Context: an optimization exercise on an open-source flow, tuned for small area, a short achievable clock period and few clock cycles. The choices shown serve that exercise and are no tape-out recipe.
At most, simulation tests tie the RTL to the original design; equivalence was not proved.
Not every run is shown, and edits may drop behaviour that the tests do not exercise.
The RTL of runs 2 and 6 was laid out without a check of its function.

--- flow/run.sh ---
#!/bin/bash
# synth_recipe.tcl (not shown) runs the flow's synth.tcl, then flattens the netlist and writes it again
# the make line also repeats each setting of config.mk as NAME=value (left out here)
make -C /OpenROAD-flow-scripts/flow DESIGN_CONFIG=/design/flow/config.mk WORK_HOME=/design/flow/orfs CLKGATE_MAP_FILE= SYNTH_SCRIPT=/design/flow/synth_recipe.tcl finish
--- flow/config.mk ---
export PLATFORM = sky130hd
export DESIGN_NAME = tpu_top
export DESIGN_NICKNAME = tpu_top
export VERILOG_FILES = /design/flow/design.v
export SDC_FILE = /design/flow/constraint.sdc
export NUM_CORES = 8
export LEC_CHECK = 0
export CAP_MARGIN = 20
export CORE_MARGIN = 2
export CORE_UTILIZATION = 40
export SLEW_MARGIN = 20
--- flow/constraint.sdc ---
create_clock -name core_clock -period 9.0 [get_ports {clk}]
set_input_delay 1.8000 -clock core_clock [delete_from_list [all_inputs] [get_ports {clk}]]
set_output_delay 1.8000 -clock core_clock [all_outputs]
set_load 0.01 [all_outputs]
--- flow/design.v ---
module addr_sel
(
	input clk,
	input [6:0] addr_serial_num,							 
	output reg [9:0] sram_raddr_w0,			 
	output reg [9:0] sram_raddr_w1,			 
	output reg [9:0] sram_raddr_d0,
	output reg [9:0] sram_raddr_d1
);
wire [9:0] sram_raddr_w0_nx;			 
wire [9:0] sram_raddr_w1_nx;			 
wire [9:0] sram_raddr_d0_nx;
wire [9:0] sram_raddr_d1_nx;
always@(posedge clk) begin				 
	sram_raddr_w0 <= sram_raddr_w0_nx;
	sram_raddr_w1 <= sram_raddr_w1_nx;
	sram_raddr_d0 <= sram_raddr_d0_nx;
	sram_raddr_d1 <= sram_raddr_d1_nx;
end
assign sram_raddr_w0_nx = (addr_serial_num<=98)? { {3{1'd0}} , addr_serial_num} : 127;
assign sram_raddr_w1_nx = (addr_serial_num>=4 && addr_serial_num<=102)? { {3{1'd0}} , addr_serial_num-7'd4} : 127;
assign sram_raddr_d0_nx = (addr_serial_num<=98)? { {3{1'd0}} , addr_serial_num} : 127;
assign sram_raddr_d1_nx = (addr_serial_num>=4 && addr_serial_num<=102)? { {3{1'd0}} , addr_serial_num-7'd4} : 127;
endmodule
module quantize#(
	parameter ARRAY_SIZE = 8,
	parameter SRAM_DATA_WIDTH = 32,
	parameter DATA_WIDTH = 8,
	parameter OUTPUT_DATA_WIDTH = 16
)
(
	input signed [ARRAY_SIZE*(DATA_WIDTH+DATA_WIDTH+5)-1:0] ori_data,
	output reg signed [ARRAY_SIZE*OUTPUT_DATA_WIDTH-1:0] quantized_data
);
localparam max_val = 32767,min_val = -32768;
localparam ORI_WIDTH = DATA_WIDTH+DATA_WIDTH+5;
reg signed [ORI_WIDTH-1:0] ori_shifted_data;
integer i;
always@* begin
	for(i=0; i<ARRAY_SIZE; i=i+1) begin	
		ori_shifted_data = ori_data[i*ORI_WIDTH +: ORI_WIDTH];
		if(ori_shifted_data >= max_val) quantized_data[i*OUTPUT_DATA_WIDTH +: OUTPUT_DATA_WIDTH] = max_val;
		else if(ori_shifted_data <= min_val) quantized_data[i*OUTPUT_DATA_WIDTH +: OUTPUT_DATA_WIDTH] = min_val;
		else quantized_data[i*OUTPUT_DATA_WIDTH +: OUTPUT_DATA_WIDTH] = ori_shifted_data[OUTPUT_DATA_WIDTH-1:0];
	end
end
endmodule
module systolic#(
	parameter ARRAY_SIZE = 8,
	parameter SRAM_DATA_WIDTH = 32,
	parameter DATA_WIDTH = 8
)
(
	input clk,
	input srstn,
	input alu_start,												 
	input [8:0] cycle_num,
	input [SRAM_DATA_WIDTH-1:0] sram_rdata_w0,		 
	input [SRAM_DATA_WIDTH-1:0] sram_rdata_w1,
	input [SRAM_DATA_WIDTH-1:0] sram_rdata_d0,		 
	input [SRAM_DATA_WIDTH-1:0] sram_rdata_d1,
	input [5:0] matrix_index,
	output reg signed [(ARRAY_SIZE*(DATA_WIDTH+DATA_WIDTH+5))-1:0] mul_outcome
);
localparam FIRST_OUT = ARRAY_SIZE+1;
localparam PARALLEL_START = ARRAY_SIZE+ARRAY_SIZE+1;
localparam OUTCOME_WIDTH = DATA_WIDTH+DATA_WIDTH+5;
reg signed [OUTCOME_WIDTH-1:0] matrix_mul_2D [0:ARRAY_SIZE-1] [0:ARRAY_SIZE-1]; 		
reg signed [OUTCOME_WIDTH-1:0] matrix_mul_2D_nx [0:ARRAY_SIZE-1] [0:ARRAY_SIZE-1]; 		
reg signed [DATA_WIDTH-1:0] data_queue [0:ARRAY_SIZE-1] [0:ARRAY_SIZE-1];
reg signed [DATA_WIDTH-1:0] weight_queue [0:ARRAY_SIZE-1] [0:ARRAY_SIZE-1];
reg signed [DATA_WIDTH+DATA_WIDTH-1:0] mul_result;
reg [5:0] upper_bound;
reg [5:0] lower_bound;
integer i,j;
always@(posedge clk) begin
	if(~srstn) begin
		for(i=0; i<ARRAY_SIZE; i=i+1) begin
			for(j=0; j<ARRAY_SIZE; j=j+1) begin
				weight_queue[i][j] <= 0;
				data_queue[i][j]   <= 0;
			end
		end
	end
	else begin
		if(alu_start) begin
			for(i=0; i<4; i=i+1) begin
				weight_queue[0][i] <= sram_rdata_w0[31-8*i-:8];
				weight_queue[0][i+4] <= sram_rdata_w1[31-8*i-:8];
			end
			for(i=1; i<ARRAY_SIZE; i=i+1) 
				for(j=0; j<ARRAY_SIZE; j=j+1) 
					weight_queue[i][j] <= weight_queue[i-1][j];
			for(i=0; i<4; i=i+1) begin
				data_queue[i][0] <= sram_rdata_d0[31-8*i-:8];
				data_queue[i+4][0] <= sram_rdata_d1[31-8*i-:8];
			end
			for(i=0; i<ARRAY_SIZE; i=i+1) 
				for(j=1; j<ARRAY_SIZE; j=j+1) 
					data_queue[i][j] <= data_queue[i][j-1];
		end
	end
end
always@(posedge clk) begin
	if(~srstn) begin
		for(i=0; i<ARRAY_SIZE; i=i+1) 
			for(j=0; j<ARRAY_SIZE; j=j+1)  
				matrix_mul_2D[i][j] <= 0;
	end
	else begin
		for(i=0; i<ARRAY_SIZE; i=i+1) 
			for(j=0; j<ARRAY_SIZE; j=j+1) 
				matrix_mul_2D[i][j] <= matrix_mul_2D_nx[i][j];
	end
end
always@(*) begin
	if(alu_start) begin			 
		for(i=0; i<ARRAY_SIZE; i=i+1) begin
			for(j=0; j<ARRAY_SIZE; j=j+1) begin
				if( (cycle_num>=FIRST_OUT && (i+j)==(cycle_num-FIRST_OUT)%16) || (cycle_num >=PARALLEL_START && (i+j)==(cycle_num-PARALLEL_START)%16) ) begin
					mul_result = weight_queue[i][j] * data_queue[i][j];
					matrix_mul_2D_nx[i][j] =  { {5{mul_result[15]}} , mul_result };
				end
				else if( cycle_num>=1 && i+j<=(cycle_num-1) ) begin
					mul_result = weight_queue[i][j] * data_queue[i][j];
					matrix_mul_2D_nx[i][j] = matrix_mul_2D[i][j] + { {5{mul_result[15]}} , mul_result };
				end
				else begin
				 	mul_result = 0;	
					matrix_mul_2D_nx[i][j] = matrix_mul_2D[i][j];
				end
			end
		end
	end
	else begin
		mul_result = 0;
		for(i=0; i<ARRAY_SIZE; i=i+1) 
			for(j=0; j<ARRAY_SIZE; j=j+1) 
				matrix_mul_2D_nx[i][j] = matrix_mul_2D[i][j];
	end		
end
always@(*) begin	
	if(matrix_index < ARRAY_SIZE) begin
		upper_bound = matrix_index;
		lower_bound = matrix_index + ARRAY_SIZE;
	end
	else begin
		upper_bound = matrix_index - ARRAY_SIZE;
		lower_bound = matrix_index;
	end
	for(i=0; i<ARRAY_SIZE*OUTCOME_WIDTH; i=i+1)
		mul_outcome[i] = 0;
	for(i=0; i<ARRAY_SIZE; i=i+1) begin
		for(j=0; j<ARRAY_SIZE-i; j=j+1) begin
			if(i+j == upper_bound)
				mul_outcome[i*OUTCOME_WIDTH+:OUTCOME_WIDTH] = matrix_mul_2D[i][j];
		end
	end
	for(i=1; i<ARRAY_SIZE; i=i+1) begin
		for(j=ARRAY_SIZE-i; j<ARRAY_SIZE; j=j+1) begin
			if(i+j == lower_bound)
				mul_outcome[i*OUTCOME_WIDTH+:OUTCOME_WIDTH] = matrix_mul_2D[i][j];
		end
	end
end
endmodule
module systolic_controll#(
	parameter ARRAY_SIZE = 8
)
(
	input clk,
	input srstn,
	input tpu_start,																 
	output reg sram_write_enable,
	output reg [6:0] addr_serial_num,
	output reg alu_start,																 
	output reg [8:0] cycle_num,													 
	output reg [5:0] matrix_index,													 
	output reg [1:0] data_set,
	output reg tpu_done														 
);
localparam IDLE = 3'd0, LOAD_DATA = 3'd1, WAIT1 = 3'd2, ROLLING = 3'd3;
reg [2:0] state;
reg [2:0] state_nx;
reg [1:0] data_set_nx;
reg tpu_done_nx;
reg [6:0] addr_serial_num_nx;
reg [8:0] cycle_num_nx;
reg [5:0] matrix_index_nx;
always@(posedge clk) begin
	if(~srstn) begin
		state <= IDLE;
		data_set <= 0;
		cycle_num <= 0;
		matrix_index <= 0;
		addr_serial_num <= 0;
		tpu_done <= 0;
	end
	else begin
		state <= state_nx;
		data_set <= data_set_nx;
		cycle_num <= cycle_num_nx;
		matrix_index <= matrix_index_nx;
		addr_serial_num <= addr_serial_num_nx;
		tpu_done <= tpu_done_nx;
	end
end
always@(*) begin
	case(state) 
		IDLE:	 begin
			if(tpu_start)
				state_nx = LOAD_DATA;
			else
				state_nx = IDLE;
			tpu_done_nx = 0;
		end
		LOAD_DATA: begin
			state_nx = WAIT1;
			tpu_done_nx = 0;
		end
		WAIT1: begin
			state_nx = ROLLING;
			tpu_done_nx = 0;
		end
		ROLLING: begin
			if(matrix_index==15 && data_set == 1) begin
				state_nx = IDLE;
				tpu_done_nx = 1;
			end
			else begin
				state_nx = ROLLING;
				tpu_done_nx = 0;
			end
		end
		default: begin
			state_nx = IDLE;
			tpu_done_nx = 0;
		end
	endcase
end
always@(*) begin
	case(state)
		IDLE: begin
			if(tpu_start)
				addr_serial_num_nx = 0;
			else
				addr_serial_num_nx = addr_serial_num;
		end
		LOAD_DATA:
			addr_serial_num_nx = 1;
		WAIT1: 
			addr_serial_num_nx = 2;
		ROLLING: begin
			if(addr_serial_num == 127)
				addr_serial_num_nx = addr_serial_num;
			else
				addr_serial_num_nx = addr_serial_num + 1;
		end
		default:
			addr_serial_num_nx = 0;
	endcase
end
always@(*) begin
	case(state)
		IDLE: begin
			alu_start = 0;
			cycle_num_nx = 0;
			matrix_index_nx = 0;
			data_set_nx = 0;
			sram_write_enable = 0;
		end
		LOAD_DATA: begin
			alu_start = 0;
			cycle_num_nx = 0;
			matrix_index_nx = 0;
			data_set_nx = 0;
			sram_write_enable = 0;
		end
		WAIT1: begin
			alu_start = 0;
			cycle_num_nx = 0;
			matrix_index_nx = 0;
			data_set_nx = 0;
			sram_write_enable = 0;
		end
		ROLLING: begin
			alu_start = 1;
			cycle_num_nx = cycle_num + 1;
			if(cycle_num >= ARRAY_SIZE+1) begin
				if(matrix_index == 15) begin
					matrix_index_nx = 0;
					data_set_nx = data_set + 1;
				end
				else begin
					matrix_index_nx = matrix_index + 1;
					data_set_nx = data_set;
				end
				sram_write_enable = 1;
			end
			else begin
				matrix_index_nx = 0;
				data_set_nx = data_set;
				sram_write_enable = 0;
			end
		end
		default: begin
			alu_start = 0;
			cycle_num_nx = 0;
			matrix_index_nx = 0;
			data_set_nx = 0;
			sram_write_enable = 0;
		end
	endcase
end
endmodule
module write_out#(
	parameter ARRAY_SIZE = 8,
	parameter OUTPUT_DATA_WIDTH = 16
)
(
	input clk,
	input srstn,
	input sram_write_enable,
	input [1:0] data_set,
	input [5:0] matrix_index,
	input signed [ARRAY_SIZE*OUTPUT_DATA_WIDTH-1:0] quantized_data,
	output reg sram_write_enable_a0,
	output reg [ARRAY_SIZE*OUTPUT_DATA_WIDTH-1:0] sram_wdata_a,
 	output reg [5:0] sram_waddr_a,
	output reg sram_write_enable_b0,
	output reg [ARRAY_SIZE*OUTPUT_DATA_WIDTH-1:0] sram_wdata_b,
 	output reg [5:0] sram_waddr_b,
	output reg sram_write_enable_c0,
	output reg [ARRAY_SIZE*OUTPUT_DATA_WIDTH-1:0] sram_wdata_c,
 	output reg [5:0] sram_waddr_c
);
integer i;
localparam MAX_INDEX = ARRAY_SIZE - 1;
reg sram_write_enable_a0_nx;
reg sram_write_enable_b0_nx;
reg sram_write_enable_c0_nx;
reg [ARRAY_SIZE*OUTPUT_DATA_WIDTH-1:0] sram_wdata_a_nx;
reg [ARRAY_SIZE*OUTPUT_DATA_WIDTH-1:0] sram_wdata_b_nx;
reg [ARRAY_SIZE*OUTPUT_DATA_WIDTH-1:0] sram_wdata_c_nx;
reg [5:0] sram_waddr_a_nx;
reg [5:0] sram_waddr_b_nx;
reg [5:0] sram_waddr_c_nx;
always@(posedge clk) begin
	if(~srstn) begin
		sram_write_enable_a0 <= 1;
		sram_write_enable_b0 <= 1;
		sram_write_enable_c0 <= 1;
		sram_wdata_a <= 0;
		sram_wdata_b <= 0;
		sram_wdata_c <= 0;
		sram_waddr_a <= 0;
		sram_waddr_b <= 0;
		sram_waddr_c <= 0;
	end
	else begin
		sram_write_enable_a0 <= sram_write_enable_a0_nx;
		sram_write_enable_b0 <= sram_write_enable_b0_nx;
		sram_write_enable_c0 <= sram_write_enable_c0_nx;
		sram_wdata_a <= sram_wdata_a_nx;
		sram_wdata_b <= sram_wdata_b_nx;
		sram_wdata_c <= sram_wdata_c_nx;
		sram_waddr_a <= sram_waddr_a_nx;
		sram_waddr_b <= sram_waddr_b_nx;
		sram_waddr_c <= sram_waddr_c_nx;
	end
end
always@(*) begin
	if(sram_write_enable) begin
		case(data_set)
			0: begin
				if(matrix_index < ARRAY_SIZE) begin
					sram_write_enable_a0_nx = 0;
					for(i=0; i<ARRAY_SIZE; i=i+1) begin
						if(i<=matrix_index)
							sram_wdata_a_nx[(MAX_INDEX-i)*OUTPUT_DATA_WIDTH +: OUTPUT_DATA_WIDTH] = quantized_data[i*OUTPUT_DATA_WIDTH +: OUTPUT_DATA_WIDTH];
						else
							sram_wdata_a_nx[(MAX_INDEX-i)*OUTPUT_DATA_WIDTH +: OUTPUT_DATA_WIDTH] = 0;
					end
					sram_waddr_a_nx = matrix_index;
				end
				else begin							 
					sram_write_enable_a0_nx = 0;
				 	for(i=0; i<ARRAY_SIZE; i=i+1) begin
						if(i < 15-matrix_index)
							sram_wdata_a_nx[(MAX_INDEX-i)*OUTPUT_DATA_WIDTH +: OUTPUT_DATA_WIDTH] = quantized_data[(i+1+(matrix_index-ARRAY_SIZE))*OUTPUT_DATA_WIDTH +: OUTPUT_DATA_WIDTH];
						else
							sram_wdata_a_nx[(MAX_INDEX-i)*OUTPUT_DATA_WIDTH +: OUTPUT_DATA_WIDTH] = 0;
					end
					sram_waddr_a_nx = matrix_index;
				end
			end
			default: begin
				sram_write_enable_a0_nx = 1;
				for(i=0; i<ARRAY_SIZE*OUTPUT_DATA_WIDTH; i=i+1) 
					sram_wdata_a_nx[i] = 0;
				sram_waddr_a_nx = 0;
			end
		endcase
	end
	else begin
		sram_write_enable_a0_nx = 1;
		for(i=0; i<ARRAY_SIZE*OUTPUT_DATA_WIDTH; i=i+1) 
			sram_wdata_a_nx[i] = 0;
		sram_waddr_a_nx = 0;
	end
end
always@(*) begin
	if(sram_write_enable) begin
		case(data_set)
			0: begin
				if(matrix_index < ARRAY_SIZE) begin			 
					sram_write_enable_b0_nx = 1;
					for(i=0; i<ARRAY_SIZE*OUTPUT_DATA_WIDTH; i=i+1) 
						sram_wdata_b_nx[i] = 0;
					sram_waddr_b_nx = 0;
				end
				else begin														 
					sram_write_enable_b0_nx = 0;
					for(i=0; i<ARRAY_SIZE; i=i+1) begin
						if(i <= matrix_index-ARRAY_SIZE)
							sram_wdata_b_nx[(MAX_INDEX-i)*OUTPUT_DATA_WIDTH +: OUTPUT_DATA_WIDTH] = quantized_data[i*OUTPUT_DATA_WIDTH +: OUTPUT_DATA_WIDTH];
						else
							sram_wdata_b_nx[(MAX_INDEX-i)*OUTPUT_DATA_WIDTH +: OUTPUT_DATA_WIDTH] = 0;
					end	
					sram_waddr_b_nx = matrix_index - ARRAY_SIZE;
				end
			end
			1: begin
				if(matrix_index < ARRAY_SIZE) begin
					sram_write_enable_b0_nx = 0;
					for(i=0; i<ARRAY_SIZE; i=i+1) begin
						if(i < ARRAY_SIZE-matrix_index-1)
							sram_wdata_b_nx[(MAX_INDEX-i)*OUTPUT_DATA_WIDTH +: OUTPUT_DATA_WIDTH] = quantized_data[(i+1+matrix_index)*OUTPUT_DATA_WIDTH +: OUTPUT_DATA_WIDTH];
						else
							sram_wdata_b_nx[(MAX_INDEX-i)*OUTPUT_DATA_WIDTH +: OUTPUT_DATA_WIDTH] = 0;
					end
					sram_waddr_b_nx = matrix_index + ARRAY_SIZE;	
				end
				else begin
					sram_write_enable_b0_nx = 1;
					for(i=0; i<ARRAY_SIZE*OUTPUT_DATA_WIDTH; i=i+1)
						sram_wdata_b_nx[i] = 0;
					sram_waddr_b_nx = 0;
				end
			end
			default: begin
				sram_write_enable_b0_nx = 1;
				for(i=0; i<ARRAY_SIZE*OUTPUT_DATA_WIDTH; i=i+1) 
					sram_wdata_b_nx[i] = 0;
				sram_waddr_b_nx = 0;
			end
		endcase
	end
	else begin
		sram_write_enable_b0_nx = 1;
		for(i=0; i<ARRAY_SIZE*OUTPUT_DATA_WIDTH; i=i+1) 
			sram_wdata_b_nx[i] = 0;
		sram_waddr_b_nx = 0;
	end
end
always@(*) begin
	if(sram_write_enable) begin
		case(data_set)
			1: begin
				if(matrix_index < ARRAY_SIZE) begin			 
					sram_write_enable_c0_nx = 0;
					for(i=0; i<ARRAY_SIZE; i=i+1) begin
						if(i<=matrix_index)
							sram_wdata_c_nx[(MAX_INDEX-i)*OUTPUT_DATA_WIDTH +: OUTPUT_DATA_WIDTH] = quantized_data[i*OUTPUT_DATA_WIDTH +: OUTPUT_DATA_WIDTH];
						else
							sram_wdata_c_nx[(MAX_INDEX-i)*OUTPUT_DATA_WIDTH +: OUTPUT_DATA_WIDTH] = 0;
					end
					sram_waddr_c_nx = matrix_index;
				end
				else begin														 
					sram_write_enable_c0_nx = 0;
					for(i=0; i<ARRAY_SIZE; i=i+1) begin
						if(i < 15-matrix_index)
							sram_wdata_c_nx[(MAX_INDEX-i)*OUTPUT_DATA_WIDTH +: OUTPUT_DATA_WIDTH] = quantized_data[(i+1+(matrix_index-ARRAY_SIZE))*OUTPUT_DATA_WIDTH +: OUTPUT_DATA_WIDTH];
						else
							sram_wdata_c_nx[(MAX_INDEX-i)*OUTPUT_DATA_WIDTH +: OUTPUT_DATA_WIDTH] = 0;
					end	
					sram_waddr_c_nx = matrix_index;
				end
			end
			default: begin
				sram_write_enable_c0_nx = 1;
				for(i=0; i<ARRAY_SIZE*OUTPUT_DATA_WIDTH; i=i+1) 
					sram_wdata_c_nx[i] = 0;
				sram_waddr_c_nx = 0;
			end
		endcase
	end
	else begin
		sram_write_enable_c0_nx = 1;
		for(i=0; i<ARRAY_SIZE*OUTPUT_DATA_WIDTH; i=i+1) 
			sram_wdata_c_nx[i] = 0;
		sram_waddr_c_nx = 0;
	end
end
endmodule
module tpu_top#(
	parameter ARRAY_SIZE = 8,
	parameter SRAM_DATA_WIDTH = 32,
	parameter DATA_WIDTH = 8,
	parameter OUTPUT_DATA_WIDTH = 16
)
(
	input clk,
	input srstn,
	input tpu_start,
	input [SRAM_DATA_WIDTH-1:0] sram_rdata_w0,
	input [SRAM_DATA_WIDTH-1:0] sram_rdata_w1,
	input [SRAM_DATA_WIDTH-1:0] sram_rdata_d0,
	input [SRAM_DATA_WIDTH-1:0] sram_rdata_d1,
	output [9:0] sram_raddr_w0,
	output [9:0] sram_raddr_w1,
	output [9:0] sram_raddr_d0,
	output [9:0] sram_raddr_d1,
	output sram_write_enable_a0,
	output [ARRAY_SIZE*OUTPUT_DATA_WIDTH-1:0] sram_wdata_a,
	output [5:0] sram_waddr_a,
	output sram_write_enable_b0,
	output [ARRAY_SIZE*OUTPUT_DATA_WIDTH-1:0] sram_wdata_b,
	output [5:0] sram_waddr_b,
	output sram_write_enable_c0,
	output [ARRAY_SIZE*OUTPUT_DATA_WIDTH-1:0] sram_wdata_c,
	output [5:0] sram_waddr_c,
	output tpu_done
);
localparam ORI_WIDTH = DATA_WIDTH+DATA_WIDTH+5;
wire [6:0] addr_serial_num;
wire signed [ARRAY_SIZE*ORI_WIDTH-1:0] ori_data;
wire signed [ARRAY_SIZE*OUTPUT_DATA_WIDTH-1:0] quantized_data;
wire alu_start;
wire [8:0] cycle_num;
wire [5:0] matrix_index;
wire sram_write_enable;
wire [1:0] data_set;
addr_sel addr_sel 
(
	.clk(clk),
	.addr_serial_num(addr_serial_num),	
	.sram_raddr_w0(sram_raddr_w0),
	.sram_raddr_w1(sram_raddr_w1),
	.sram_raddr_d0(sram_raddr_d0),
	.sram_raddr_d1(sram_raddr_d1)
);
quantize #(
	.ARRAY_SIZE(ARRAY_SIZE),
	.SRAM_DATA_WIDTH(SRAM_DATA_WIDTH),
	.DATA_WIDTH(DATA_WIDTH),
	.OUTPUT_DATA_WIDTH(OUTPUT_DATA_WIDTH)
) quantize
(
	.ori_data(ori_data),
	.quantized_data(quantized_data)	
);
systolic #(
	.ARRAY_SIZE(ARRAY_SIZE),
	.SRAM_DATA_WIDTH(SRAM_DATA_WIDTH),
	.DATA_WIDTH(DATA_WIDTH)
) systolic
(
	.clk(clk),
	.srstn(srstn),
	.alu_start(alu_start),
	.cycle_num(cycle_num),
	.sram_rdata_w0(sram_rdata_w0),
	.sram_rdata_w1(sram_rdata_w1),
	.sram_rdata_d0(sram_rdata_d0),
	.sram_rdata_d1(sram_rdata_d1),
	.matrix_index(matrix_index),
	.mul_outcome(ori_data)
);
systolic_controll  #(
	.ARRAY_SIZE(ARRAY_SIZE)
) systolic_controll
(
	.clk(clk),
	.srstn(srstn),
	.tpu_start(tpu_start),
	.sram_write_enable(sram_write_enable),
	.addr_serial_num(addr_serial_num),
	.alu_start(alu_start),
	.cycle_num(cycle_num),
	.matrix_index(matrix_index),
	.data_set(data_set),
	.tpu_done(tpu_done)
);
write_out #(
	.ARRAY_SIZE(ARRAY_SIZE),
	.OUTPUT_DATA_WIDTH(OUTPUT_DATA_WIDTH)
) write_out
(
	.clk(clk), 
	.srstn(srstn),
	.sram_write_enable(sram_write_enable),
	.data_set(data_set),
	.matrix_index(matrix_index),
	.quantized_data(quantized_data),
	.sram_write_enable_a0(sram_write_enable_a0),
	.sram_wdata_a(sram_wdata_a),
	.sram_waddr_a(sram_waddr_a),
	.sram_write_enable_b0(sram_write_enable_b0),
	.sram_wdata_b(sram_wdata_b),
	.sram_waddr_b(sram_waddr_b),
	.sram_write_enable_c0(sram_write_enable_c0),
	.sram_wdata_c(sram_wdata_c),
	.sram_waddr_c(sram_waddr_c)
);
endmodule
Figure 1. Routing view (run 1).
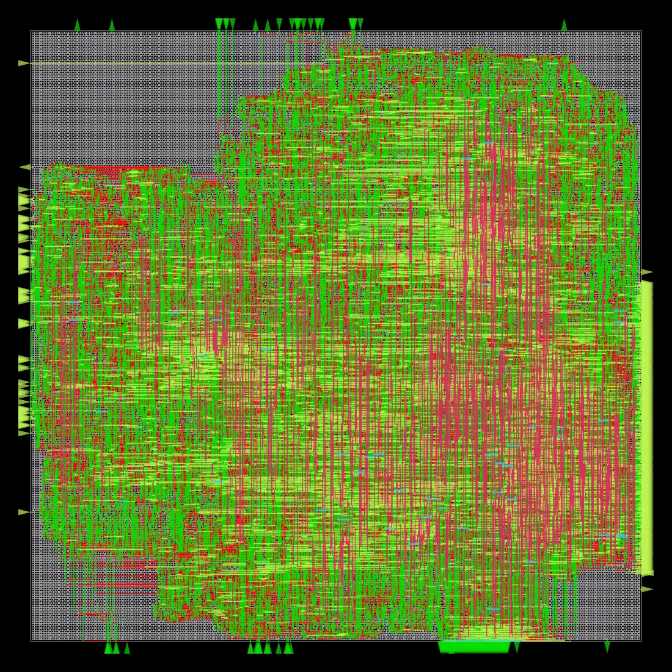
overall global routing resource usage: 32.45%
sum of met2 wire segment lengths after detailed routing: 615.9 mm

Figure 2. Sequential cells colored by netlist name (run 1).
Other sequential cells in the stronger gray, the rest of the logic in the fainter gray.
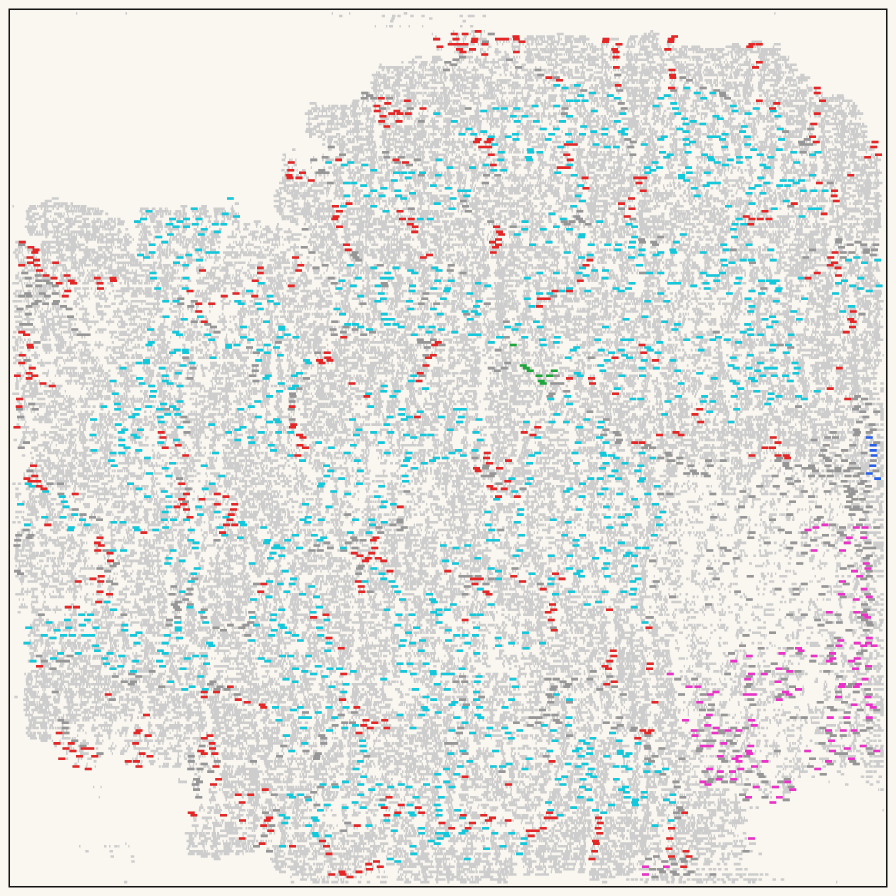
Green is systolic_controll.cycle_num, sequential cells 9, where middle. Cyan is systolic.matrix_mul_2D, sequential cells 1344, where all over the die. Magenta is write_out.sram_wdata_c, sequential cells 128, where bottom right. Red is systolic.data_queue, sequential cells 512, where all over the die. Blue is addr_sel.sram_raddr_w1, sequential cells 7, where right middle.

Figure 3. Hierarchy map of the flops (run 1).
Other cells in gray.
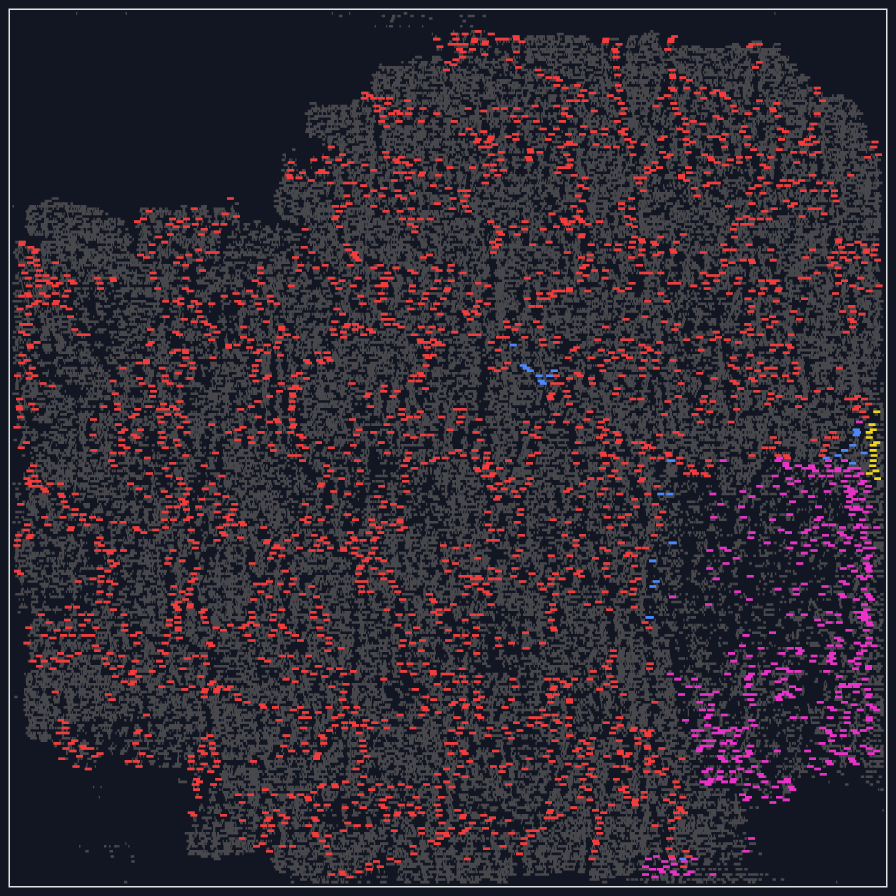
Blue is systolic_controll, sequential cells 27. Magenta is write_out, sequential cells 405. Yellow is addr_sel, sequential cells 14, where right middle. Red is systolic, sequential cells 2368, where all over the die.

==> impl_metrics.env, run 1 <==
export IMPL_start_util_pct=40.07
export IMPL_grt_overflow_total=0
export IMPL_multi_input_comb_area_mm2=0.2563
export IMPL_clock_sinks=2814
export IMPL_critical_path_slowest_cell="sky130_fd_sc_hd__o21ai_0"
export IMPL_synth_cells=42526
export IMPL_post_layout_min_period_ns=8.312
export IMPL_critPathTopFamily="simple AND/OR/NAND/NOR gates"
export IMPL_fin_ws_ns=0.6879
export IMPL_synth_edff_count=0
export IMPL_placed_area_mm2=0.3589
export IMPL_crit_end_element="flop"
export IMPL_clockBufferCount=521
export IMPL_flip_flop_and_latch_share_of_the_layout_cell_area_pct=15.12
export IMPL_synth_seq_cells=2814
export IMPL_cts_hold_buffers=0
export IMPL_post_cts_repair_setup_buffers=0
export IMPL_timing_final_crit_share_pct=92.36
export IMPL_yosysWarnings=12
export IMPL_worstSkewPairLatency_ns=1.19
export IMPL_status="finished clean"
export IMPL_async_flop_share_pct=0
export IMPL_fin_worst_skew_ns=0.1668
export IMPL_detail_route_iter0_violations=31912
export IMPL_fp_coreArea_mm2=0.8504
export IMPL_crit_path_max_fanout=24
export IMPL_proportion_of_cell_area_occupied_by_multi_input_gates_pct=68.77
export IMPL_tritoncts="done"
export IMPL_largestClassByArea="multi-input gates"
export IMPL_gp_weighted_congestion=1.109
export IMPL_postRouteWirelength_mm=1440
export IMPL_clockRootBuffer="sky130_fd_sc_hd__clkbuf_16"
export IMPL_cts_buffers=385
export IMPL_finalSetupTns_ns=0
export IMPL_slew_headroom_pct=4.106
export IMPL_hold_path_class="reg -> reg"
export IMPL_synth_ff_type="sky130_fd_sc_hd__dfxtp_1"
Testbench counts for the RTL of run 1, summed over its fixed seeds: cycles 5,880.
run 1: worst paths after layout:
path / startpoint / to / slack (ns) / cells past startpoint
worst min register to register: systolic_controll.addr_serial_num[6] / addr_sel.sram_raddr_w0[6] / 0.43 / 0
worst max register to register: systolic_controll.matrix_index[4] / write_out.sram_wdata_c[22] / 0.69 / 19
worst min-delay path: systolic_controll.addr_serial_num[6] / addr_sel.sram_raddr_w0[6] / 0.43 / 0
worst max-delay path: systolic_controll.matrix_index[4] / write_out.sram_wdata_c[22] / 0.69 / 19
run 1: flip-flops by register name (all words and copies together) (netlist names), 6 cells and up:
register / flops
write_out.sram_wdata_b: 128
write_out.sram_waddr_b: 6
systolic_controll.matrix_index: 6
write_out.sram_waddr_a: 6
write_out.sram_wdata_c: 128
addr_sel.sram_raddr_w0: 7
systolic_controll.addr_serial_num: 7
systolic.weight_queue: 512
write_out.sram_wdata_a: 128
write_out.sram_waddr_c: 6
systolic.data_queue: 512
systolic_controll.cycle_num: 9
systolic.matrix_mul_2D: 1344
addr_sel.sram_raddr_w1: 7
run 1: routing by layer:
metal / part of all wire (%) / vias up / GRT usage [%]
li1: - / 139517 / -
met1: 39 / 152773 / 40.53
met2: 43 / 13496 / 49.70
met3: 9.4 / 3625 / 8.046
met4: 8.4 / 86 / 21.58
met5: 0.047 / - / 0.09951
run 1: placed cells by master (no fill, tap or decap), types with 195 or more instances in the layout:
cell                              netlist  final
sky130_fd_sc_hd__a211oi_1             597    589
sky130_fd_sc_hd__a21o_1               404    404
sky130_fd_sc_hd__a21oi_1             3295   3278
sky130_fd_sc_hd__a311oi_1             288    287
sky130_fd_sc_hd__a31oi_1              253    250
sky130_fd_sc_hd__and2_1              3112   3101
sky130_fd_sc_hd__and3_1               198    195
sky130_fd_sc_hd__buf_4                 58    655
sky130_fd_sc_hd__clkbuf_16              0    389
sky130_fd_sc_hd__clkdlybuf4s50_1        0    563
sky130_fd_sc_hd__dfxtp_1             2814   2810
sky130_fd_sc_hd__fa_1                3584   3584
sky130_fd_sc_hd__ha_1                3181   3174
sky130_fd_sc_hd__inv_1               5503   5498
sky130_fd_sc_hd__nand2_1             4909   4892
sky130_fd_sc_hd__nand2b_1             369    368
sky130_fd_sc_hd__nand3_1              574    572
sky130_fd_sc_hd__nor2_1              3075   3035
sky130_fd_sc_hd__nor2b_1              249    243
sky130_fd_sc_hd__nor3_1               916    902
sky130_fd_sc_hd__o211ai_1             288    288
sky130_fd_sc_hd__o21ai_0             1699   1665
sky130_fd_sc_hd__o21bai_1             219    218
sky130_fd_sc_hd__o221ai_1             205    204
sky130_fd_sc_hd__xnor2_1             1469   1453
sky130_fd_sc_hd__xor2_1               564    564
run 1: synthesized netlist by cell type, drive strengths merged (404+ instances only):
cell type / count / share of area, %
o21ai: 1735 / 2.6
a211oi: 601 / 1.3
nor3: 917 / 1.3
xnor2: 1469 / 3.8
and2: 3117 / 5.7
xor2: 564 / 1.4
dfxtp: 2814 / 17
nand2: 4910 / 5.4
nor2: 3085 / 3.4
clkbuf: 1919 / 2.1
inv: 5505 / 6.1
a21oi: 3296 / 4.8
fa: 3584 / 21
nand3: 574 / 0.84
ha: 3181 / 12
a21o: 404 / 0.89
run 1: logic make-up (layout without fill, tap and decap cells):
| group | count (synthesis) | count (layout) | synth area share, % |
|---|---|---|---|
| muxes | 260 | 260 | 0.8653 |
| xor gates and xnor gates | 2033 | 2033 | 5.225 |
| and+or+nand+nor | 14067 | 14067 | 19.53 |
| buffers and inverters | 7719 | 7482 | 8.639 |
| other | 1 | 141 | 0.001100 |
| DFF | 2814 | 2814 | 16.53 |
| AOI/OAI and AO/OA | 8867 | 8867 | 16.48 |
| adders and majority gates | 6765 | 6765 | 32.73 |
run 1: stage by stage:
step,std cells,utilization (%)
after floorplan,42537,-
after global placement,52828,42.13
after detailed placement,52853,42.20
after CTS,53550,43.76
after global routing,53626,43.80
final,53682,43.82
## Run 2: files that changed since run 1, shown whole
==> flow/design.v <==
module addr_sel (
	input clk,
	input srstn,
	input [5:0] cnt_nx_a,
	input [5:0] cnt,
	output [9:0] sram_raddr_w0,
	output [9:0] sram_raddr_w1,
	output [9:0] sram_raddr_d0,
	output [9:0] sram_raddr_d1
);
reg [5:0] a1;
always @(posedge clk)
	if (~srstn) a1 <= 6'd60;
	else a1 <= cnt_nx_a - 6'd4;
assign sram_raddr_w0 = {4'd0, cnt};
assign sram_raddr_d0 = {4'd0, cnt};
assign sram_raddr_w1 = {4'd0, a1};
assign sram_raddr_d1 = {4'd0, a1};
endmodule
module quantize (
	input  [8*38-1:0] row_acc,
	output reg [8*16-1:0] quantized_data
);
integer i;
reg [18:0] v;
always @(*) begin
	for (i = 0; i < 8; i = i + 1) begin
		v = row_acc[38*i +: 19] + row_acc[38*i+19 +: 19];
		if (v[18:15] == 4'b0000 || v[18:15] == 4'b1111)
			quantized_data[16*i +: 16] = v[15:0];
		else
			quantized_data[16*i +: 16] = v[18] ? 16'h8000 : 16'h7fff;
	end
end
endmodule
module systolic (
	input clk,
	input srstn,
	input go,                               
	input [31:0] sram_rdata_w0,
	input [31:0] sram_rdata_w1,
	input [31:0] sram_rdata_d0,
	input [31:0] sram_rdata_d1,
	output [8*38-1:0] row_acc               
);
reg [7:0] dq [0:7][0:7];                    
reg [7:0] clr [0:7];                        
reg [7:0] wq [0:7][0:7];                    
wire [37:0] acc [0:7][0:7];
integer i, j;
always @(posedge clk) begin
	for (i = 0; i < 4; i = i + 1) begin
		dq[i][0]   <= sram_rdata_d0[31-8*i -: 8];
		dq[i+4][0] <= sram_rdata_d1[31-8*i -: 8];
		wq[0][i]   <= sram_rdata_w0[31-8*i -: 8];
		wq[0][i+4] <= sram_rdata_w1[31-8*i -: 8];
	end
	for (i = 0; i < 8; i = i + 1)
		if (~srstn)
			clr[i] <= 8'd1 << ((14 - i) % 8);
		else if (go)
			clr[i] <= {clr[i][6:0], clr[i][7]};
	for (i = 0; i < 8; i = i + 1)
		for (j = 1; j < 8; j = j + 1) begin
			dq[i][j] <= dq[i][j-1];
			wq[j][i] <= wq[j-1][i];
		end
end
genvar gi, gj;
generate
	for (gi = 0; gi < 8; gi = gi + 1) begin : r
		for (gj = 0; gj < 8; gj = gj + 1) begin : c
			pe pe (
				.clk(clk),
				.clr(clr[gi][gj]),
				.x(dq[gi][gj]),
				.y(wq[gi][gj]),
				.acc(acc[gi][gj])
			);
		end
		reg [37:0] m;
		always @(*) begin
			m = 38'd0;
			for (j = 0; j < 8; j = j + 1)
				m = m | ({38{clr[gi][j]}} & acc[gi][j]);
		end
		assign row_acc[38*gi +: 38] = m;
	end
endgenerate
endmodule
module pe (
	input clk,
	input clr,
	input [7:0] x,
	input [7:0] y,
	output [37:0] acc                       
);
reg [18:0] as_q, ac_q;
wire [18:0] ns, nc;
wire [18:0] as_in = clr ? 19'h40800 : as_q;
wire [18:0] ac_in = clr ? 19'h00000 : ac_q;
pe_tree t (.x(x), .y(y), .as(as_in), .ac(ac_in), .ns(ns), .nc(nc));
always @(posedge clk) begin
	as_q <= ns;
	ac_q <= nc;
end
assign acc = {ac_q, as_q};
endmodule
module pe_tree (
	input  [7:0]  x,
	input  [7:0]  y,
	input  [18:0] as,
	input  [18:0] ac,
	output [18:0] ns,
	output [18:0] nc
);
wire p0_0, p0_1, p0_2, p0_3, p0_4, p0_5, p0_6, p0_7, p1_0, p1_1, p1_2, p1_3, p1_4, p1_5, p1_6, p1_7, p2_0, p2_1, p2_2, p2_3, p2_4, p2_5, p2_6, p2_7, p3_0, p3_1, p3_2, p3_3, p3_4, p3_5, p3_6, p3_7, p4_0, p4_1, p4_2, p4_3, p4_4, p4_5, p4_6, p4_7, p5_0, p5_1, p5_2, p5_3, p5_4, p5_5, p5_6, p5_7, p6_0, p6_1, p6_2, p6_3, p6_4, p6_5, p6_6, p6_7, p7_0, p7_1, p7_2, p7_3, p7_4, p7_5, p7_6, p7_7, s0, c0, s1, c1, s2, c2, s3, c3, s4, c4, s5, c5, s6, c6, s7, c7, s8, c8, s9, c9, s10, c10, s11, c11, s12, c12, s13, c13, s14, c14, s15, c15, s16, c16, s17, c17, s18, c18, s19, c19, s20, c20, s21, c21, s22, c22, s23, c23, s24, c24, s25, c25, s26, c26, s27, c27, s28, c28, s29, c29, s30, c30, s31, c31, s32, c32, s33, c33, s34, c34, s35, c35, s36, c36, s37, c37, s38, c38, s39, c39, s40, c40, s41, c41, s42, c42, s43, c43, s44, c44, s45, c45, s46, c46, s47, c47, s48, c48, s49, c49, s50, c50, s51, c51, s52, c52, s53, c53, s54, c54, s55, c55, s56, c56, s57, c57, s58, c58, s59, c59, s60, c60, s61, c61, s62, c62, s63, c63, s64, c64, s65, c65, s66, c66, s67, c67, s68, c68, s69, c69, s70, c70, s71, c71, s72, c72, s73, c73, s74;
assign p0_0 = x[0] & y[0];
assign p0_1 = x[0] & y[1];
assign p0_2 = x[0] & y[2];
assign p0_3 = x[0] & y[3];
assign p0_4 = x[0] & y[4];
assign p0_5 = x[0] & y[5];
assign p0_6 = x[0] & y[6];
assign p0_7 = ~(x[0] & y[7]);
assign p1_0 = x[1] & y[0];
assign p1_1 = x[1] & y[1];
assign p1_2 = x[1] & y[2];
assign p1_3 = x[1] & y[3];
assign p1_4 = x[1] & y[4];
assign p1_5 = x[1] & y[5];
assign p1_6 = x[1] & y[6];
assign p1_7 = ~(x[1] & y[7]);
assign p2_0 = x[2] & y[0];
assign p2_1 = x[2] & y[1];
assign p2_2 = x[2] & y[2];
assign p2_3 = x[2] & y[3];
assign p2_4 = x[2] & y[4];
assign p2_5 = x[2] & y[5];
assign p2_6 = x[2] & y[6];
assign p2_7 = ~(x[2] & y[7]);
assign p3_0 = x[3] & y[0];
assign p3_1 = x[3] & y[1];
assign p3_2 = x[3] & y[2];
assign p3_3 = x[3] & y[3];
assign p3_4 = x[3] & y[4];
assign p3_5 = x[3] & y[5];
assign p3_6 = x[3] & y[6];
assign p3_7 = ~(x[3] & y[7]);
assign p4_0 = x[4] & y[0];
assign p4_1 = x[4] & y[1];
assign p4_2 = x[4] & y[2];
assign p4_3 = x[4] & y[3];
assign p4_4 = x[4] & y[4];
assign p4_5 = x[4] & y[5];
assign p4_6 = x[4] & y[6];
assign p4_7 = ~(x[4] & y[7]);
assign p5_0 = x[5] & y[0];
assign p5_1 = x[5] & y[1];
assign p5_2 = x[5] & y[2];
assign p5_3 = x[5] & y[3];
assign p5_4 = x[5] & y[4];
assign p5_5 = x[5] & y[5];
assign p5_6 = x[5] & y[6];
assign p5_7 = ~(x[5] & y[7]);
assign p6_0 = x[6] & y[0];
assign p6_1 = x[6] & y[1];
assign p6_2 = x[6] & y[2];
assign p6_3 = x[6] & y[3];
assign p6_4 = x[6] & y[4];
assign p6_5 = x[6] & y[5];
assign p6_6 = x[6] & y[6];
assign p6_7 = ~(x[6] & y[7]);
assign p7_0 = ~(x[7] & y[0]);
assign p7_1 = ~(x[7] & y[1]);
assign p7_2 = ~(x[7] & y[2]);
assign p7_3 = ~(x[7] & y[3]);
assign p7_4 = ~(x[7] & y[4]);
assign p7_5 = ~(x[7] & y[5]);
assign p7_6 = ~(x[7] & y[6]);
assign p7_7 = x[7] & y[7];
assign s0 = p0_7 ^ p1_6;
assign c0 = p0_7 & p1_6;
assign s1 = p1_7 ^ p2_6;
assign c1 = p1_7 & p2_6;
assign s2 = p0_4 ^ p1_3;
assign c2 = p0_4 & p1_3;
assign s3 = p0_5 ^ p1_4 ^ p2_3;
assign c3 = (p0_5 & p1_4) | (p0_5 & p2_3) | (p1_4 & p2_3);
assign s4 = p3_2 ^ p4_1;
assign c4 = p3_2 & p4_1;
assign s5 = p0_6 ^ p1_5 ^ p2_4;
assign c5 = (p0_6 & p1_5) | (p0_6 & p2_4) | (p1_5 & p2_4);
assign s6 = p3_3 ^ p4_2 ^ p5_1;
assign c6 = (p3_3 & p4_2) | (p3_3 & p5_1) | (p4_2 & p5_1);
assign s7 = p6_0 ^ as[6];
assign c7 = p6_0 & as[6];
assign s8 = s0 ^ p2_5 ^ p3_4;
assign c8 = (s0 & p2_5) | (s0 & p3_4) | (p2_5 & p3_4);
assign s9 = p4_3 ^ p5_2 ^ p6_1;
assign c9 = (p4_3 & p5_2) | (p4_3 & p6_1) | (p5_2 & p6_1);
assign s10 = p7_0 ^ as[7] ^ ac[7];
assign c10 = (p7_0 & as[7]) | (p7_0 & ac[7]) | (as[7] & ac[7]);
assign s11 = s1 ^ p3_5 ^ p4_4;
assign c11 = (s1 & p3_5) | (s1 & p4_4) | (p3_5 & p4_4);
assign s12 = p5_3 ^ p6_2 ^ p7_1;
assign c12 = (p5_3 & p6_2) | (p5_3 & p7_1) | (p6_2 & p7_1);
assign s13 = as[8] ^ ac[8] ^ c0;
assign c13 = (as[8] & ac[8]) | (as[8] & c0) | (ac[8] & c0);
assign s14 = p2_7 ^ p3_6 ^ p4_5;
assign c14 = (p2_7 & p3_6) | (p2_7 & p4_5) | (p3_6 & p4_5);
assign s15 = p5_4 ^ p6_3 ^ p7_2;
assign c15 = (p5_4 & p6_3) | (p5_4 & p7_2) | (p6_3 & p7_2);
assign s16 = as[9] ^ ac[9] ^ c1;
assign c16 = (as[9] & ac[9]) | (as[9] & c1) | (ac[9] & c1);
assign s17 = p3_7 ^ p4_6 ^ p5_5;
assign c17 = (p3_7 & p4_6) | (p3_7 & p5_5) | (p4_6 & p5_5);
assign s18 = p6_4 ^ p7_3 ^ as[10];
assign c18 = (p6_4 & p7_3) | (p6_4 & as[10]) | (p7_3 & as[10]);
assign s19 = p4_7 ^ p5_6 ^ p6_5;
assign c19 = (p4_7 & p5_6) | (p4_7 & p6_5) | (p5_6 & p6_5);
assign s20 = p0_2 ^ p1_1;
assign c20 = p0_2 & p1_1;
assign s21 = p0_3 ^ p1_2 ^ p2_1;
assign c21 = (p0_3 & p1_2) | (p0_3 & p2_1) | (p1_2 & p2_1);
assign s22 = p3_0 ^ as[3];
assign c22 = p3_0 & as[3];
assign s23 = s2 ^ p2_2 ^ p3_1;
assign c23 = (s2 & p2_2) | (s2 & p3_1) | (p2_2 & p3_1);
assign s24 = p4_0 ^ as[4] ^ ac[4];
assign c24 = (p4_0 & as[4]) | (p4_0 & ac[4]) | (as[4] & ac[4]);
assign s25 = s3 ^ s4 ^ p5_0;
assign c25 = (s3 & s4) | (s3 & p5_0) | (s4 & p5_0);
assign s26 = as[5] ^ ac[5] ^ c2;
assign c26 = (as[5] & ac[5]) | (as[5] & c2) | (ac[5] & c2);
assign s27 = s5 ^ s6 ^ s7;
assign c27 = (s5 & s6) | (s5 & s7) | (s6 & s7);
assign s28 = ac[6] ^ c3 ^ c4;
assign c28 = (ac[6] & c3) | (ac[6] & c4) | (c3 & c4);
assign s29 = s8 ^ s9 ^ s10;
assign c29 = (s8 & s9) | (s8 & s10) | (s9 & s10);
assign s30 = c5 ^ c6 ^ c7;
assign c30 = (c5 & c6) | (c5 & c7) | (c6 & c7);
assign s31 = s11 ^ s12 ^ s13;
assign c31 = (s11 & s12) | (s11 & s13) | (s12 & s13);
assign s32 = c8 ^ c9 ^ c10;
assign c32 = (c8 & c9) | (c8 & c10) | (c9 & c10);
assign s33 = s14 ^ s15 ^ s16;
assign c33 = (s14 & s15) | (s14 & s16) | (s15 & s16);
assign s34 = c11 ^ c12 ^ c13;
assign c34 = (c11 & c12) | (c11 & c13) | (c12 & c13);
assign s35 = s17 ^ s18 ^ ac[10];
assign c35 = (s17 & s18) | (s17 & ac[10]) | (s18 & ac[10]);
assign s36 = c14 ^ c15 ^ c16;
assign c36 = (c14 & c15) | (c14 & c16) | (c15 & c16);
assign s37 = s19 ^ p7_4 ^ as[11];
assign c37 = (s19 & p7_4) | (s19 & as[11]) | (p7_4 & as[11]);
assign s38 = ac[11] ^ c17 ^ c18;
assign c38 = (ac[11] & c17) | (ac[11] & c18) | (c17 & c18);
assign s39 = p5_7 ^ p6_6 ^ p7_5;
assign c39 = (p5_7 & p6_6) | (p5_7 & p7_5) | (p6_6 & p7_5);
assign s40 = as[12] ^ ac[12] ^ c19;
assign c40 = (as[12] & ac[12]) | (as[12] & c19) | (ac[12] & c19);
assign s41 = p6_7 ^ p7_6 ^ as[13];
assign c41 = (p6_7 & p7_6) | (p6_7 & as[13]) | (p7_6 & as[13]);
assign s42 = p0_1 ^ p1_0;
assign c42 = p0_1 & p1_0;
assign s43 = s20 ^ p2_0 ^ as[2];
assign c43 = (s20 & p2_0) | (s20 & as[2]) | (p2_0 & as[2]);
assign s44 = s21 ^ s22 ^ ac[3];
assign c44 = (s21 & s22) | (s21 & ac[3]) | (s22 & ac[3]);
assign s45 = s23 ^ s24 ^ c21;
assign c45 = (s23 & s24) | (s23 & c21) | (s24 & c21);
assign s46 = s25 ^ s26 ^ c23;
assign c46 = (s25 & s26) | (s25 & c23) | (s26 & c23);
assign s47 = s27 ^ s28 ^ c25;
assign c47 = (s27 & s28) | (s27 & c25) | (s28 & c25);
assign s48 = s29 ^ s30 ^ c27;
assign c48 = (s29 & s30) | (s29 & c27) | (s30 & c27);
assign s49 = s31 ^ s32 ^ c29;
assign c49 = (s31 & s32) | (s31 & c29) | (s32 & c29);
assign s50 = s33 ^ s34 ^ c31;
assign c50 = (s33 & s34) | (s33 & c31) | (s34 & c31);
assign s51 = s35 ^ s36 ^ c33;
assign c51 = (s35 & s36) | (s35 & c33) | (s36 & c33);
assign s52 = s37 ^ s38 ^ c35;
assign c52 = (s37 & s38) | (s37 & c35) | (s38 & c35);
assign s53 = s39 ^ s40 ^ c37;
assign c53 = (s39 & s40) | (s39 & c37) | (s40 & c37);
assign s54 = s41 ^ ac[13] ^ c39;
assign c54 = (s41 & ac[13]) | (s41 & c39) | (ac[13] & c39);
assign s55 = p7_7 ^ as[14] ^ ac[14];
assign c55 = (p7_7 & as[14]) | (p7_7 & ac[14]) | (as[14] & ac[14]);
assign s56 = p0_0 ^ as[0];
assign c56 = p0_0 & as[0];
assign s57 = s42 ^ as[1] ^ ac[1];
assign c57 = (s42 & as[1]) | (s42 & ac[1]) | (as[1] & ac[1]);
assign s58 = s43 ^ ac[2] ^ c42;
assign c58 = (s43 & ac[2]) | (s43 & c42) | (ac[2] & c42);
assign s59 = s44 ^ c20 ^ c43;
assign c59 = (s44 & c20) | (s44 & c43) | (c20 & c43);
assign s60 = s45 ^ c22 ^ c44;
assign c60 = (s45 & c22) | (s45 & c44) | (c22 & c44);
assign s61 = s46 ^ c24 ^ c45;
assign c61 = (s46 & c24) | (s46 & c45) | (c24 & c45);
assign s62 = s47 ^ c26 ^ c46;
assign c62 = (s47 & c26) | (s47 & c46) | (c26 & c46);
assign s63 = s48 ^ c28 ^ c47;
assign c63 = (s48 & c28) | (s48 & c47) | (c28 & c47);
assign s64 = s49 ^ c30 ^ c48;
assign c64 = (s49 & c30) | (s49 & c48) | (c30 & c48);
assign s65 = s50 ^ c32 ^ c49;
assign c65 = (s50 & c32) | (s50 & c49) | (c32 & c49);
assign s66 = s51 ^ c34 ^ c50;
assign c66 = (s51 & c34) | (s51 & c50) | (c34 & c50);
assign s67 = s52 ^ c36 ^ c51;
assign c67 = (s52 & c36) | (s52 & c51) | (c36 & c51);
assign s68 = s53 ^ c38 ^ c52;
assign c68 = (s53 & c38) | (s53 & c52) | (c38 & c52);
assign s69 = s54 ^ c40 ^ c53;
assign c69 = (s54 & c40) | (s54 & c53) | (c40 & c53);
assign s70 = s55 ^ c41 ^ c54;
assign c70 = (s55 & c41) | (s55 & c54) | (c41 & c54);
assign s71 = as[15] ^ ac[15] ^ c55;
assign c71 = (as[15] & ac[15]) | (as[15] & c55) | (ac[15] & c55);
assign s72 = as[16] ^ ac[16];
assign c72 = as[16] & ac[16];
assign s73 = as[17] ^ ac[17];
assign c73 = as[17] & ac[17];
assign s74 = as[18] ^ ac[18];
assign ns[0] = s56;
assign nc[0] = ac[0];
assign ns[1] = s57;
assign nc[1] = c56;
assign ns[2] = s58;
assign nc[2] = c57;
assign ns[3] = s59;
assign nc[3] = c58;
assign ns[4] = s60;
assign nc[4] = c59;
assign ns[5] = s61;
assign nc[5] = c60;
assign ns[6] = s62;
assign nc[6] = c61;
assign ns[7] = s63;
assign nc[7] = c62;
assign ns[8] = s64;
assign nc[8] = c63;
assign ns[9] = s65;
assign nc[9] = c64;
assign ns[10] = s66;
assign nc[10] = c65;
assign ns[11] = s67;
assign nc[11] = c66;
assign ns[12] = s68;
assign nc[12] = c67;
assign ns[13] = s69;
assign nc[13] = c68;
assign ns[14] = s70;
assign nc[14] = c69;
assign ns[15] = s71;
assign nc[15] = c70;
assign ns[16] = s72;
assign nc[16] = c71;
assign ns[17] = s73;
assign nc[17] = c72;
assign ns[18] = s74;
assign nc[18] = c73;
endmodule
module systolic_controll (
	input clk,
	input srstn,
	input tpu_start,
	output reg [5:0] cnt,
	output go,
	output [5:0] cnt_nx,
	output reg [7:0] clrg,
	output [7:0] kn_oh,
	output [2:0] kn,
	output [2:0] wr_new,
	output [2:0] wr_old,
	output reg tpu_done
);
reg running;
assign cnt_nx = (running | tpu_start) ? ((cnt == 6'd41) ? 6'd0 : cnt + 6'd1) : 6'd0;
wire [5:0] u = cnt - 6'd11;
wire [2:0] g_nx = cnt_nx[2:0] + 3'd6;
always @(posedge clk) begin
	if (~srstn) begin
		cnt <= 6'd0;
		running <= 1'b0;
		tpu_done <= 1'b0;
	end else begin
		cnt <= cnt_nx;
		running <= (running | tpu_start) & (cnt != 6'd41);
		tpu_done <= running & (cnt == 6'd41);
	end
	clrg <= 8'd1 << g_nx;
end
assign kn = u[2:0];
assign go = running | tpu_start;
assign kn_oh = {clrg[0], clrg[7:1]};
wire new_ok = running && cnt >= 6'd11 && cnt <= 6'd34;
wire old_ok = running && cnt >= 6'd19 && cnt <= 6'd41 && u[2:0] != 3'd7;
wire [1:0] sn = u[4:3];
assign wr_new = new_ok ? (3'b001 << sn) : 3'b000;
assign wr_old = old_ok ? (3'b001 << (sn - 2'd1)) : 3'b000;
endmodule
module write_out (
	input clk,
	input srstn,
	input [8*16-1:0] quantized_data,
	input [7:0] kn_oh,                      
	input [2:0] wr_new,                     
	input [2:0] wr_old,                     
	input [2:0] kn,
	output sram_write_enable_a0,
	output [127:0] sram_wdata_a,
	output [5:0] sram_waddr_a,
	output sram_write_enable_b0,
	output [127:0] sram_wdata_b,
	output [5:0] sram_waddr_b,
	output sram_write_enable_c0,
	output [127:0] sram_wdata_c,
	output [5:0] sram_waddr_c
);
reg [15:0] r [0:7];
reg [127:0] wa_q, wb_q, wc_q;
reg [2:0] we_q, old_q;
reg [2:0] kn_q;
reg [127:0] nw, ow;
reg le;
integer i, q;
always @(*) begin
	for (i = 0; i < 8; i = i + 1) begin
		le = 1'b0;
		for (q = i; q < 8; q = q + 1) le = le | kn_oh[q];
		nw[16*(7-i) +: 16] = le ? r[i] : 16'd0;
	end
	for (q = 0; q < 8; q = q + 1) begin
		ow[16*q +: 16] = 16'd0;
		for (i = 8 - q; i < 8; i = i + 1)
			ow[16*q +: 16] = ow[16*q +: 16] | ({16{kn_oh[i+q-8]}} & r[i]);
	end
end
always @(posedge clk) begin
	for (i = 0; i < 8; i = i + 1)
		r[i] <= quantized_data[16*i +: 16];
	wa_q <= wr_new[0] ? nw : ow;
	wb_q <= wr_new[1] ? nw : ow;
	wc_q <= wr_new[2] ? nw : ow;
	old_q <= wr_old;
	kn_q <= kn;
	if (~srstn)
		we_q <= 3'b111;
	else
		we_q <= ~(wr_new | wr_old);
end
assign sram_write_enable_a0 = we_q[0];
assign sram_write_enable_b0 = we_q[1];
assign sram_write_enable_c0 = we_q[2];
assign sram_wdata_a = wa_q;
assign sram_wdata_b = wb_q;
assign sram_wdata_c = wc_q;
assign sram_waddr_a = {2'b00, old_q[0], kn_q};
assign sram_waddr_b = {2'b00, old_q[1], kn_q};
assign sram_waddr_c = {2'b00, old_q[2], kn_q};
endmodule
module tpu_top#(
	parameter ARRAY_SIZE = 8,
	parameter SRAM_DATA_WIDTH = 32,
	parameter DATA_WIDTH = 8,
	parameter OUTPUT_DATA_WIDTH = 16
)
(
	input clk,
	input srstn,
	input tpu_start,
	input [SRAM_DATA_WIDTH-1:0] sram_rdata_w0,
	input [SRAM_DATA_WIDTH-1:0] sram_rdata_w1,
	input [SRAM_DATA_WIDTH-1:0] sram_rdata_d0,
	input [SRAM_DATA_WIDTH-1:0] sram_rdata_d1,
	output [9:0] sram_raddr_w0,
	output [9:0] sram_raddr_w1,
	output [9:0] sram_raddr_d0,
	output [9:0] sram_raddr_d1,
	output sram_write_enable_a0,
	output [ARRAY_SIZE*OUTPUT_DATA_WIDTH-1:0] sram_wdata_a,
	output [5:0] sram_waddr_a,
	output sram_write_enable_b0,
	output [ARRAY_SIZE*OUTPUT_DATA_WIDTH-1:0] sram_wdata_b,
	output [5:0] sram_waddr_b,
	output sram_write_enable_c0,
	output [ARRAY_SIZE*OUTPUT_DATA_WIDTH-1:0] sram_wdata_c,
	output [5:0] sram_waddr_c,
	output tpu_done
);
wire [5:0] cnt, cnt_nx;
wire go;
wire [7:0] clrg, kn_oh;
wire [2:0] kn, wr_new, wr_old;
wire [8*38-1:0] row_acc;
wire [8*16-1:0] quantized_data;
systolic_controll systolic_controll (
	.clk(clk), .srstn(srstn), .tpu_start(tpu_start),
	.cnt(cnt), .go(go), .cnt_nx(cnt_nx), .clrg(clrg), .kn_oh(kn_oh), .kn(kn),
	.wr_new(wr_new), .wr_old(wr_old), .tpu_done(tpu_done)
);
addr_sel addr_sel (
	.clk(clk), .srstn(srstn), .cnt_nx_a(cnt_nx), .cnt(cnt),
	.sram_raddr_w0(sram_raddr_w0), .sram_raddr_w1(sram_raddr_w1),
	.sram_raddr_d0(sram_raddr_d0), .sram_raddr_d1(sram_raddr_d1)
);
systolic systolic (
	.clk(clk), .srstn(srstn), .go(go),
	.sram_rdata_w0(sram_rdata_w0), .sram_rdata_w1(sram_rdata_w1),
	.sram_rdata_d0(sram_rdata_d0), .sram_rdata_d1(sram_rdata_d1),
	.row_acc(row_acc)
);
quantize quantize (.row_acc(row_acc), .quantized_data(quantized_data));
write_out write_out (
	.clk(clk), .srstn(srstn), .quantized_data(quantized_data),
	.kn_oh(kn_oh), .wr_new(wr_new), .wr_old(wr_old), .kn(kn),
	.sram_write_enable_a0(sram_write_enable_a0), .sram_wdata_a(sram_wdata_a), .sram_waddr_a(sram_waddr_a),
	.sram_write_enable_b0(sram_write_enable_b0), .sram_wdata_b(sram_wdata_b), .sram_waddr_b(sram_waddr_b),
	.sram_write_enable_c0(sram_write_enable_c0), .sram_wdata_c(sram_wdata_c), .sram_waddr_c(sram_waddr_c)
);
endmodule
==> flow/config.mk <==
export PLATFORM = sky130hd
export DESIGN_NAME = tpu_top
export DESIGN_NICKNAME = tpu_top
export VERILOG_FILES = /design/flow/design.v
export SDC_FILE = /design/flow/constraint.sdc
export NUM_CORES = 8
export LEC_CHECK = 0
export ABC_CLOCK_PERIOD_IN_PS = 3500
export CAP_MARGIN = 20
export CORE_MARGIN = 2
export CORE_UTILIZATION = 50
export SETUP_SLACK_MARGIN = 5
export SLEW_MARGIN = 20
Figure 4. Sequential cells colored by netlist name (run 2).
Other sequential cells in the stronger gray, the rest of the logic in the fainter gray.
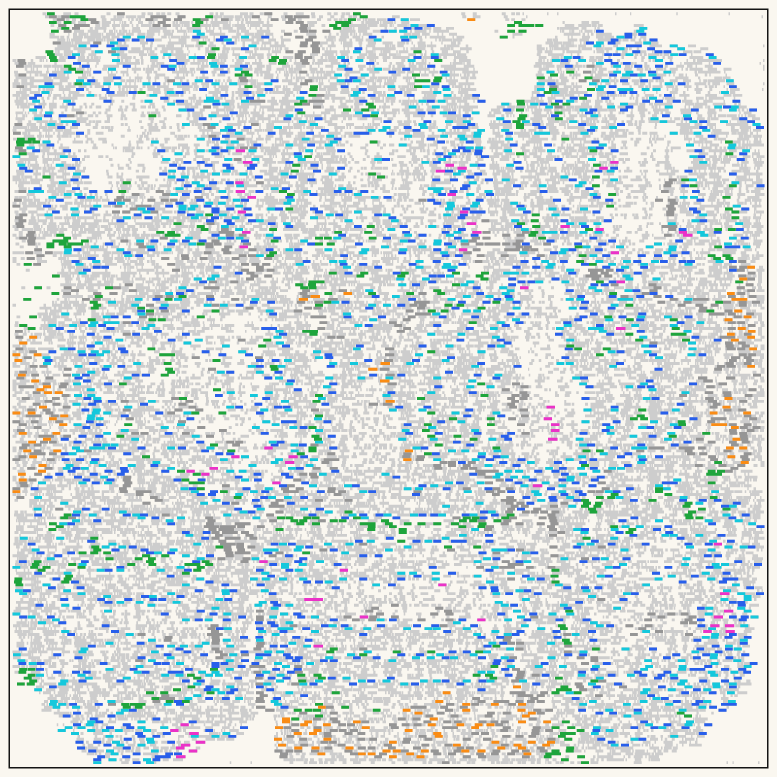
Blue is systolic.r.c.pe.as_q, sequential cells 1216, where all over the die. Orange is write_out.wa_q, sequential cells 128. Green is systolic.dq, sequential cells 512, where all over the die. Magenta is systolic.clr, sequential cells 64, where all over the die. Cyan is systolic.r.c.pe.ac_q, sequential cells 1152, where all over the die.
Another 925 sequential cells are not colored.
flip-flop and latch share of the layout cell area: 29.06%
Reg area: 0.08029 mm²
post-route core utilization: 56.09%

Figure 5. Routing view (run 2).
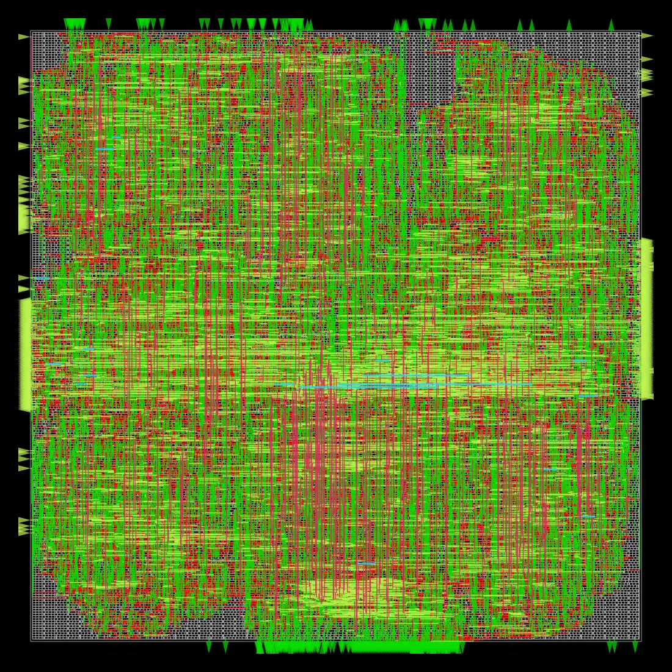
sum of met2 wire segment lengths after detailed routing: 385.2 mm
overall global routing resource usage: 35.67%
routed wire length per instance: 29.13 µm
met3 wire len: 86.28 mm

==> impl_metrics.env, run 2 <==
export IMPL_status="finished clean"
export IMPL_hold_path_class="reg -> reg"
export IMPL_max_ffs_per_register=1216
export IMPL_area_share_of_the_leading_cell_type_in_the_synthesized_netlist_pct=32.76
export IMPL_top_register="systolic.r.c.pe.as_q"
export IMPL_synth_cells=23140
export IMPL_critical_path_slowest_cell="sky130_fd_sc_hd__clkdlybuf4s50_1"
export IMPL_postRouteWirelength_mm=888.2
export IMPL_critPathTopFamily="buffers and inverters"
export IMPL_synth_seq_cells=3997
export IMPL_tritoncts="done"
export IMPL_synth_ff_type="sky130_fd_sc_hd__dfxtp_1"
export IMPL_fp_coreArea_mm2=0.4926
export IMPL_slew_headroom_pct=4.154
export IMPL_commonest_cells_after_routing_fill_and_taps_aside="sky130_fd_sc_hd__fa_1, sky130_fd_sc_hd__dfxtp_1, sky130_fd_sc_hd__inv_1, sky130_fd_sc_hd__and2_1, sky130_fd_sc_hd__nand2_1"
export IMPL_maximum_number_of_pins_on_one_net_before_global_route_repair=130
export IMPL_timing_final_crit_share_pct=43.86
export IMPL_finalSetupTns_ns=0
export IMPL_start_util_pct=50.12
export IMPL_clock_sinks=3997
export IMPL_grt_overflow_total=0
export IMPL_synth_edff_count=0
export IMPL_gp_weighted_congestion=0.9976
export IMPL_critical_path_class="reg -> out"
export IMPL_synthMostInstantiatedCell="sky130_fd_sc_hd__fa_1"
export IMPL_crit_end_element="output pin"
export IMPL_regs_by_ff_count="systolic.r.c.pe.as_q (1216), systolic.r.c.pe.ac_q (1152)"
export IMPL_crit_path_max_fanout=1
export IMPL_clockRootBuffer="sky130_fd_sc_hd__clkbuf_16"
export IMPL_cp_slowest_stage_delay_ns=0.60
export IMPL_fin_worst_skew_ns=0.08490
export IMPL_site_rows=258
export IMPL_post_layout_min_period_ns=3.948
export IMPL_detail_route_iter0_violations=16421
export IMPL_cts_buffers=450
export IMPL_yosysWarnings=13
export IMPL_synth_top_cells_by_count="sky130_fd_sc_hd__fa_1, sky130_fd_sc_hd__dfxtp_1, sky130_fd_sc_hd__inv_1"
export IMPL_synthTopCellsByArea="sky130_fd_sc_hd__fa_1, sky130_fd_sc_hd__dfxtp_1, sky130_fd_sc_hd__and2_1"
export IMPL_synthDominantAreaCellType="sky130_fd_sc_hd__fa_1"
export IMPL_layout_commonest_cell="sky130_fd_sc_hd__fa_1"
## run 2: changes by cell type after synthesis, moves of 1345 or more
cell / delta
sky130_fd_sc_hd__nand2_1: -3113
sky130_fd_sc_hd__a21oi_1: -2750
sky130_fd_sc_hd__nor2_1: -2694
sky130_fd_sc_hd__ha_1: -2336
sky130_fd_sc_hd__inv_1: -2197
sky130_fd_sc_hd__o21ai_0: -1550
sky130_fd_sc_hd__xnor2_1: -1345
## run 2: repair_timing
| action | in CTS | in global routing |
|---|---|---|
| pin swaps | 5 | 9 |
| hold endpoints to repair | 0 | 0 |
| resized for setup | 146 | 106 |
| hold buffers | 0 | 0 |
| buffers inserted | 4 | 12 |
| endpoints found under the setup margin | 300 | 228 |
## run 2: final timing paths
path | start | end | slack (ns) | depth (start not counted)
min | systolic.r[0].c[6].pe.ac_q[18] | systolic.r[0].c[6].pe.as_q[18] | 0.49 | 2
max reg2reg | systolic.clr[0][6] | write_out.r[0][3] | 5.09 | 12
min reg2reg | systolic.r[0].c[6].pe.ac_q[18] | systolic.r[0].c[6].pe.as_q[18] | 0.49 | 2
max | write_out.wa_q[111] | sram_wdata_a[111] | 5.05 | 1
## run 2: cells by family (layout without fill, tap and decap cells)
group / after synthesis / in the layout / synth area share [%]
multiplexers: 2 / 2 / 0.008109
flip-flops: 3997 / 3997 / 32.41
AO/OA/AOI/OAI: 2343 / 2343 / 6.503
other: 1 / 87 / 0.001519
AND/OR/NAND/NOR: 7607 / 7607 / 17.02
XOR/XNOR: 194 / 194 / 0.6882
adder cells (fa/ha/maj): 4885 / 4885 / 37.04
buffers and inverters: 4111 / 4878 / 6.329
## run 2: layer usage
metal / GRT usage (%) / share of wire (%) / up-vias
met3: 9.167 / 9.7 / 1630
li1: - / - / 72635
met4: 18.44 / 6.1 / 34
met1: 48.46 / 41 / 88099
met2: 52.80 / 43 / 7559
met5: 0 / 0.079 / -
## run 2: final cells by class
type	count	area (µm²)
fillers	42789	216300
multi-input cells	15053	151700
flip-flops and latches	3997	80290
clock buffers	591	12700
inverters	3306	12410
well taps	6500	8133
repair buffers	734	7402
clock inverters	247	3523
diodes	65	162.7
## run 2: per-stage QoR
step,instances,instance area (µm²),worst slack [ns],utilization [%]
2_1_floorplan,23161,247000,5.296,-
3_3_place_gp,29572,258800,4.071,52.54
3_5_place_dp,29574,258900,4.111,52.55
4_1_cts,30416,275600,5.001,55.95
5_1_grt,30438,276200,4.960,56.06
6_report,30493,276300,5.052,56.09
Figure 6. Hierarchy map of the flops (run 2).
Other cells in gray.
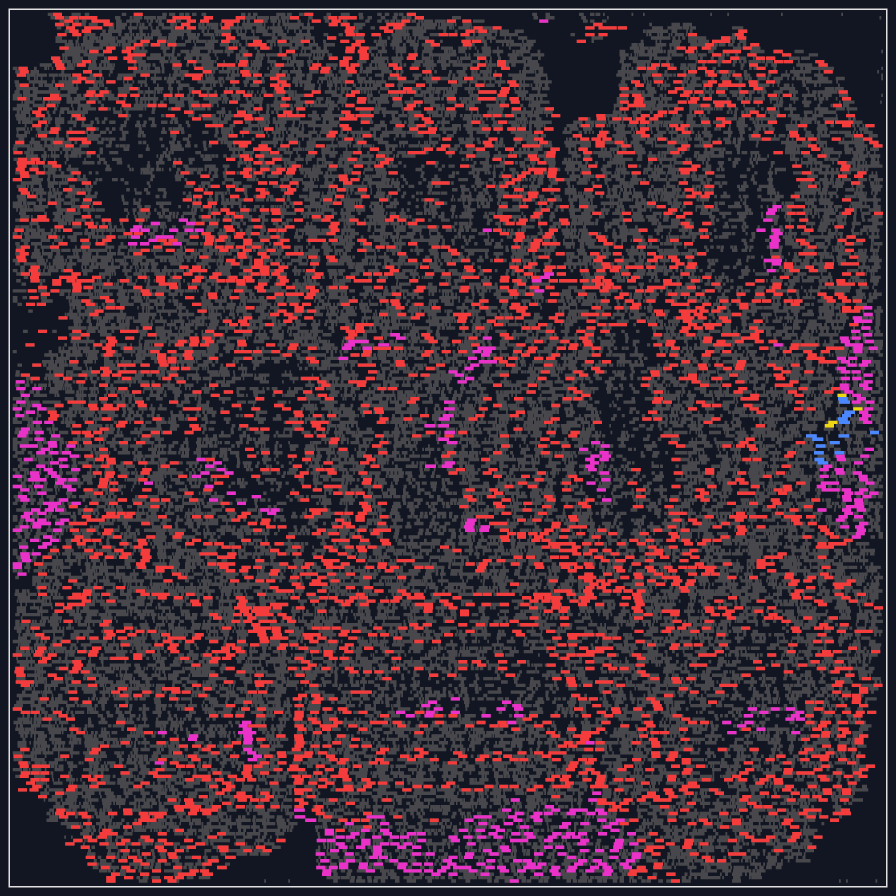

==> inputs of run 3 (changes only) <==
--- a/flow/design.v
+++ b/flow/design.v
@@ -37,4 +37,3 @@
 	input clk,
-	input srstn,
-	input go,                               
+	input [7:0] clrg,                       
 	input [31:0] sram_rdata_w0,
@@ -46,3 +45,2 @@
 reg [7:0] dq [0:7][0:7];                    
-reg [7:0] clr [0:7];                        
 reg [7:0] wq [0:7][0:7];                    
@@ -58,7 +56,2 @@
 	for (i = 0; i < 8; i = i + 1)
-		if (~srstn)
-			clr[i] <= 8'd1 << ((14 - i) % 8);
-		else if (go)
-			clr[i] <= {clr[i][6:0], clr[i][7]};
-	for (i = 0; i < 8; i = i + 1)
 		for (j = 1; j < 8; j = j + 1) begin
@@ -74,3 +67,3 @@
 				.clk(clk),
-				.clr(clr[gi][gj]),
+				.clr(clrg[(gi+gj)%8]),
 				.x(dq[gi][gj]),
@@ -84,3 +77,3 @@
 			for (j = 0; j < 8; j = j + 1)
-				m = m | ({38{clr[gi][j]}} & acc[gi][j]);
+				m = m | ({38{clrg[(gi+j)%8]}} & acc[gi][j]);
 		end
@@ -374,3 +367,2 @@
 	output reg [5:0] cnt,
-	output go,
 	output [5:0] cnt_nx,
@@ -400,3 +392,2 @@
 assign kn = u[2:0];
-assign go = running | tpu_start;
 assign kn_oh = {clrg[0], clrg[7:1]};
@@ -427,4 +418,4 @@
 reg [15:0] r [0:7];
-reg [127:0] wa_q, wb_q, wc_q;
-reg [2:0] we_q, old_q;
+reg [127:0] on_q, oo_q;
+reg [2:0] we_q, seln_q, old_q;
 reg [2:0] kn_q;
@@ -448,5 +439,5 @@
 		r[i] <= quantized_data[16*i +: 16];
-	wa_q <= wr_new[0] ? nw : ow;
-	wb_q <= wr_new[1] ? nw : ow;
-	wc_q <= wr_new[2] ? nw : ow;
+	on_q <= nw;
+	oo_q <= ow;
+	seln_q <= wr_new;
 	old_q <= wr_old;
@@ -461,5 +452,5 @@
 assign sram_write_enable_c0 = we_q[2];
-assign sram_wdata_a = wa_q;
-assign sram_wdata_b = wb_q;
-assign sram_wdata_c = wc_q;
+assign sram_wdata_a = seln_q[0] ? on_q : oo_q;
+assign sram_wdata_b = seln_q[1] ? on_q : oo_q;
+assign sram_wdata_c = seln_q[2] ? on_q : oo_q;
 assign sram_waddr_a = {2'b00, old_q[0], kn_q};
@@ -498,3 +489,2 @@
 wire [5:0] cnt, cnt_nx;
-wire go;
 wire [7:0] clrg, kn_oh;
@@ -505,3 +495,3 @@
 	.clk(clk), .srstn(srstn), .tpu_start(tpu_start),
-	.cnt(cnt), .go(go), .cnt_nx(cnt_nx), .clrg(clrg), .kn_oh(kn_oh), .kn(kn),
+	.cnt(cnt), .cnt_nx(cnt_nx), .clrg(clrg), .kn_oh(kn_oh), .kn(kn),
 	.wr_new(wr_new), .wr_old(wr_old), .tpu_done(tpu_done)
@@ -514,3 +504,3 @@
 systolic systolic (
-	.clk(clk), .srstn(srstn), .go(go),
+	.clk(clk), .clrg(clrg),
 	.sram_rdata_w0(sram_rdata_w0), .sram_rdata_w1(sram_rdata_w1),
--- a/flow/config.mk
+++ b/flow/config.mk
@@ -7,7 +7,5 @@
 export LEC_CHECK = 0
-export ABC_CLOCK_PERIOD_IN_PS = 3500
 export CAP_MARGIN = 20
 export CORE_MARGIN = 2
-export CORE_UTILIZATION = 50
-export SETUP_SLACK_MARGIN = 5
+export CORE_UTILIZATION = 40
 export SLEW_MARGIN = 20
Figure 7. Hierarchy map of the flops (run 3).
Other cells in gray.
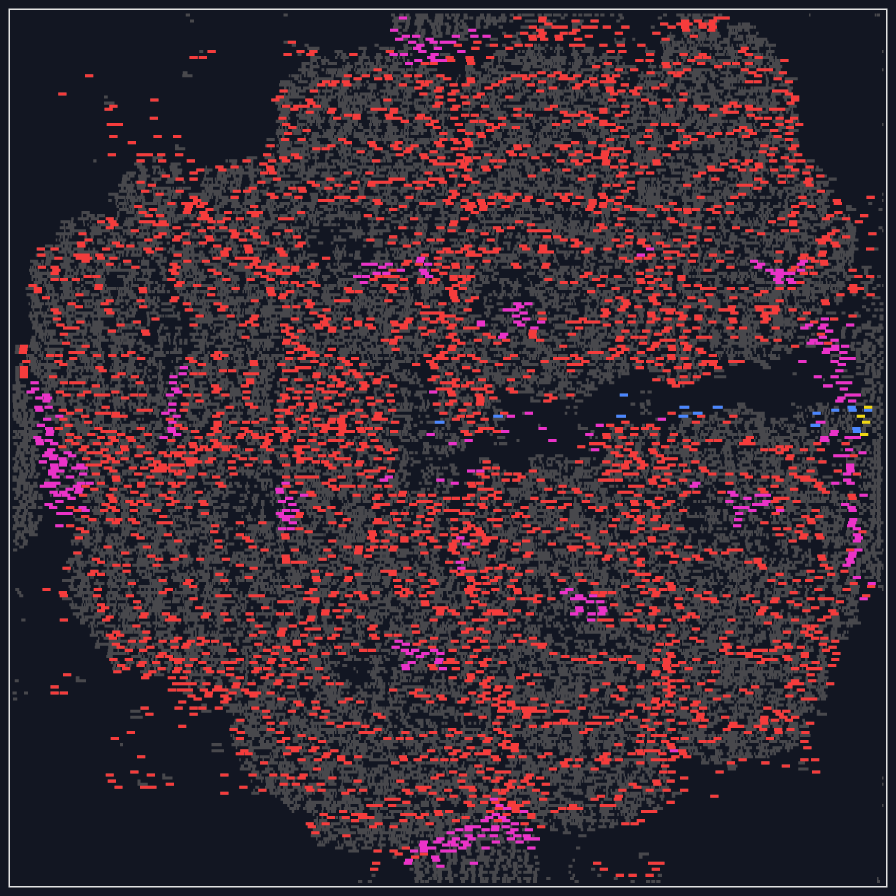
Red is systolic, sequential cells 3392, where all over the die. Blue is systolic_controll, sequential cells 16, where right middle. Magenta is write_out, sequential cells 380, where all over the die. Yellow is addr_sel, sequential cells 4, where right middle.

==> impl_metrics.env, run 3 <==
export IMPL_worst_setup_path_endpoint="sram_wdata_b[80]"
export IMPL_critical_path_class="reg -> out"
export IMPL_commonest_cells_after_routing_fill_and_taps_aside="sky130_fd_sc_hd__fa_1, sky130_fd_sc_hd__dfxtp_1, sky130_fd_sc_hd__inv_1, sky130_fd_sc_hd__and2_1, sky130_fd_sc_hd__nand2_1"
export IMPL_cts_hold_buffers=0
export IMPL_fin_ws_ns=2.815
export IMPL_quantity_of_gates_resized_following_cts=0
export IMPL_max_ffs_per_register=1216
export IMPL_slew_headroom_pct=11.92
export IMPL_yosysWarnings=11
export IMPL_finalSetupTns_ns=0
export IMPL_regs_by_ff_count="systolic.r.c.pe.as_q (1216), systolic.r.c.pe.ac_q (1152)"
export IMPL_synthDominantAreaCellType="sky130_fd_sc_hd__fa_1"
export IMPL_critical_path_reg2reg_startpoint="systolic_controll.clrg[2]"
export IMPL_clock_sinks=3792
export IMPL_grt_overflow_total=0
export IMPL_tritoncts="done"
export IMPL_status="finished clean"
export IMPL_timing_final_crit_share_pct=68.72
export IMPL_worst_r2r_setup_slack_ns=3.73
export IMPL_multi_input_comb_area_mm2=0.1521
export IMPL_route_detailed_wl_per_inst_um=26.95
export IMPL_top_register="systolic.r.c.pe.as_q"
export IMPL_layout_commonest_cell="sky130_fd_sc_hd__fa_1"
export IMPL_hold_path_class="reg -> reg"
export IMPL_placement_setup_worst_slack_ns=3.798
export IMPL_crit_path_max_fanout=51
export IMPL_crit_end_element="output pin"
export IMPL_timing_critical_path_from="write_out.seln_q[1]"
export IMPL_synth_cells=22367
export IMPL_r2r_worst_path_cells=13
export IMPL_postRouteWirelength_mm=852.8
export IMPL_synth_ff_type="sky130_fd_sc_hd__dfxtp_1"
export IMPL_cts_buffers=438
export IMPL_crit_reg2reg_capture="write_out.r[6][8]"
export IMPL_post_layout_min_period_ns=6.185
Testbench counts for the RTL of run 3, summed over its fixed seeds: cycles 5,624.
Figure 8. Sequential cells colored by netlist name (run 3).
Other sequential cells in the stronger gray, the rest of the logic in the fainter gray.
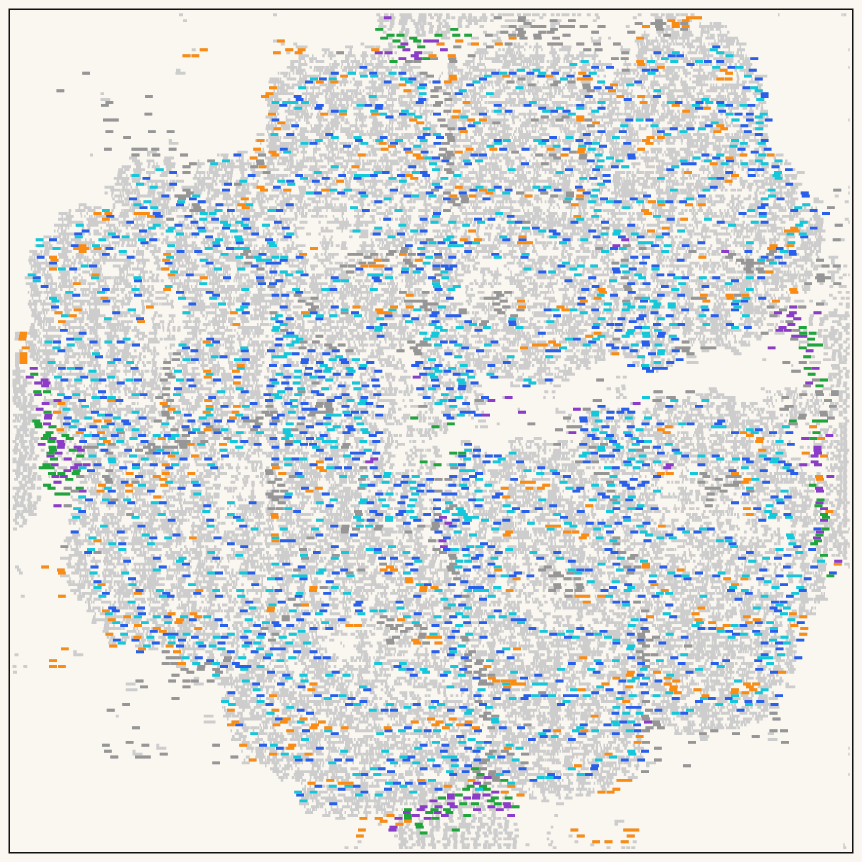
Purple is write_out.on_q, sequential cells 128, where all over the die. Cyan is systolic.r.c.pe.ac_q, sequential cells 1152, where all over the die. Green is write_out.oo_q, sequential cells 112, where all over the die. Blue is systolic.r.c.pe.as_q, sequential cells 1216, where all over the die. Orange is systolic.dq, sequential cells 512, where all over the die.
flip-flop and latch share of the layout cell area: 27.70%
post-route core utilization: 45.24%
Reg area: 0.07595 mm²

-- run 3: cell types whose count changed in the layout (fill, tap and decap cells not counted), moves of 86 or more --
cell and change:
sky130_fd_sc_hd__nor2b_1 +88, sky130_fd_sc_hd__nor2_1 -240, sky130_fd_sc_hd__a21oi_1 -417, sky130_fd_sc_hd__diode_2 +305, sky130_fd_sc_hd__and2_1 +86, sky130_fd_sc_hd__dfxtp_1 -102, sky130_fd_sc_hd__nand2_1 -203, sky130_fd_sc_hd__mux2_2 +336
-- run 3: metrics by stage --
| step | hold WS [ns] | cells | instance area, µm² |
|---|---|---|---|
| after floorplan | 0.3933 | 22388 | 243300 |
| after global placement | 0.4480 | 30461 | 257500 |
| after detailed placement | 0.4380 | 30463 | 257500 |
| after CTS | 0.4516 | 31268 | 273300 |
| after global routing | 0.4643 | 31465 | 273800 |
| final | 0.4457 | 31638 | 274200 |
-- run 3: layer usage --
metal / global-route usage [%] / vias up / wire length (µm)
li1: - / 70701 / -
met2: 42.48 / 6584 / 377700
met1: 35.98 / 85932 / 342900
met5: 0 / - / 433
met3: 6.633 / 1678 / 70590
met4: 16.39 / 66 / 61210
-- run 3: cell type report --
cell class	instances	share of cell area, %
multi-input combinational	14590	55.46
sequential	3792	27.70
clock buffer	584	4.538
inverter	3310	4.530
tap	8064	3.679
timing repair buffer	707	2.545
clock inverter	221	1.212
antenna	370	0.3376
-- run 3: worst min-delay path by stage --
stage | to | startpoint | cells past startpoint | slack, ns
6_report | write_out.on_q[127] | write_out.r[0][15] | 1 | 0.45
5_1_grt | write_out.on_q[127] | write_out.r[0][15] | 1 | 0.46
4_1_cts | write_out.on_q[127] | write_out.r[0][15] | 1 | 0.45
3_5_place_dp | write_out.on_q[127] | write_out.r[0][15] | 1 | 0.44
3_3_place_gp | write_out.on_q[127] | write_out.r[0][15] | 1 | 0.45
2_1_floorplan | systolic.dq[10][3] | systolic.dq[9][3] | 0 | 0.39
-- run 3: critical path, stage by stage (launching register included) --
cell and delay [ns]:
sky130_fd_sc_hd__dfxtp_4 0.85, sky130_fd_sc_hd__buf_4 0.56, sky130_fd_sc_hd__buf_4 0.83, sky130_fd_sc_hd__mux2_2 0.43, sky130_fd_sc_hd__clkdlybuf4s50_1 0.48
-- run 3: cell families after synthesis --
kind of cell    Yosys count  synth area share, %
buf+inv                4006                6.284
fa+ha+maj              4885                37.61
mux                     340                1.572
flops                  3792                31.22
simple gates           7281                16.94
xor+xnor                199               0.7167
other cells               1             0.001542
compound gates         1863                5.658
Figure 9. Routing view (run 3).
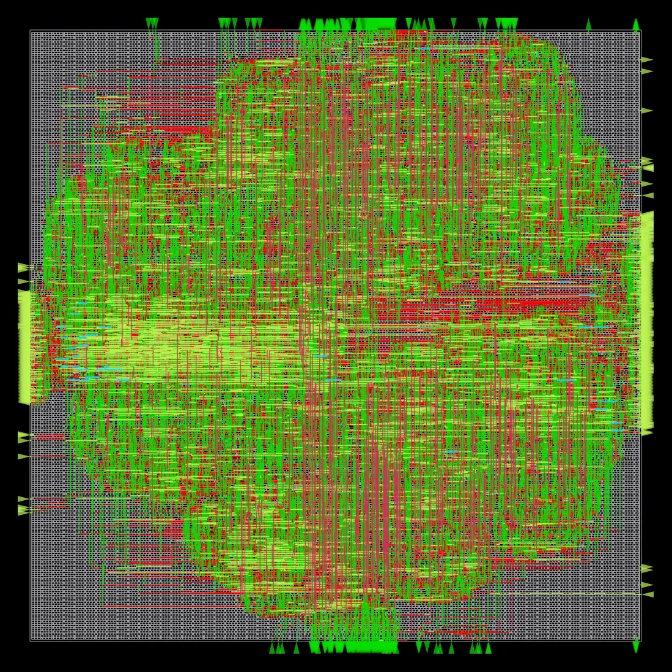

==> inputs of run 4 (changes only) <==
--- a/flow/design.v
+++ b/flow/design.v
@@ -1,6 +1,4 @@
 module addr_sel (
-	input clk,
-	input srstn,
-	input [5:0] cnt_nx_a,
-	input [5:0] cnt,
+	input [5:0] addr0,
+	input [5:0] addr1,
 	output [9:0] sram_raddr_w0,
@@ -10,13 +8,9 @@
 );
-reg [5:0] a1;
-always @(posedge clk)
-	if (~srstn) a1 <= 6'd60;
-	else a1 <= cnt_nx_a - 6'd4;
-assign sram_raddr_w0 = {4'd0, cnt};
-assign sram_raddr_d0 = {4'd0, cnt};
-assign sram_raddr_w1 = {4'd0, a1};
-assign sram_raddr_d1 = {4'd0, a1};
+assign sram_raddr_w0 = {4'd0, addr0};
+assign sram_raddr_d0 = {4'd0, addr0};
+assign sram_raddr_w1 = {4'd0, addr1};
+assign sram_raddr_d1 = {4'd0, addr1};
 endmodule
 module quantize (
-	input  [8*38-1:0] row_acc,
+	input  [8*19-1:0] row_sum,
 	output reg [8*16-1:0] quantized_data
@@ -27,3 +21,3 @@
 	for (i = 0; i < 8; i = i + 1) begin
-		v = row_acc[38*i +: 19] + row_acc[38*i+19 +: 19];
+		v = row_sum[19*i +: 19];
 		if (v[18:15] == 4'b0000 || v[18:15] == 4'b1111)
@@ -37,3 +31,4 @@
 	input clk,
-	input [7:0] clrg,                       
+	input srstn,
+	input go,                               
 	input [31:0] sram_rdata_w0,
@@ -44,15 +39,36 @@
 );
-reg [7:0] dq [0:7][0:7];                    
-reg [7:0] wq [0:7][0:7];                    
+reg [7:0] dq [0:7][1:7];                    
+reg [7:0] wq [1:7][0:7];                    
+reg [7:0] clr [0:7];                        
+reg [7:0] sel [0:7];                        
+wire [7:0] d0 [0:7];                        
+wire [7:0] w0 [0:7];                        
+wire [7:0] xin [0:7][0:7];                  
+wire [7:0] yin [0:7][0:7];
 wire [37:0] acc [0:7][0:7];
 integer i, j;
+genvar gi, gj;
+generate
+	for (gi = 0; gi < 4; gi = gi + 1) begin : in
+		assign d0[gi]   = sram_rdata_d0[31-8*gi -: 8];
+		assign d0[gi+4] = sram_rdata_d1[31-8*gi -: 8];
+		assign w0[gi]   = sram_rdata_w0[31-8*gi -: 8];
+		assign w0[gi+4] = sram_rdata_w1[31-8*gi -: 8];
+	end
+endgenerate
 always @(posedge clk) begin
-	for (i = 0; i < 4; i = i + 1) begin
-		dq[i][0]   <= sram_rdata_d0[31-8*i -: 8];
-		dq[i+4][0] <= sram_rdata_d1[31-8*i -: 8];
-		wq[0][i]   <= sram_rdata_w0[31-8*i -: 8];
-		wq[0][i+4] <= sram_rdata_w1[31-8*i -: 8];
+	for (i = 0; i < 8; i = i + 1) begin
+		dq[i][1] <= ~d0[i];
+		wq[1][i] <= ~w0[i];
 	end
 	for (i = 0; i < 8; i = i + 1)
-		for (j = 1; j < 8; j = j + 1) begin
+		if (~srstn) begin
+			clr[i] <= 8'd1 << ((15 - i) % 8);
+			sel[i] <= 8'd1 << ((15 - i) % 8);
+		end else if (go) begin
+			clr[i] <= {clr[i][6:0], clr[i][7]};
+			sel[i] <= {sel[i][6:0], sel[i][7]};
+		end
+	for (i = 0; i < 8; i = i + 1)
+		for (j = 2; j < 8; j = j + 1) begin
 			dq[i][j] <= dq[i][j-1];
@@ -61,3 +77,2 @@
 end
-genvar gi, gj;
 generate
@@ -65,7 +80,17 @@
 		for (gj = 0; gj < 8; gj = gj + 1) begin : c
-			pe pe (
+			if (gj == 0) begin : x0
+				assign xin[gi][gj] = d0[gi];
+			end else begin : xq
+				assign xin[gi][gj] = dq[gi][gj];
+			end
+			if (gi == 0) begin : y0
+				assign yin[gi][gj] = w0[gj];
+			end else begin : yq
+				assign yin[gi][gj] = wq[gi][gj];
+			end
+			pe #(.XN(gj != 0), .YN(gi != 0)) pe (
 				.clk(clk),
-				.clr(clrg[(gi+gj)%8]),
-				.x(dq[gi][gj]),
-				.y(wq[gi][gj]),
+				.clr(clr[gi][gj]),
+				.x(xin[gi][gj]),
+				.y(yin[gi][gj]),
 				.acc(acc[gi][gj])
@@ -77,3 +102,3 @@
 			for (j = 0; j < 8; j = j + 1)
-				m = m | ({38{clrg[(gi+j)%8]}} & acc[gi][j]);
+				m = m | ({38{sel[gi][j]}} & acc[gi][j]);
 		end
@@ -83,3 +108,6 @@
 endmodule
-module pe (
+module pe #(
+	parameter XN = 0,                       
+	parameter YN = 0                        
+) (
 	input clk,
@@ -94,3 +122,5 @@
 wire [18:0] ac_in = clr ? 19'h00000 : ac_q;
-pe_tree t (.x(x), .y(y), .as(as_in), .ac(ac_in), .ns(ns), .nc(nc));
+wire [7:0] xt = XN ? ~x : x;
+wire [7:0] yt = YN ? ~y : y;
+pe_tree t (.x(xt), .y(yt), .as(as_in), .ac(ac_in), .ns(ns), .nc(nc));
 always @(posedge clk) begin
@@ -286,4 +316,4 @@
 assign c55 = (p7_7 & as[14]) | (p7_7 & ac[14]) | (as[14] & ac[14]);
-assign s56 = p0_0 ^ as[0];
-assign c56 = p0_0 & as[0];
+assign s56 = p0_0 ^ as[0] ^ ac[0];
+assign c56 = (p0_0 & as[0]) | (p0_0 & ac[0]) | (as[0] & ac[0]);
 assign s57 = s42 ^ as[1] ^ ac[1];
@@ -324,3 +354,3 @@
 assign ns[0] = s56;
-assign nc[0] = ac[0];
+assign nc[0] = 1'b0;
 assign ns[1] = s57;
@@ -366,9 +396,9 @@
 	input tpu_start,
-	output reg [5:0] cnt,
-	output [5:0] cnt_nx,
-	output reg [7:0] clrg,
-	output [7:0] kn_oh,
-	output [2:0] kn,
-	output [2:0] wr_new,
-	output [2:0] wr_old,
+	output reg [5:0] addr0,                 
+	output reg [5:0] addr1,                 
+	output go,
+	output reg [7:0] kn_oh,                 
+	output reg [2:0] kn,
+	output reg [2:0] wr_new,                
+	output reg [2:0] wr_old,                
 	output reg tpu_done
@@ -376,24 +406,30 @@
 reg running;
-assign cnt_nx = (running | tpu_start) ? ((cnt == 6'd41) ? 6'd0 : cnt + 6'd1) : 6'd0;
-wire [5:0] u = cnt - 6'd11;
-wire [2:0] g_nx = cnt_nx[2:0] + 3'd6;
+reg [5:0] u;
+wire last = (u == 6'd30);
+assign go = running | tpu_start;
+wire step = go & ~last;
+wire [5:0] u_nx = step ? u + 6'd1 : 6'd54;
+wire new_nx = running && u_nx <= 6'd23;
+wire old_nx = running && u_nx >= 6'd8 && u_nx <= 6'd30 && u_nx[2:0] != 3'd7;
 always @(posedge clk) begin
 	if (~srstn) begin
-		cnt <= 6'd0;
+		addr0 <= 6'd0;
+		addr1 <= 6'd60;
+		u <= 6'd54;
 		running <= 1'b0;
 		tpu_done <= 1'b0;
+		wr_new <= 3'd0;
+		wr_old <= 3'd0;
 	end else begin
-		cnt <= cnt_nx;
-		running <= (running | tpu_start) & (cnt != 6'd41);
-		tpu_done <= running & (cnt == 6'd41);
+		addr0 <= u_nx + 6'd10;
+		addr1 <= u_nx + 6'd6;
+		u <= u_nx;
+		running <= step;
+		tpu_done <= running & last;
+		wr_new <= new_nx ? (3'b001 << u_nx[4:3]) : 3'b000;
+		wr_old <= old_nx ? (3'b001 << (u_nx[4:3] - 2'd1)) : 3'b000;
 	end
-	clrg <= 8'd1 << g_nx;
+	kn <= u_nx[2:0];
+	kn_oh <= 8'd1 << u_nx[2:0];
 end
-assign kn = u[2:0];
-assign kn_oh = {clrg[0], clrg[7:1]};
-wire new_ok = running && cnt >= 6'd11 && cnt <= 6'd34;
-wire old_ok = running && cnt >= 6'd19 && cnt <= 6'd41 && u[2:0] != 3'd7;
-wire [1:0] sn = u[4:3];
-assign wr_new = new_ok ? (3'b001 << sn) : 3'b000;
-assign wr_old = old_ok ? (3'b001 << (sn - 2'd1)) : 3'b000;
 endmodule
@@ -402,3 +438,3 @@
 	input srstn,
-	input [8*16-1:0] quantized_data,
+	input [8*38-1:0] row_acc,               
 	input [7:0] kn_oh,                      
@@ -417,9 +453,11 @@
 );
-reg [15:0] r [0:7];
-reg [127:0] on_q, oo_q;
-reg [2:0] we_q, seln_q, old_q;
-reg [2:0] kn_q;
+reg [8*19-1:0] r;
+wire [8*16-1:0] q;
+reg [127:0] wa_q, wb_q, wc_q;
+reg [2:0] we_q, old_q;
+reg [2:0] ka_q, kb_q, kc_q;                 
 reg [127:0] nw, ow;
 reg le;
-integer i, q;
+integer i, k;
+quantize quantize (.row_sum(r), .quantized_data(q));
 always @(*) begin
@@ -427,9 +465,9 @@
 		le = 1'b0;
-		for (q = i; q < 8; q = q + 1) le = le | kn_oh[q];
-		nw[16*(7-i) +: 16] = le ? r[i] : 16'd0;
+		for (k = i; k < 8; k = k + 1) le = le | kn_oh[k];
+		nw[16*(7-i) +: 16] = le ? q[16*i +: 16] : 16'd0;
 	end
-	for (q = 0; q < 8; q = q + 1) begin
-		ow[16*q +: 16] = 16'd0;
-		for (i = 8 - q; i < 8; i = i + 1)
-			ow[16*q +: 16] = ow[16*q +: 16] | ({16{kn_oh[i+q-8]}} & r[i]);
+	for (k = 0; k < 8; k = k + 1) begin
+		ow[16*k +: 16] = 16'd0;
+		for (i = 8 - k; i < 8; i = i + 1)
+			ow[16*k +: 16] = ow[16*k +: 16] | ({16{kn_oh[i+k-8]}} & q[16*i +: 16]);
 	end
@@ -438,8 +476,10 @@
 	for (i = 0; i < 8; i = i + 1)
-		r[i] <= quantized_data[16*i +: 16];
-	on_q <= nw;
-	oo_q <= ow;
-	seln_q <= wr_new;
+		r[19*i +: 19] <= row_acc[38*i +: 19] + row_acc[38*i+19 +: 19];
+	wa_q <= wr_new[0] ? nw : ow;
+	wb_q <= wr_new[1] ? nw : ow;
+	wc_q <= wr_new[2] ? nw : ow;
 	old_q <= wr_old;
-	kn_q <= kn;
+	if (wr_new[0] | wr_old[0]) ka_q <= kn;
+	if (wr_new[1] | wr_old[1]) kb_q <= kn;
+	if (wr_new[2] | wr_old[2]) kc_q <= kn;
 	if (~srstn)
@@ -452,8 +492,8 @@
 assign sram_write_enable_c0 = we_q[2];
-assign sram_wdata_a = seln_q[0] ? on_q : oo_q;
-assign sram_wdata_b = seln_q[1] ? on_q : oo_q;
-assign sram_wdata_c = seln_q[2] ? on_q : oo_q;
-assign sram_waddr_a = {2'b00, old_q[0], kn_q};
-assign sram_waddr_b = {2'b00, old_q[1], kn_q};
-assign sram_waddr_c = {2'b00, old_q[2], kn_q};
+assign sram_wdata_a = wa_q;
+assign sram_wdata_b = wb_q;
+assign sram_wdata_c = wc_q;
+assign sram_waddr_a = {2'b00, old_q[0], ka_q};
+assign sram_waddr_b = {2'b00, old_q[1], kb_q};
+assign sram_waddr_c = {2'b00, old_q[2], kc_q};
 endmodule
@@ -488,10 +528,10 @@
 );
-wire [5:0] cnt, cnt_nx;
-wire [7:0] clrg, kn_oh;
+wire [5:0] addr0, addr1;
+wire go;
+wire [7:0] kn_oh;
 wire [2:0] kn, wr_new, wr_old;
 wire [8*38-1:0] row_acc;
-wire [8*16-1:0] quantized_data;
 systolic_controll systolic_controll (
 	.clk(clk), .srstn(srstn), .tpu_start(tpu_start),
-	.cnt(cnt), .cnt_nx(cnt_nx), .clrg(clrg), .kn_oh(kn_oh), .kn(kn),
+	.addr0(addr0), .addr1(addr1), .go(go), .kn_oh(kn_oh), .kn(kn),
 	.wr_new(wr_new), .wr_old(wr_old), .tpu_done(tpu_done)
@@ -499,3 +539,3 @@
 addr_sel addr_sel (
-	.clk(clk), .srstn(srstn), .cnt_nx_a(cnt_nx), .cnt(cnt),
+	.addr0(addr0), .addr1(addr1),
 	.sram_raddr_w0(sram_raddr_w0), .sram_raddr_w1(sram_raddr_w1),
@@ -504,3 +544,3 @@
 systolic systolic (
-	.clk(clk), .clrg(clrg),
+	.clk(clk), .srstn(srstn), .go(go),
 	.sram_rdata_w0(sram_rdata_w0), .sram_rdata_w1(sram_rdata_w1),
@@ -509,5 +549,4 @@
 );
-quantize quantize (.row_acc(row_acc), .quantized_data(quantized_data));
 write_out write_out (
-	.clk(clk), .srstn(srstn), .quantized_data(quantized_data),
+	.clk(clk), .srstn(srstn), .row_acc(row_acc),
 	.kn_oh(kn_oh), .wr_new(wr_new), .wr_old(wr_old), .kn(kn),
==> flow/flow/run.sh (new file) <==
#!/bin/bash
set -euo pipefail
bash standard.sh SYNTH_SCRIPT="$PWD/flow/synth_noabc.tcl" SETUP_SLACK_MARGIN=5.7 finish > make_finish.log 2>&1
==> flow/flow/synth_noabc.tcl (new file) <==
# synth_recipe.tcl with one change: Yosys's synth runs its fine stage without
# its internal "abc -fast", so that ORFS's extract_fa sees the full adders as
# written in the RTL (abc -fast re-encodes their XORs with mixed polarities,
# which leaves inverters between the adder cells). Everything else, including
# the registers, is the standard synthesis.
proc synth {args} {
  if {[lsearch -exact $args "fine:"] >= 0} {
    yosys synth -nofsm -noshare -noabc {*}$args
  } else {
    yosys synth -nofsm -noshare {*}$args
  }
}
source $::env(SCRIPTS_DIR)/synth.tcl
# left out here: clear keep_hierarchy, flatten, clean up, hide names made inside functions, write 1_2_yosys.v
==> flow/standard.sh (new file) <==
#!/bin/bash
# synth_recipe.tcl (not shown) runs the flow's synth.tcl, then flattens the netlist and writes it again
# the make line also repeats each setting of config.mk as NAME=value (left out here)
make -C /OpenROAD-flow-scripts/flow DESIGN_CONFIG=/design/flow/config.mk WORK_HOME=/design/flow/orfs CLKGATE_MAP_FILE= SYNTH_SCRIPT=/design/flow/synth_recipe.tcl "${@:-finish}"
--- a/flow/config.mk
+++ b/flow/config.mk
@@ -7,5 +7,10 @@
 export LEC_CHECK = 0
-export CAP_MARGIN = 20
+export ABC_CLOCK_PERIOD_IN_PS = 3500
+export CAP_MARGIN = 35
 export CORE_MARGIN = 2
-export CORE_UTILIZATION = 40
+export CORE_UTILIZATION = 60
+export CTS_CLUSTER_DIAMETER = 110
+export CTS_CLUSTER_SIZE = 22
+export SETUP_SLACK_MARGIN = 5
 export SLEW_MARGIN = 20
+export TNS_END_PERCENT = 10
removed: flow/run.sh
Figure 10. Routing view (run 4).
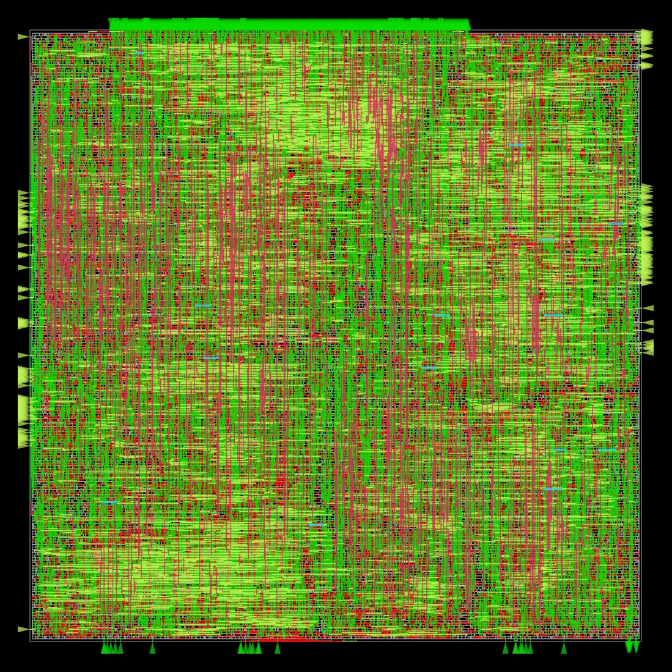
sum of met2 wire segment lengths after detailed routing: 372.6 mm
metal1 wirelength: 324.1 mm
met3 wire len: 94.53 mm
routed wire length per instance: 31.08 µm
overall global routing resource usage: 43.05%

==> impl_metrics.env, run 4 <==
export IMPL_timing_final_crit_share_pct=40.27
export IMPL_clock_sinks=3977
export IMPL_grt_overflow_total=0
export IMPL_ys_types=76
export IMPL_layout_commonest_cell="sky130_fd_sc_hd__fa_1"
export IMPL_postRouteWirelength_mm=858.2
export IMPL_critical_path_reg2reg_startpoint="systolic.sel[3][1]"
export IMPL_commonest_cells_after_routing_fill_and_taps_aside="sky130_fd_sc_hd__fa_1, sky130_fd_sc_hd__dfxtp_1, sky130_fd_sc_hd__nor2_1, sky130_fd_sc_hd__nor2b_1, sky130_fd_sc_hd__inv_1"
export IMPL_crit_path_max_fanout=12
export IMPL_synth_top_cells_by_count="sky130_fd_sc_hd__fa_1, sky130_fd_sc_hd__dfxtp_1, sky130_fd_sc_hd__nor2_1"
export IMPL_synth_ff_type="sky130_fd_sc_hd__dfxtp_1"
export IMPL_r2r_worst_path_cells=12
export IMPL_placedCellCount=26867
export IMPL_clockRootBuffer="sky130_fd_sc_hd__clkbuf_16"
export IMPL_cts_buffers=205
export IMPL_top_register="systolic.r.c.pe.as_q"
export IMPL_htreeDepth=4
export IMPL_detail_route_first_pass_iterations=10
export IMPL_top_layer_used="met5"
export IMPL_yosysWarnings=16
export IMPL_max_ffs_per_register=1216
export IMPL_area_growth_syn_to_layout_pct=8.941
export IMPL_synthDominantAreaCellType="sky130_fd_sc_hd__fa_1"
export IMPL_regs_by_ff_count="systolic.r.c.pe.as_q (1216), systolic.r.c.pe.ac_q (1152)"
export IMPL_crit_end_element="flop"
export IMPL_gp_weighted_congestion=1.022
export IMPL_post_layout_nonfiller_instances=27609
export IMPL_tritoncts="done"
export IMPL_worst_setup_path_endpoint="write_out.r[73]"
export IMPL_timing_critical_path_from="systolic.sel[3][1]"
export IMPL_synth_cells=22027
export IMPL_path_cells="buf_12 -> a22oi_2 -> nand4_1 -> ha_4 -> buf_6 -> o211ai_1 -> o211ai_1 -> a31o_2 -> o311a_4 -> o21ai_4 -> buf_6 -> xnor2_4"
export IMPL_critical_path_class="reg -> reg"
export IMPL_crit_reg2reg_capture="write_out.r[73]"
export IMPL_status="finished clean"
export IMPL_post_layout_min_period_ns=3.624
Testbench counts for the RTL of run 4, summed over its fixed seeds: cycles 5,496.
Figure 11. Sequential cells colored by netlist name (run 4).
Other sequential cells in the stronger gray, the rest of the logic in the fainter gray.
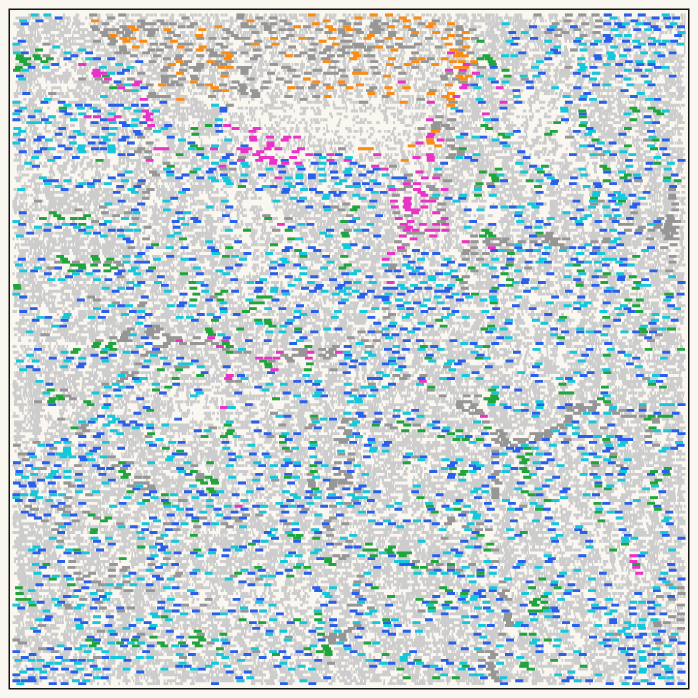
Cyan is systolic.r.c.pe.ac_q, sequential cells 1152, where all over the die. Green is systolic.dq, sequential cells 448, where all over the die. Orange is write_out.wa_q, sequential cells 128, where top middle. Blue is systolic.r.c.pe.as_q, sequential cells 1216, where all over the die. Magenta is write_out.r, sequential cells 152.
post-route core utilization: 65.66%
flip-flop and latch share of the layout cell area: 30.79%

[run 4: changes by cell type in the layout (fill, tap and decap cells not counted), sizes merged, moves of 396 or more]
cell,delta
and2,-2697
buf,+396
clkdlybuf4s50,-554
inv,-2015
nand2,-997
nor2,+3517
nor2b,+406
or2,+698
[run 4: worst min-delay path by stage]
stage                                            from  depth (start not counted)            endpoint  slack (ns)
after floorplan           systolic_controll.wr_old[0]                          0  write_out.old_q[0]        0.32
after global placement    systolic_controll.wr_old[1]                          0  write_out.old_q[1]        0.36
after detailed placement  systolic_controll.wr_old[0]                          0  write_out.old_q[0]        0.36
after CTS                 systolic_controll.wr_old[0]                          0  write_out.old_q[0]        0.39
after global routing      systolic_controll.wr_old[2]                          0  write_out.old_q[2]        0.40
final                     systolic_controll.wr_old[0]                          0  write_out.old_q[0]        0.40
[run 4: timing repair]
| action | CTS | global route |
|---|---|---|
| buffers inserted | 133 | 21 |
| resized for setup | 1812 | 280 |
| hold buffers | 0 | 0 |
| setup endpoints to repair | 1193 | 1202 |
| pin swaps | 173 | 59 |
| gates cloned | 7 | 0 |
[run 4: worst max-delay path: cells and delay by family, from the launching register on]
kind / cells / cell delay [ns]
flip-flops: 1 / 0.42
XOR/XNOR: 1 / 0.53
buffers and inverters: 3 / 0.40
AND/OR/NAND/NOR: 1 / 0.26
adder cells (fa/ha/maj): 1 / 0.35
AO/OA/AOI/OAI: 6 / 1.48
[run 4: kinds of logic after synthesis]
logic type	Yosys count	synth area share [%]
AOI/OAI and AO/OA	2336	6.798
xor gates and xnor gates	192	0.7052
adders and majority gates	4888	38.37
buffers and inverters	2645	4.233
DFF	3977	33.42
muxes	18	0.07870
other	1	0.001573
and+or+nand+nor	7970	16.39
[run 4: area by class of cell]
| cell class | count | area [µm²] |
|---|---|---|
| multi-input combinational | 15428 | 151300 |
| fill | 31650 | 135900 |
| sequential | 3977 | 80000 |
| timing repair buffer | 1009 | 9671 |
| tap | 5242 | 6559 |
| inverter | 1386 | 5978 |
| clock buffer | 223 | 5321 |
| antenna | 329 | 823.3 |
| clock inverter | 14 | 166.4 |
| timing repair inverter | 1 | 5.005 |
[run 4: through the flow]
step / utilization (%) / cell area, µm² / hold WS (ns) / setup WS (ns)
floorplan: - / 239800 / 0.3231 / 4.896
CTS: 65.16 / 257800 / 0.3883 / 5.508
global placement: 62.91 / 248900 / 0.3645 / 3.866
finish: 65.66 / 259800 / 0.3961 / 5.376
global route: 65.62 / 259600 / 0.3951 / 5.340
detailed placement: 63.10 / 249700 / 0.3647 / 3.831
[run 4: metal layers]
| metal | track usage, % | vias up |
|---|---|---|
| met2 | 63.29 | 9528 |
| met3 | 12.46 | 2125 |
| li1 | - | 69791 |
| met4 | 27.13 | 28 |
| met5 | 0 | - |
| met1 | 56.20 | 86501 |
Figure 12. Hierarchy map of the flops (run 4).
Other cells in gray.
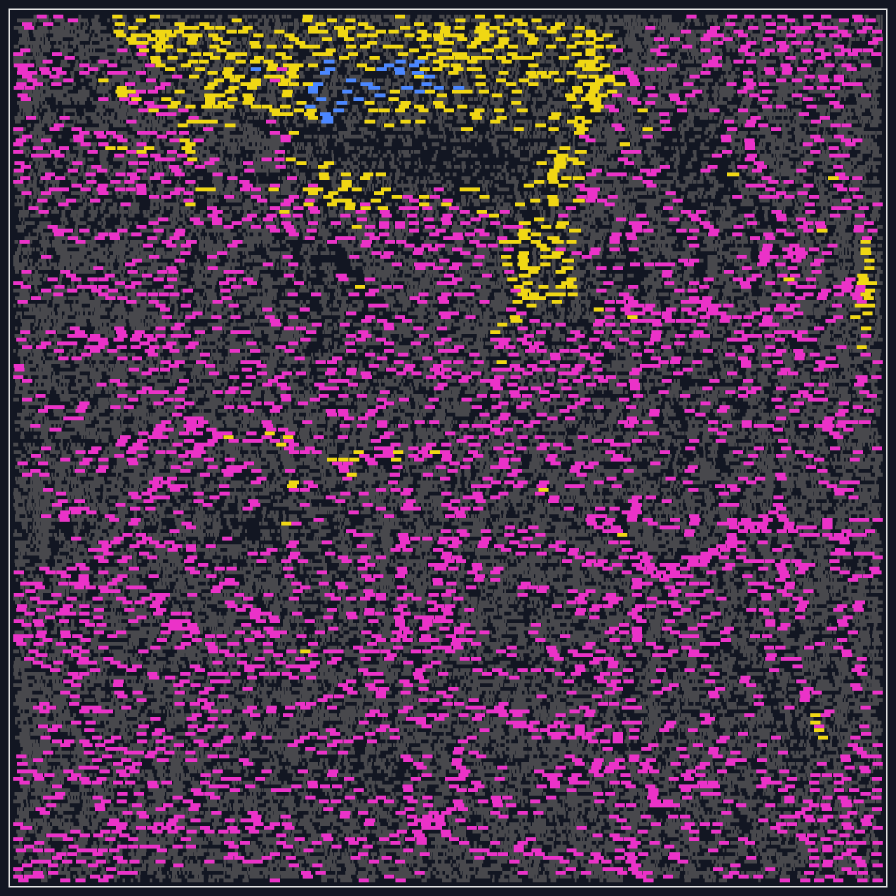

==> inputs of run 5 (changes only) <==
--- a/flow/config.mk
+++ b/flow/config.mk
@@ -15,2 +15 @@
 export SLEW_MARGIN = 20
-export TNS_END_PERCENT = 10
Figure 13. Hierarchy map of the flops (run 5).
Other cells in gray.
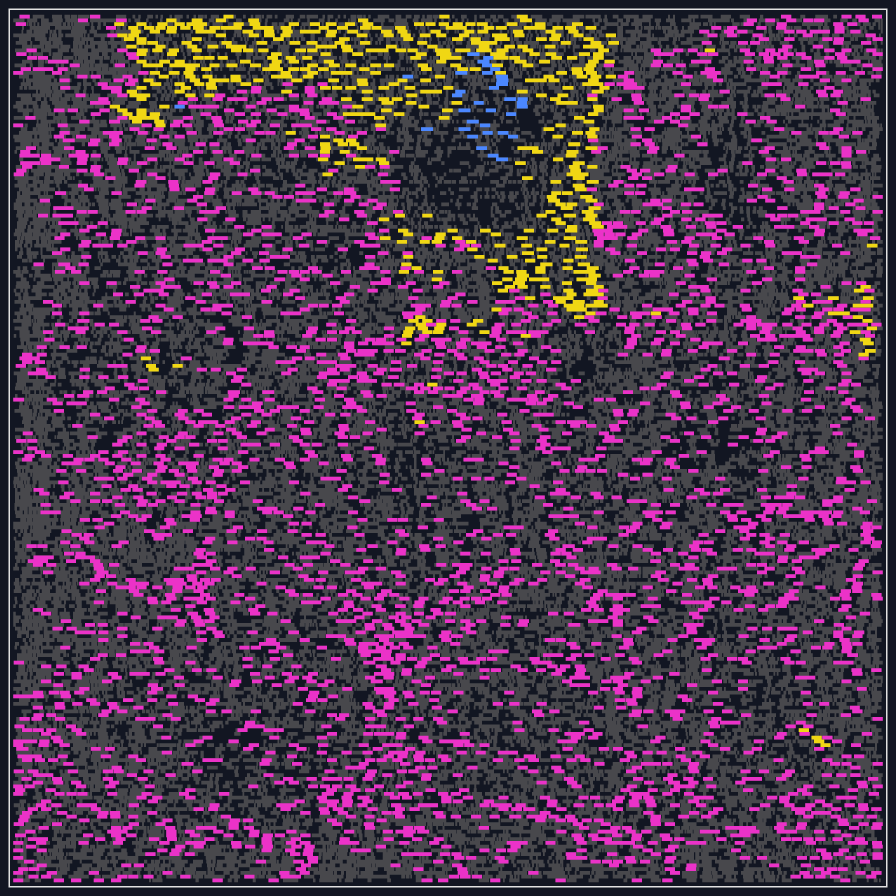
Blue is systolic_controll, sequential cells 34, where top middle. Magenta is systolic, sequential cells 3392, where all over the die. Yellow is write_out, sequential cells 551.

Figure 14. Sequential cells colored by netlist name (run 5).
Other sequential cells in the stronger gray, the rest of the logic in the fainter gray.
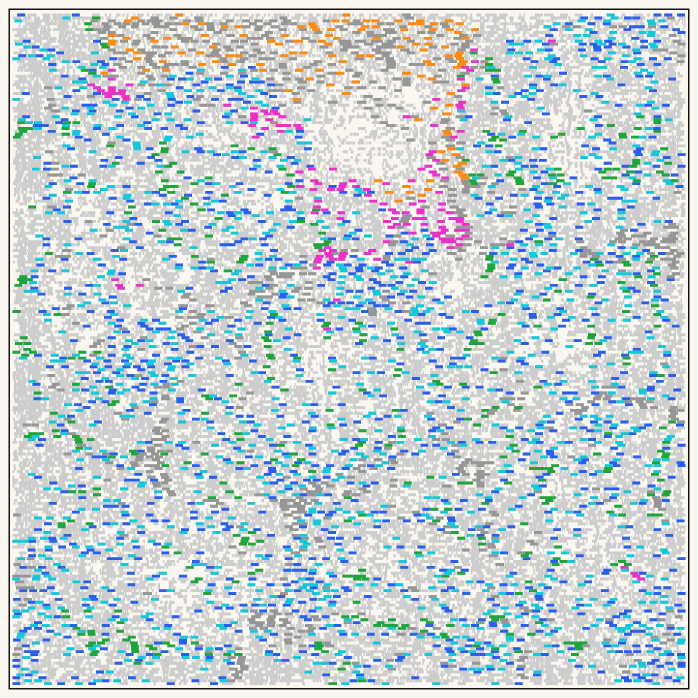
Cyan is systolic.r.c.pe.ac_q, sequential cells 1152, where all over the die. Blue is systolic.r.c.pe.as_q, sequential cells 1216, where all over the die. Green is systolic.dq, sequential cells 448, where all over the die. Orange is write_out.wa_q, sequential cells 128, where top middle. Magenta is write_out.r, sequential cells 152.
Another 881 sequential cells are not colored.

==> impl_metrics.env, run 5 <==
export IMPL_proportion_of_synthesized_area_in_mux_cells_pct=0.07870
export IMPL_crit_path_max_fanout=4
export IMPL_commonest_cells_after_routing_fill_and_taps_aside="sky130_fd_sc_hd__fa_1, sky130_fd_sc_hd__dfxtp_1, sky130_fd_sc_hd__nor2_1, sky130_fd_sc_hd__nor2b_1, sky130_fd_sc_hd__inv_1"
export IMPL_synthDominantAreaCellType="sky130_fd_sc_hd__fa_1"
export IMPL_drv_cap=0
export IMPL_start_util_pct=60.27
export IMPL_top_layer_used="met5"
export IMPL_placedCellCount=26871
export IMPL_yosysWarnings=16
export IMPL_status="finished clean"
export IMPL_regs_by_ff_count="systolic.r.c.pe.as_q (1216), systolic.r.c.pe.ac_q (1152)"
export IMPL_wl_met1_mm=326.2
export IMPL_fillers=30898
export IMPL_hold_depth=0
export IMPL_met3_length_mm=95.28
export IMPL_clock_sinks=3977
export IMPL_post_route_core_utilization_pct=66.50
export IMPL_synth_adder_area_share_pct=38.37
export IMPL_setup_viol=0
export IMPL_synth_ff_type="sky130_fd_sc_hd__dfxtp_1"
export IMPL_finish_instance_area_mm2=0.2631
export IMPL_cts_buffers=206
export IMPL_fraction_of_the_mapped_netlist_area_in_compound_gates_pct=6.798
export IMPL_area_growth_syn_to_layout_pct=10.35
export IMPL_timing_final_crit_share_pct=38.75
export IMPL_synth_cells=22027
export IMPL_yosys_area_share_xor_xnor_pct=0.7052
export IMPL_grt_use_total_pct=43.16
export IMPL_placed_area_mm2=0.2511
export IMPL_synthSimpleGateAreaFrac_pct=16.39
export IMPL_post_layout_min_period_ns=3.487
export IMPL_post_layout_nonfiller_instances=27598
export IMPL_fin_ws_ns=5.513
export IMPL_detail_route_iter0_violations=19101
export IMPL_crit_end_element="output pin"
export IMPL_top_register="systolic.r.c.pe.as_q"
export IMPL_cts_hold_buffers=0
export IMPL_layout_commonest_cell="sky130_fd_sc_hd__fa_1"
export IMPL_detail_route_first_pass_iterations=7
export IMPL_critical_path_class="reg -> out"
export IMPL_htreeDepth=4
export IMPL_gp_weighted_congestion=1.013
export IMPL_r2r_worst_path_cells=11
export IMPL_met2_length_mm=373.5
export IMPL_synth_top_cells_by_count="sky130_fd_sc_hd__fa_1, sky130_fd_sc_hd__dfxtp_1, sky130_fd_sc_hd__nor2_1"
export IMPL_placement_setup_worst_slack_ns=3.700
export IMPL_tritoncts="done"
export IMPL_ys_types=76
export IMPL_synth_top_family_by_area="adder cells"
export IMPL_grt_overflow_total=0
run 5: cell counts after synthesis:
No cell type changed its count.
run 5: what timing repair did:
action / 4_1_cts / 5_1_grt
hold endpoints to repair: 0 / 0
pin swaps: 203 / 395
gates resized for setup: 3457 / 699
setup endpoints to repair: 1191 / 536
gates cloned: 3 / 3
setup buffers: 163 / 120
run 5: final timing paths:
| path | start | to | slack, ns |
|---|---|---|---|
| worst max register to register | systolic.sel[1][3] | write_out.r[37] | 5.61 |
| worst max-delay path | systolic_controll.addr1[1] | sram_raddr_w1[1] | 5.51 |
| worst min-delay path | systolic_controll.wr_old[0] | write_out.old_q[0] | 0.39 |
| worst min register to register | systolic_controll.wr_old[0] | write_out.old_q[0] | 0.39 |
run 5: critical path, cell delays in order, from the launching register on:
cell and delay (ns):
sky130_fd_sc_hd__dfxtp_4 0.40, sky130_fd_sc_hd__buf_4 0.15, sky130_fd_sc_hd__buf_6 0.11
run 5: final cells by class:
cell class / instances / area [µm²] / area share [%]
Sequential cell: 3977 / 80510 / 30.60
Clock inverter: 16 / 192.7 / 0.07323
Tap cell: 5242 / 6559 / 2.493
Inverter: 1386 / 6385 / 2.426
Timing Repair Buffer: 1144 / 10690 / 4.062
Antenna cell: 187 / 467.9 / 0.1778
Multi-Input combinational cell: 15427 / 153000 / 58.16
Clock buffer: 219 / 5309 / 2.018
run 5: logic make-up (layout without fill, tap and decap cells):
kind of cell               Yosys count  in the layout
and+or+nand+nor                   7970           7971
buffers and inverters             2645           2765
other                                1            209
DFF                               3977           3977
muxes                               18             18
adders and majority gates         4888           4888
xor gates and xnor gates           192            192
AOI/OAI and AO/OA                 2336           2336
run 5: metal layers:
layer,vias to the layer above,track usage (%)
met5,-,0.3865
met4,54,27.93
met3,2160,12.77
met2,9370,63.23
met1,86822,56.03
li1,69922,-
run 5: through the flow:
step                      hold slack [ns]
final                              0.3871
after global routing               0.3787
after CTS                          0.3834
after detailed placement           0.3618
after global placement             0.3577
after floorplan                    0.3231
Figure 15. Routing view (run 5).
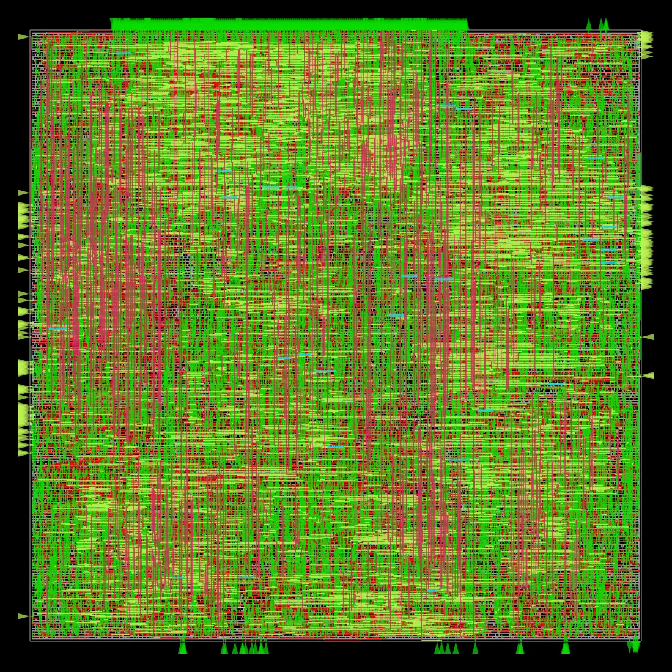

==> inputs of run 6 (changes only) <==
--- a/flow/design.v
+++ b/flow/design.v
@@ -31,4 +31,3 @@
 	input clk,
-	input srstn,
-	input go,                               
+	input tpu_start,
 	input [31:0] sram_rdata_w0,
@@ -64,6 +63,6 @@
 	for (i = 0; i < 8; i = i + 1)
-		if (~srstn) begin
-			clr[i] <= 8'd1 << ((15 - i) % 8);
-			sel[i] <= 8'd1 << ((15 - i) % 8);
-		end else if (go) begin
+		if (tpu_start) begin
+			clr[i] <= 8'd1 << ((16 - i) % 8);
+			sel[i] <= 8'd1 << ((16 - i) % 8);
+		end else begin
 			clr[i] <= {clr[i][6:0], clr[i][7]};
@@ -544,3 +543,3 @@
 systolic systolic (
-	.clk(clk), .srstn(srstn), .go(go),
+	.clk(clk), .tpu_start(tpu_start),
 	.sram_rdata_w0(sram_rdata_w0), .sram_rdata_w1(sram_rdata_w1),
Figure 16. Routing view (run 6).
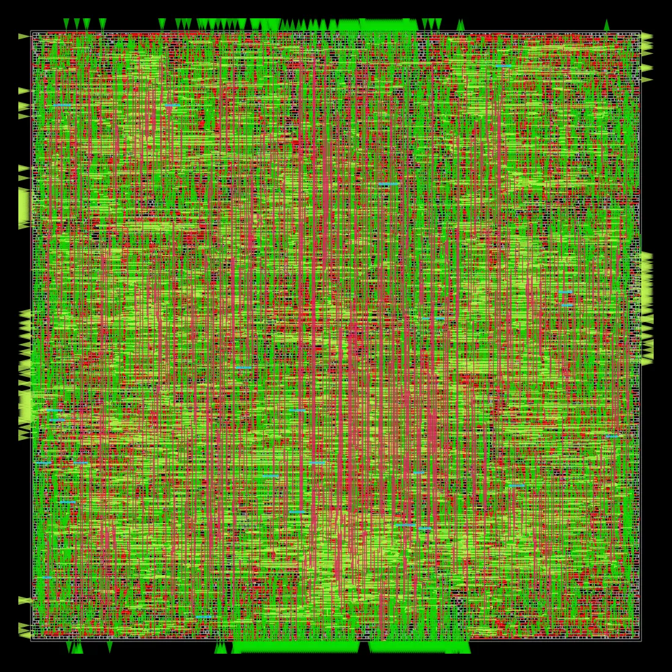
sum of met2 wire segment lengths after detailed routing: 366.2 mm
metal1 wirelength: 315.6 mm
top sig layer: met5

==> impl_metrics.env, run 6 <==
export IMPL_final_antenna_net_count=0
export IMPL_proportion_of_synthesized_area_in_mux_cells_pct=0.4801
export IMPL_fillers=31078
export IMPL_synthDominantAreaCellType="sky130_fd_sc_hd__fa_1"
export IMPL_fraction_of_the_mapped_netlist_area_in_compound_gates_pct=6.499
export IMPL_detail_route_iter0_violations=17314
export IMPL_post_layout_min_period_ns=3.470
export IMPL_timing_final_crit_share_pct=38.56
export IMPL_drv_cap=0
export IMPL_start_util_pct=60.15
export IMPL_drc=0
export IMPL_grt_use_total_pct=42.27
export IMPL_r2r_worst_path_cells=6
export IMPL_postRouteWirelength_mm=841.7
export IMPL_hold_depth=0
export IMPL_synthesis_area_mm2=0.2377
export IMPL_cts_hold_buffers=0
export IMPL_status="finished clean"
export IMPL_fp_coreArea_mm2=0.3951
export IMPL_multi_input_comb_area_mm2=0.1519
export IMPL_synth_ff_type="sky130_fd_sc_hd__dfxtp_1"
export IMPL_cts_buffers=205
export IMPL_crit_end_element="flop"
export IMPL_regs_by_ff_count="systolic.r.c.pe.as_q (1216), systolic.r.c.pe.ac_q (1152)"
export IMPL_crit_required_ns=9.86
export IMPL_synth_top_family_by_area="adder cells"
export IMPL_post_layout_nonfiller_instances=27085
export IMPL_setup_viol=0
export IMPL_gp_weighted_congestion=1.026
export IMPL_critical_path_class="reg -> reg"
export IMPL_htreeDepth=4
export IMPL_area_growth_syn_to_layout_pct=9.671
export IMPL_yosys_area_share_xor_xnor_pct=0.6523
export IMPL_top_register="systolic.r.c.pe.as_q"
export IMPL_crit_path_max_fanout=17
export IMPL_yosysWarnings=16
export IMPL_synth_edff_count=9
export IMPL_slew_headroom_pct=23.20
export IMPL_synth_adder_area_share_pct=38.50
export IMPL_synthSimpleGateAreaFrac_pct=16.23
export IMPL_finalMaxSlewViolations=0
export IMPL_grt_overflow_total=0
export IMPL_layout_commonest_cell="sky130_fd_sc_hd__fa_1"
export IMPL_detail_route_first_pass_iterations=14
export IMPL_commonest_cells_after_routing_fill_and_taps_aside="sky130_fd_sc_hd__fa_1, sky130_fd_sc_hd__dfxtp_1, sky130_fd_sc_hd__nor2_1, sky130_fd_sc_hd__nor2b_1, sky130_fd_sc_hd__inv_1"
export IMPL_synth_cells=21590
export IMPL_synth_top_cells_by_count="sky130_fd_sc_hd__fa_1, sky130_fd_sc_hd__dfxtp_1, sky130_fd_sc_hd__nor2_1"
export IMPL_clock_sinks=3977
export IMPL_ys_types=79
export IMPL_tritoncts="done"
export IMPL_placedCellCount=26546
export IMPL_vias=164852
export IMPL_clockRootBuffer="sky130_fd_sc_hd__clkbuf_16"
Figure 17. Sequential cells colored by netlist name (run 6).
Other sequential cells in the stronger gray, the rest of the logic in the fainter gray.
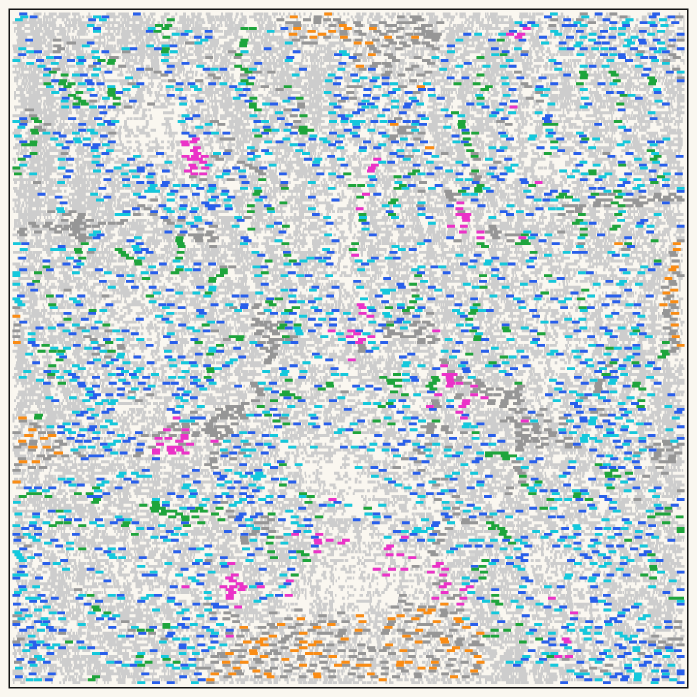
Cyan is systolic.r.c.pe.ac_q, sequential cells 1152, where all over the die. Green is systolic.dq, sequential cells 448, where all over the die. Blue is systolic.r.c.pe.as_q, sequential cells 1216, where all over the die. Magenta is write_out.r, sequential cells 152. Orange is write_out.wa_q, sequential cells 128, where all over the die.
Another 881 sequential cells are not colored.
post-route core utilization: 65.97%
Reg area: 0.08036 mm²
flip-flop and latch share of the layout cell area: 30.83%

==> run 6: cell count changes in the layout (fill, tap and decap cells not counted), sizes merged, moves of 99 or more <==
cell and delta:
nand2 -304, a21oi -138, diode -132, a21boi -119, nor2b +115, nor2 -99
==> run 6: stage by stage <==
step / setup slack (ns) / area [µm²] / hold slack, ns / util (%)
after floorplan: 4.896 / 240500 / 0.3231 / -
after CTS: 5.566 / 258100 / 0.3591 / 65.32
after global placement: 3.674 / 250200 / 0.3330 / 63.32
after global routing: 5.569 / 260600 / 0.3783 / 65.95
after detailed placement: 3.668 / 250700 / 0.3428 / 63.45
final: 5.530 / 260600 / 0.3589 / 65.97
==> run 6: area by class of cell <==
class / instances / area share [%]
multi-input combinational: 15081 / 58.28
sequential: 3977 / 30.83
timing repair buffer: 1095 / 3.751
tap: 5242 / 2.516
inverter: 1396 / 2.460
clock buffer: 218 / 2.027
clock inverter: 18 / 0.07201
antenna: 55 / 0.05281
timing repair inverter: 3 / 0.008161
==> run 6: routing by layer <==
layer	GRT usage, %	part of all wire, %
met1	54.48	38
met5	0	0.038
met2	62.71	44
met4	28.74	8.6
met3	11.26	10
==> run 6: cells by family after synthesis <==
logic type	count (synthesis)
buf+inv	2554
xor+xnor	177
fa+ha+maj	4888
simple gates	7728
flops	3977
other cells	1
compound gates	2157
mux	108
==> run 6: worst paths after layout <==
kind | from | endpoint | slack (ns)
setup / recovery | write_out.r[94] | write_out.wa_q[117] | 5.53
hold / removal | systolic_controll.wr_old[1] | write_out.old_q[1] | 0.36
setup reg to reg | write_out.r[94] | write_out.wa_q[117] | 5.53
hold reg to reg | systolic_controll.wr_old[1] | write_out.old_q[1] | 0.36
==> run 6: repair_timing <==
action                     4_1_cts  5_1_grt
buffers inserted               158       77
setup endpoints to repair     1105      464
gates resized for setup       3174      649
pin swaps                      160      331
cloned                           2        2
==> run 6: critical path: stages (launching register included) <==
cell and delay (ns):
sky130_fd_sc_hd__dfxtp_1 0.71, sky130_fd_sc_hd__inv_1 0.48, sky130_fd_sc_hd__and2_4 0.36, sky130_fd_sc_hd__nor2_1 0.49, sky130_fd_sc_hd__o221ai_1 0.25, sky130_fd_sc_hd__nor3_1 0.84, sky130_fd_sc_hd__mux2i_1 0.16

[static timing again, ports no longer ideal]
In the flow no input, the clock included, has a driving cell. The finished layouts below were timed again as built, in two steps. Step 1: set_driving_cell puts a clkbuf_16 on clk and a buf_2 on each other input, an assumption about the parent block. Step 2 times the ports against the registers' clock, not the clock port: input delays grow and output delays shrink by t, the midpoint of the rising clock arrivals with the driver on. Slacks: no drivers / after step 1 / after step 2; pairs: no drivers / after step 1.
| run | shift t [ns] | setup WS [ns] | worst setup path at the end | clock arrival spread, ns | worst slew at a driven data input, ns |
|---|---|---|---|---|---|
| run 1 | 1.255 | 0.688 / 0.688 / 0.688 | register to register | 0.167 / 0.167 | 0.22 |
| run 2 | 1.161 | 5.052 / 4.919 / 4.533 | input to register | 0.093 / 0.093 | 0.09 |
| run 3 | 1.198 | 2.815 / 2.673 / 3.733 | register to register | 0.110 / 0.110 | 0.45 |
| run 4 | 1.097 | 5.376 / 5.376 / 4.464 | input to register | 0.093 / 0.093 | 0.18 |
| run 5 | 1.129 | 5.513 / 5.389 / 4.471 | input to register | 0.065 / 0.065 | 0.22 |
| run 6 | 1.110 | 5.530 / 5.518 / 4.532 | input to register | 0.086 / 0.086 | 0.11 |
After both steps every run listed still meets setup and hold. For run 5, which loses most, drivers alone change the setup slack by -0.124 ns; drivers and shift together by -1.042 ns.
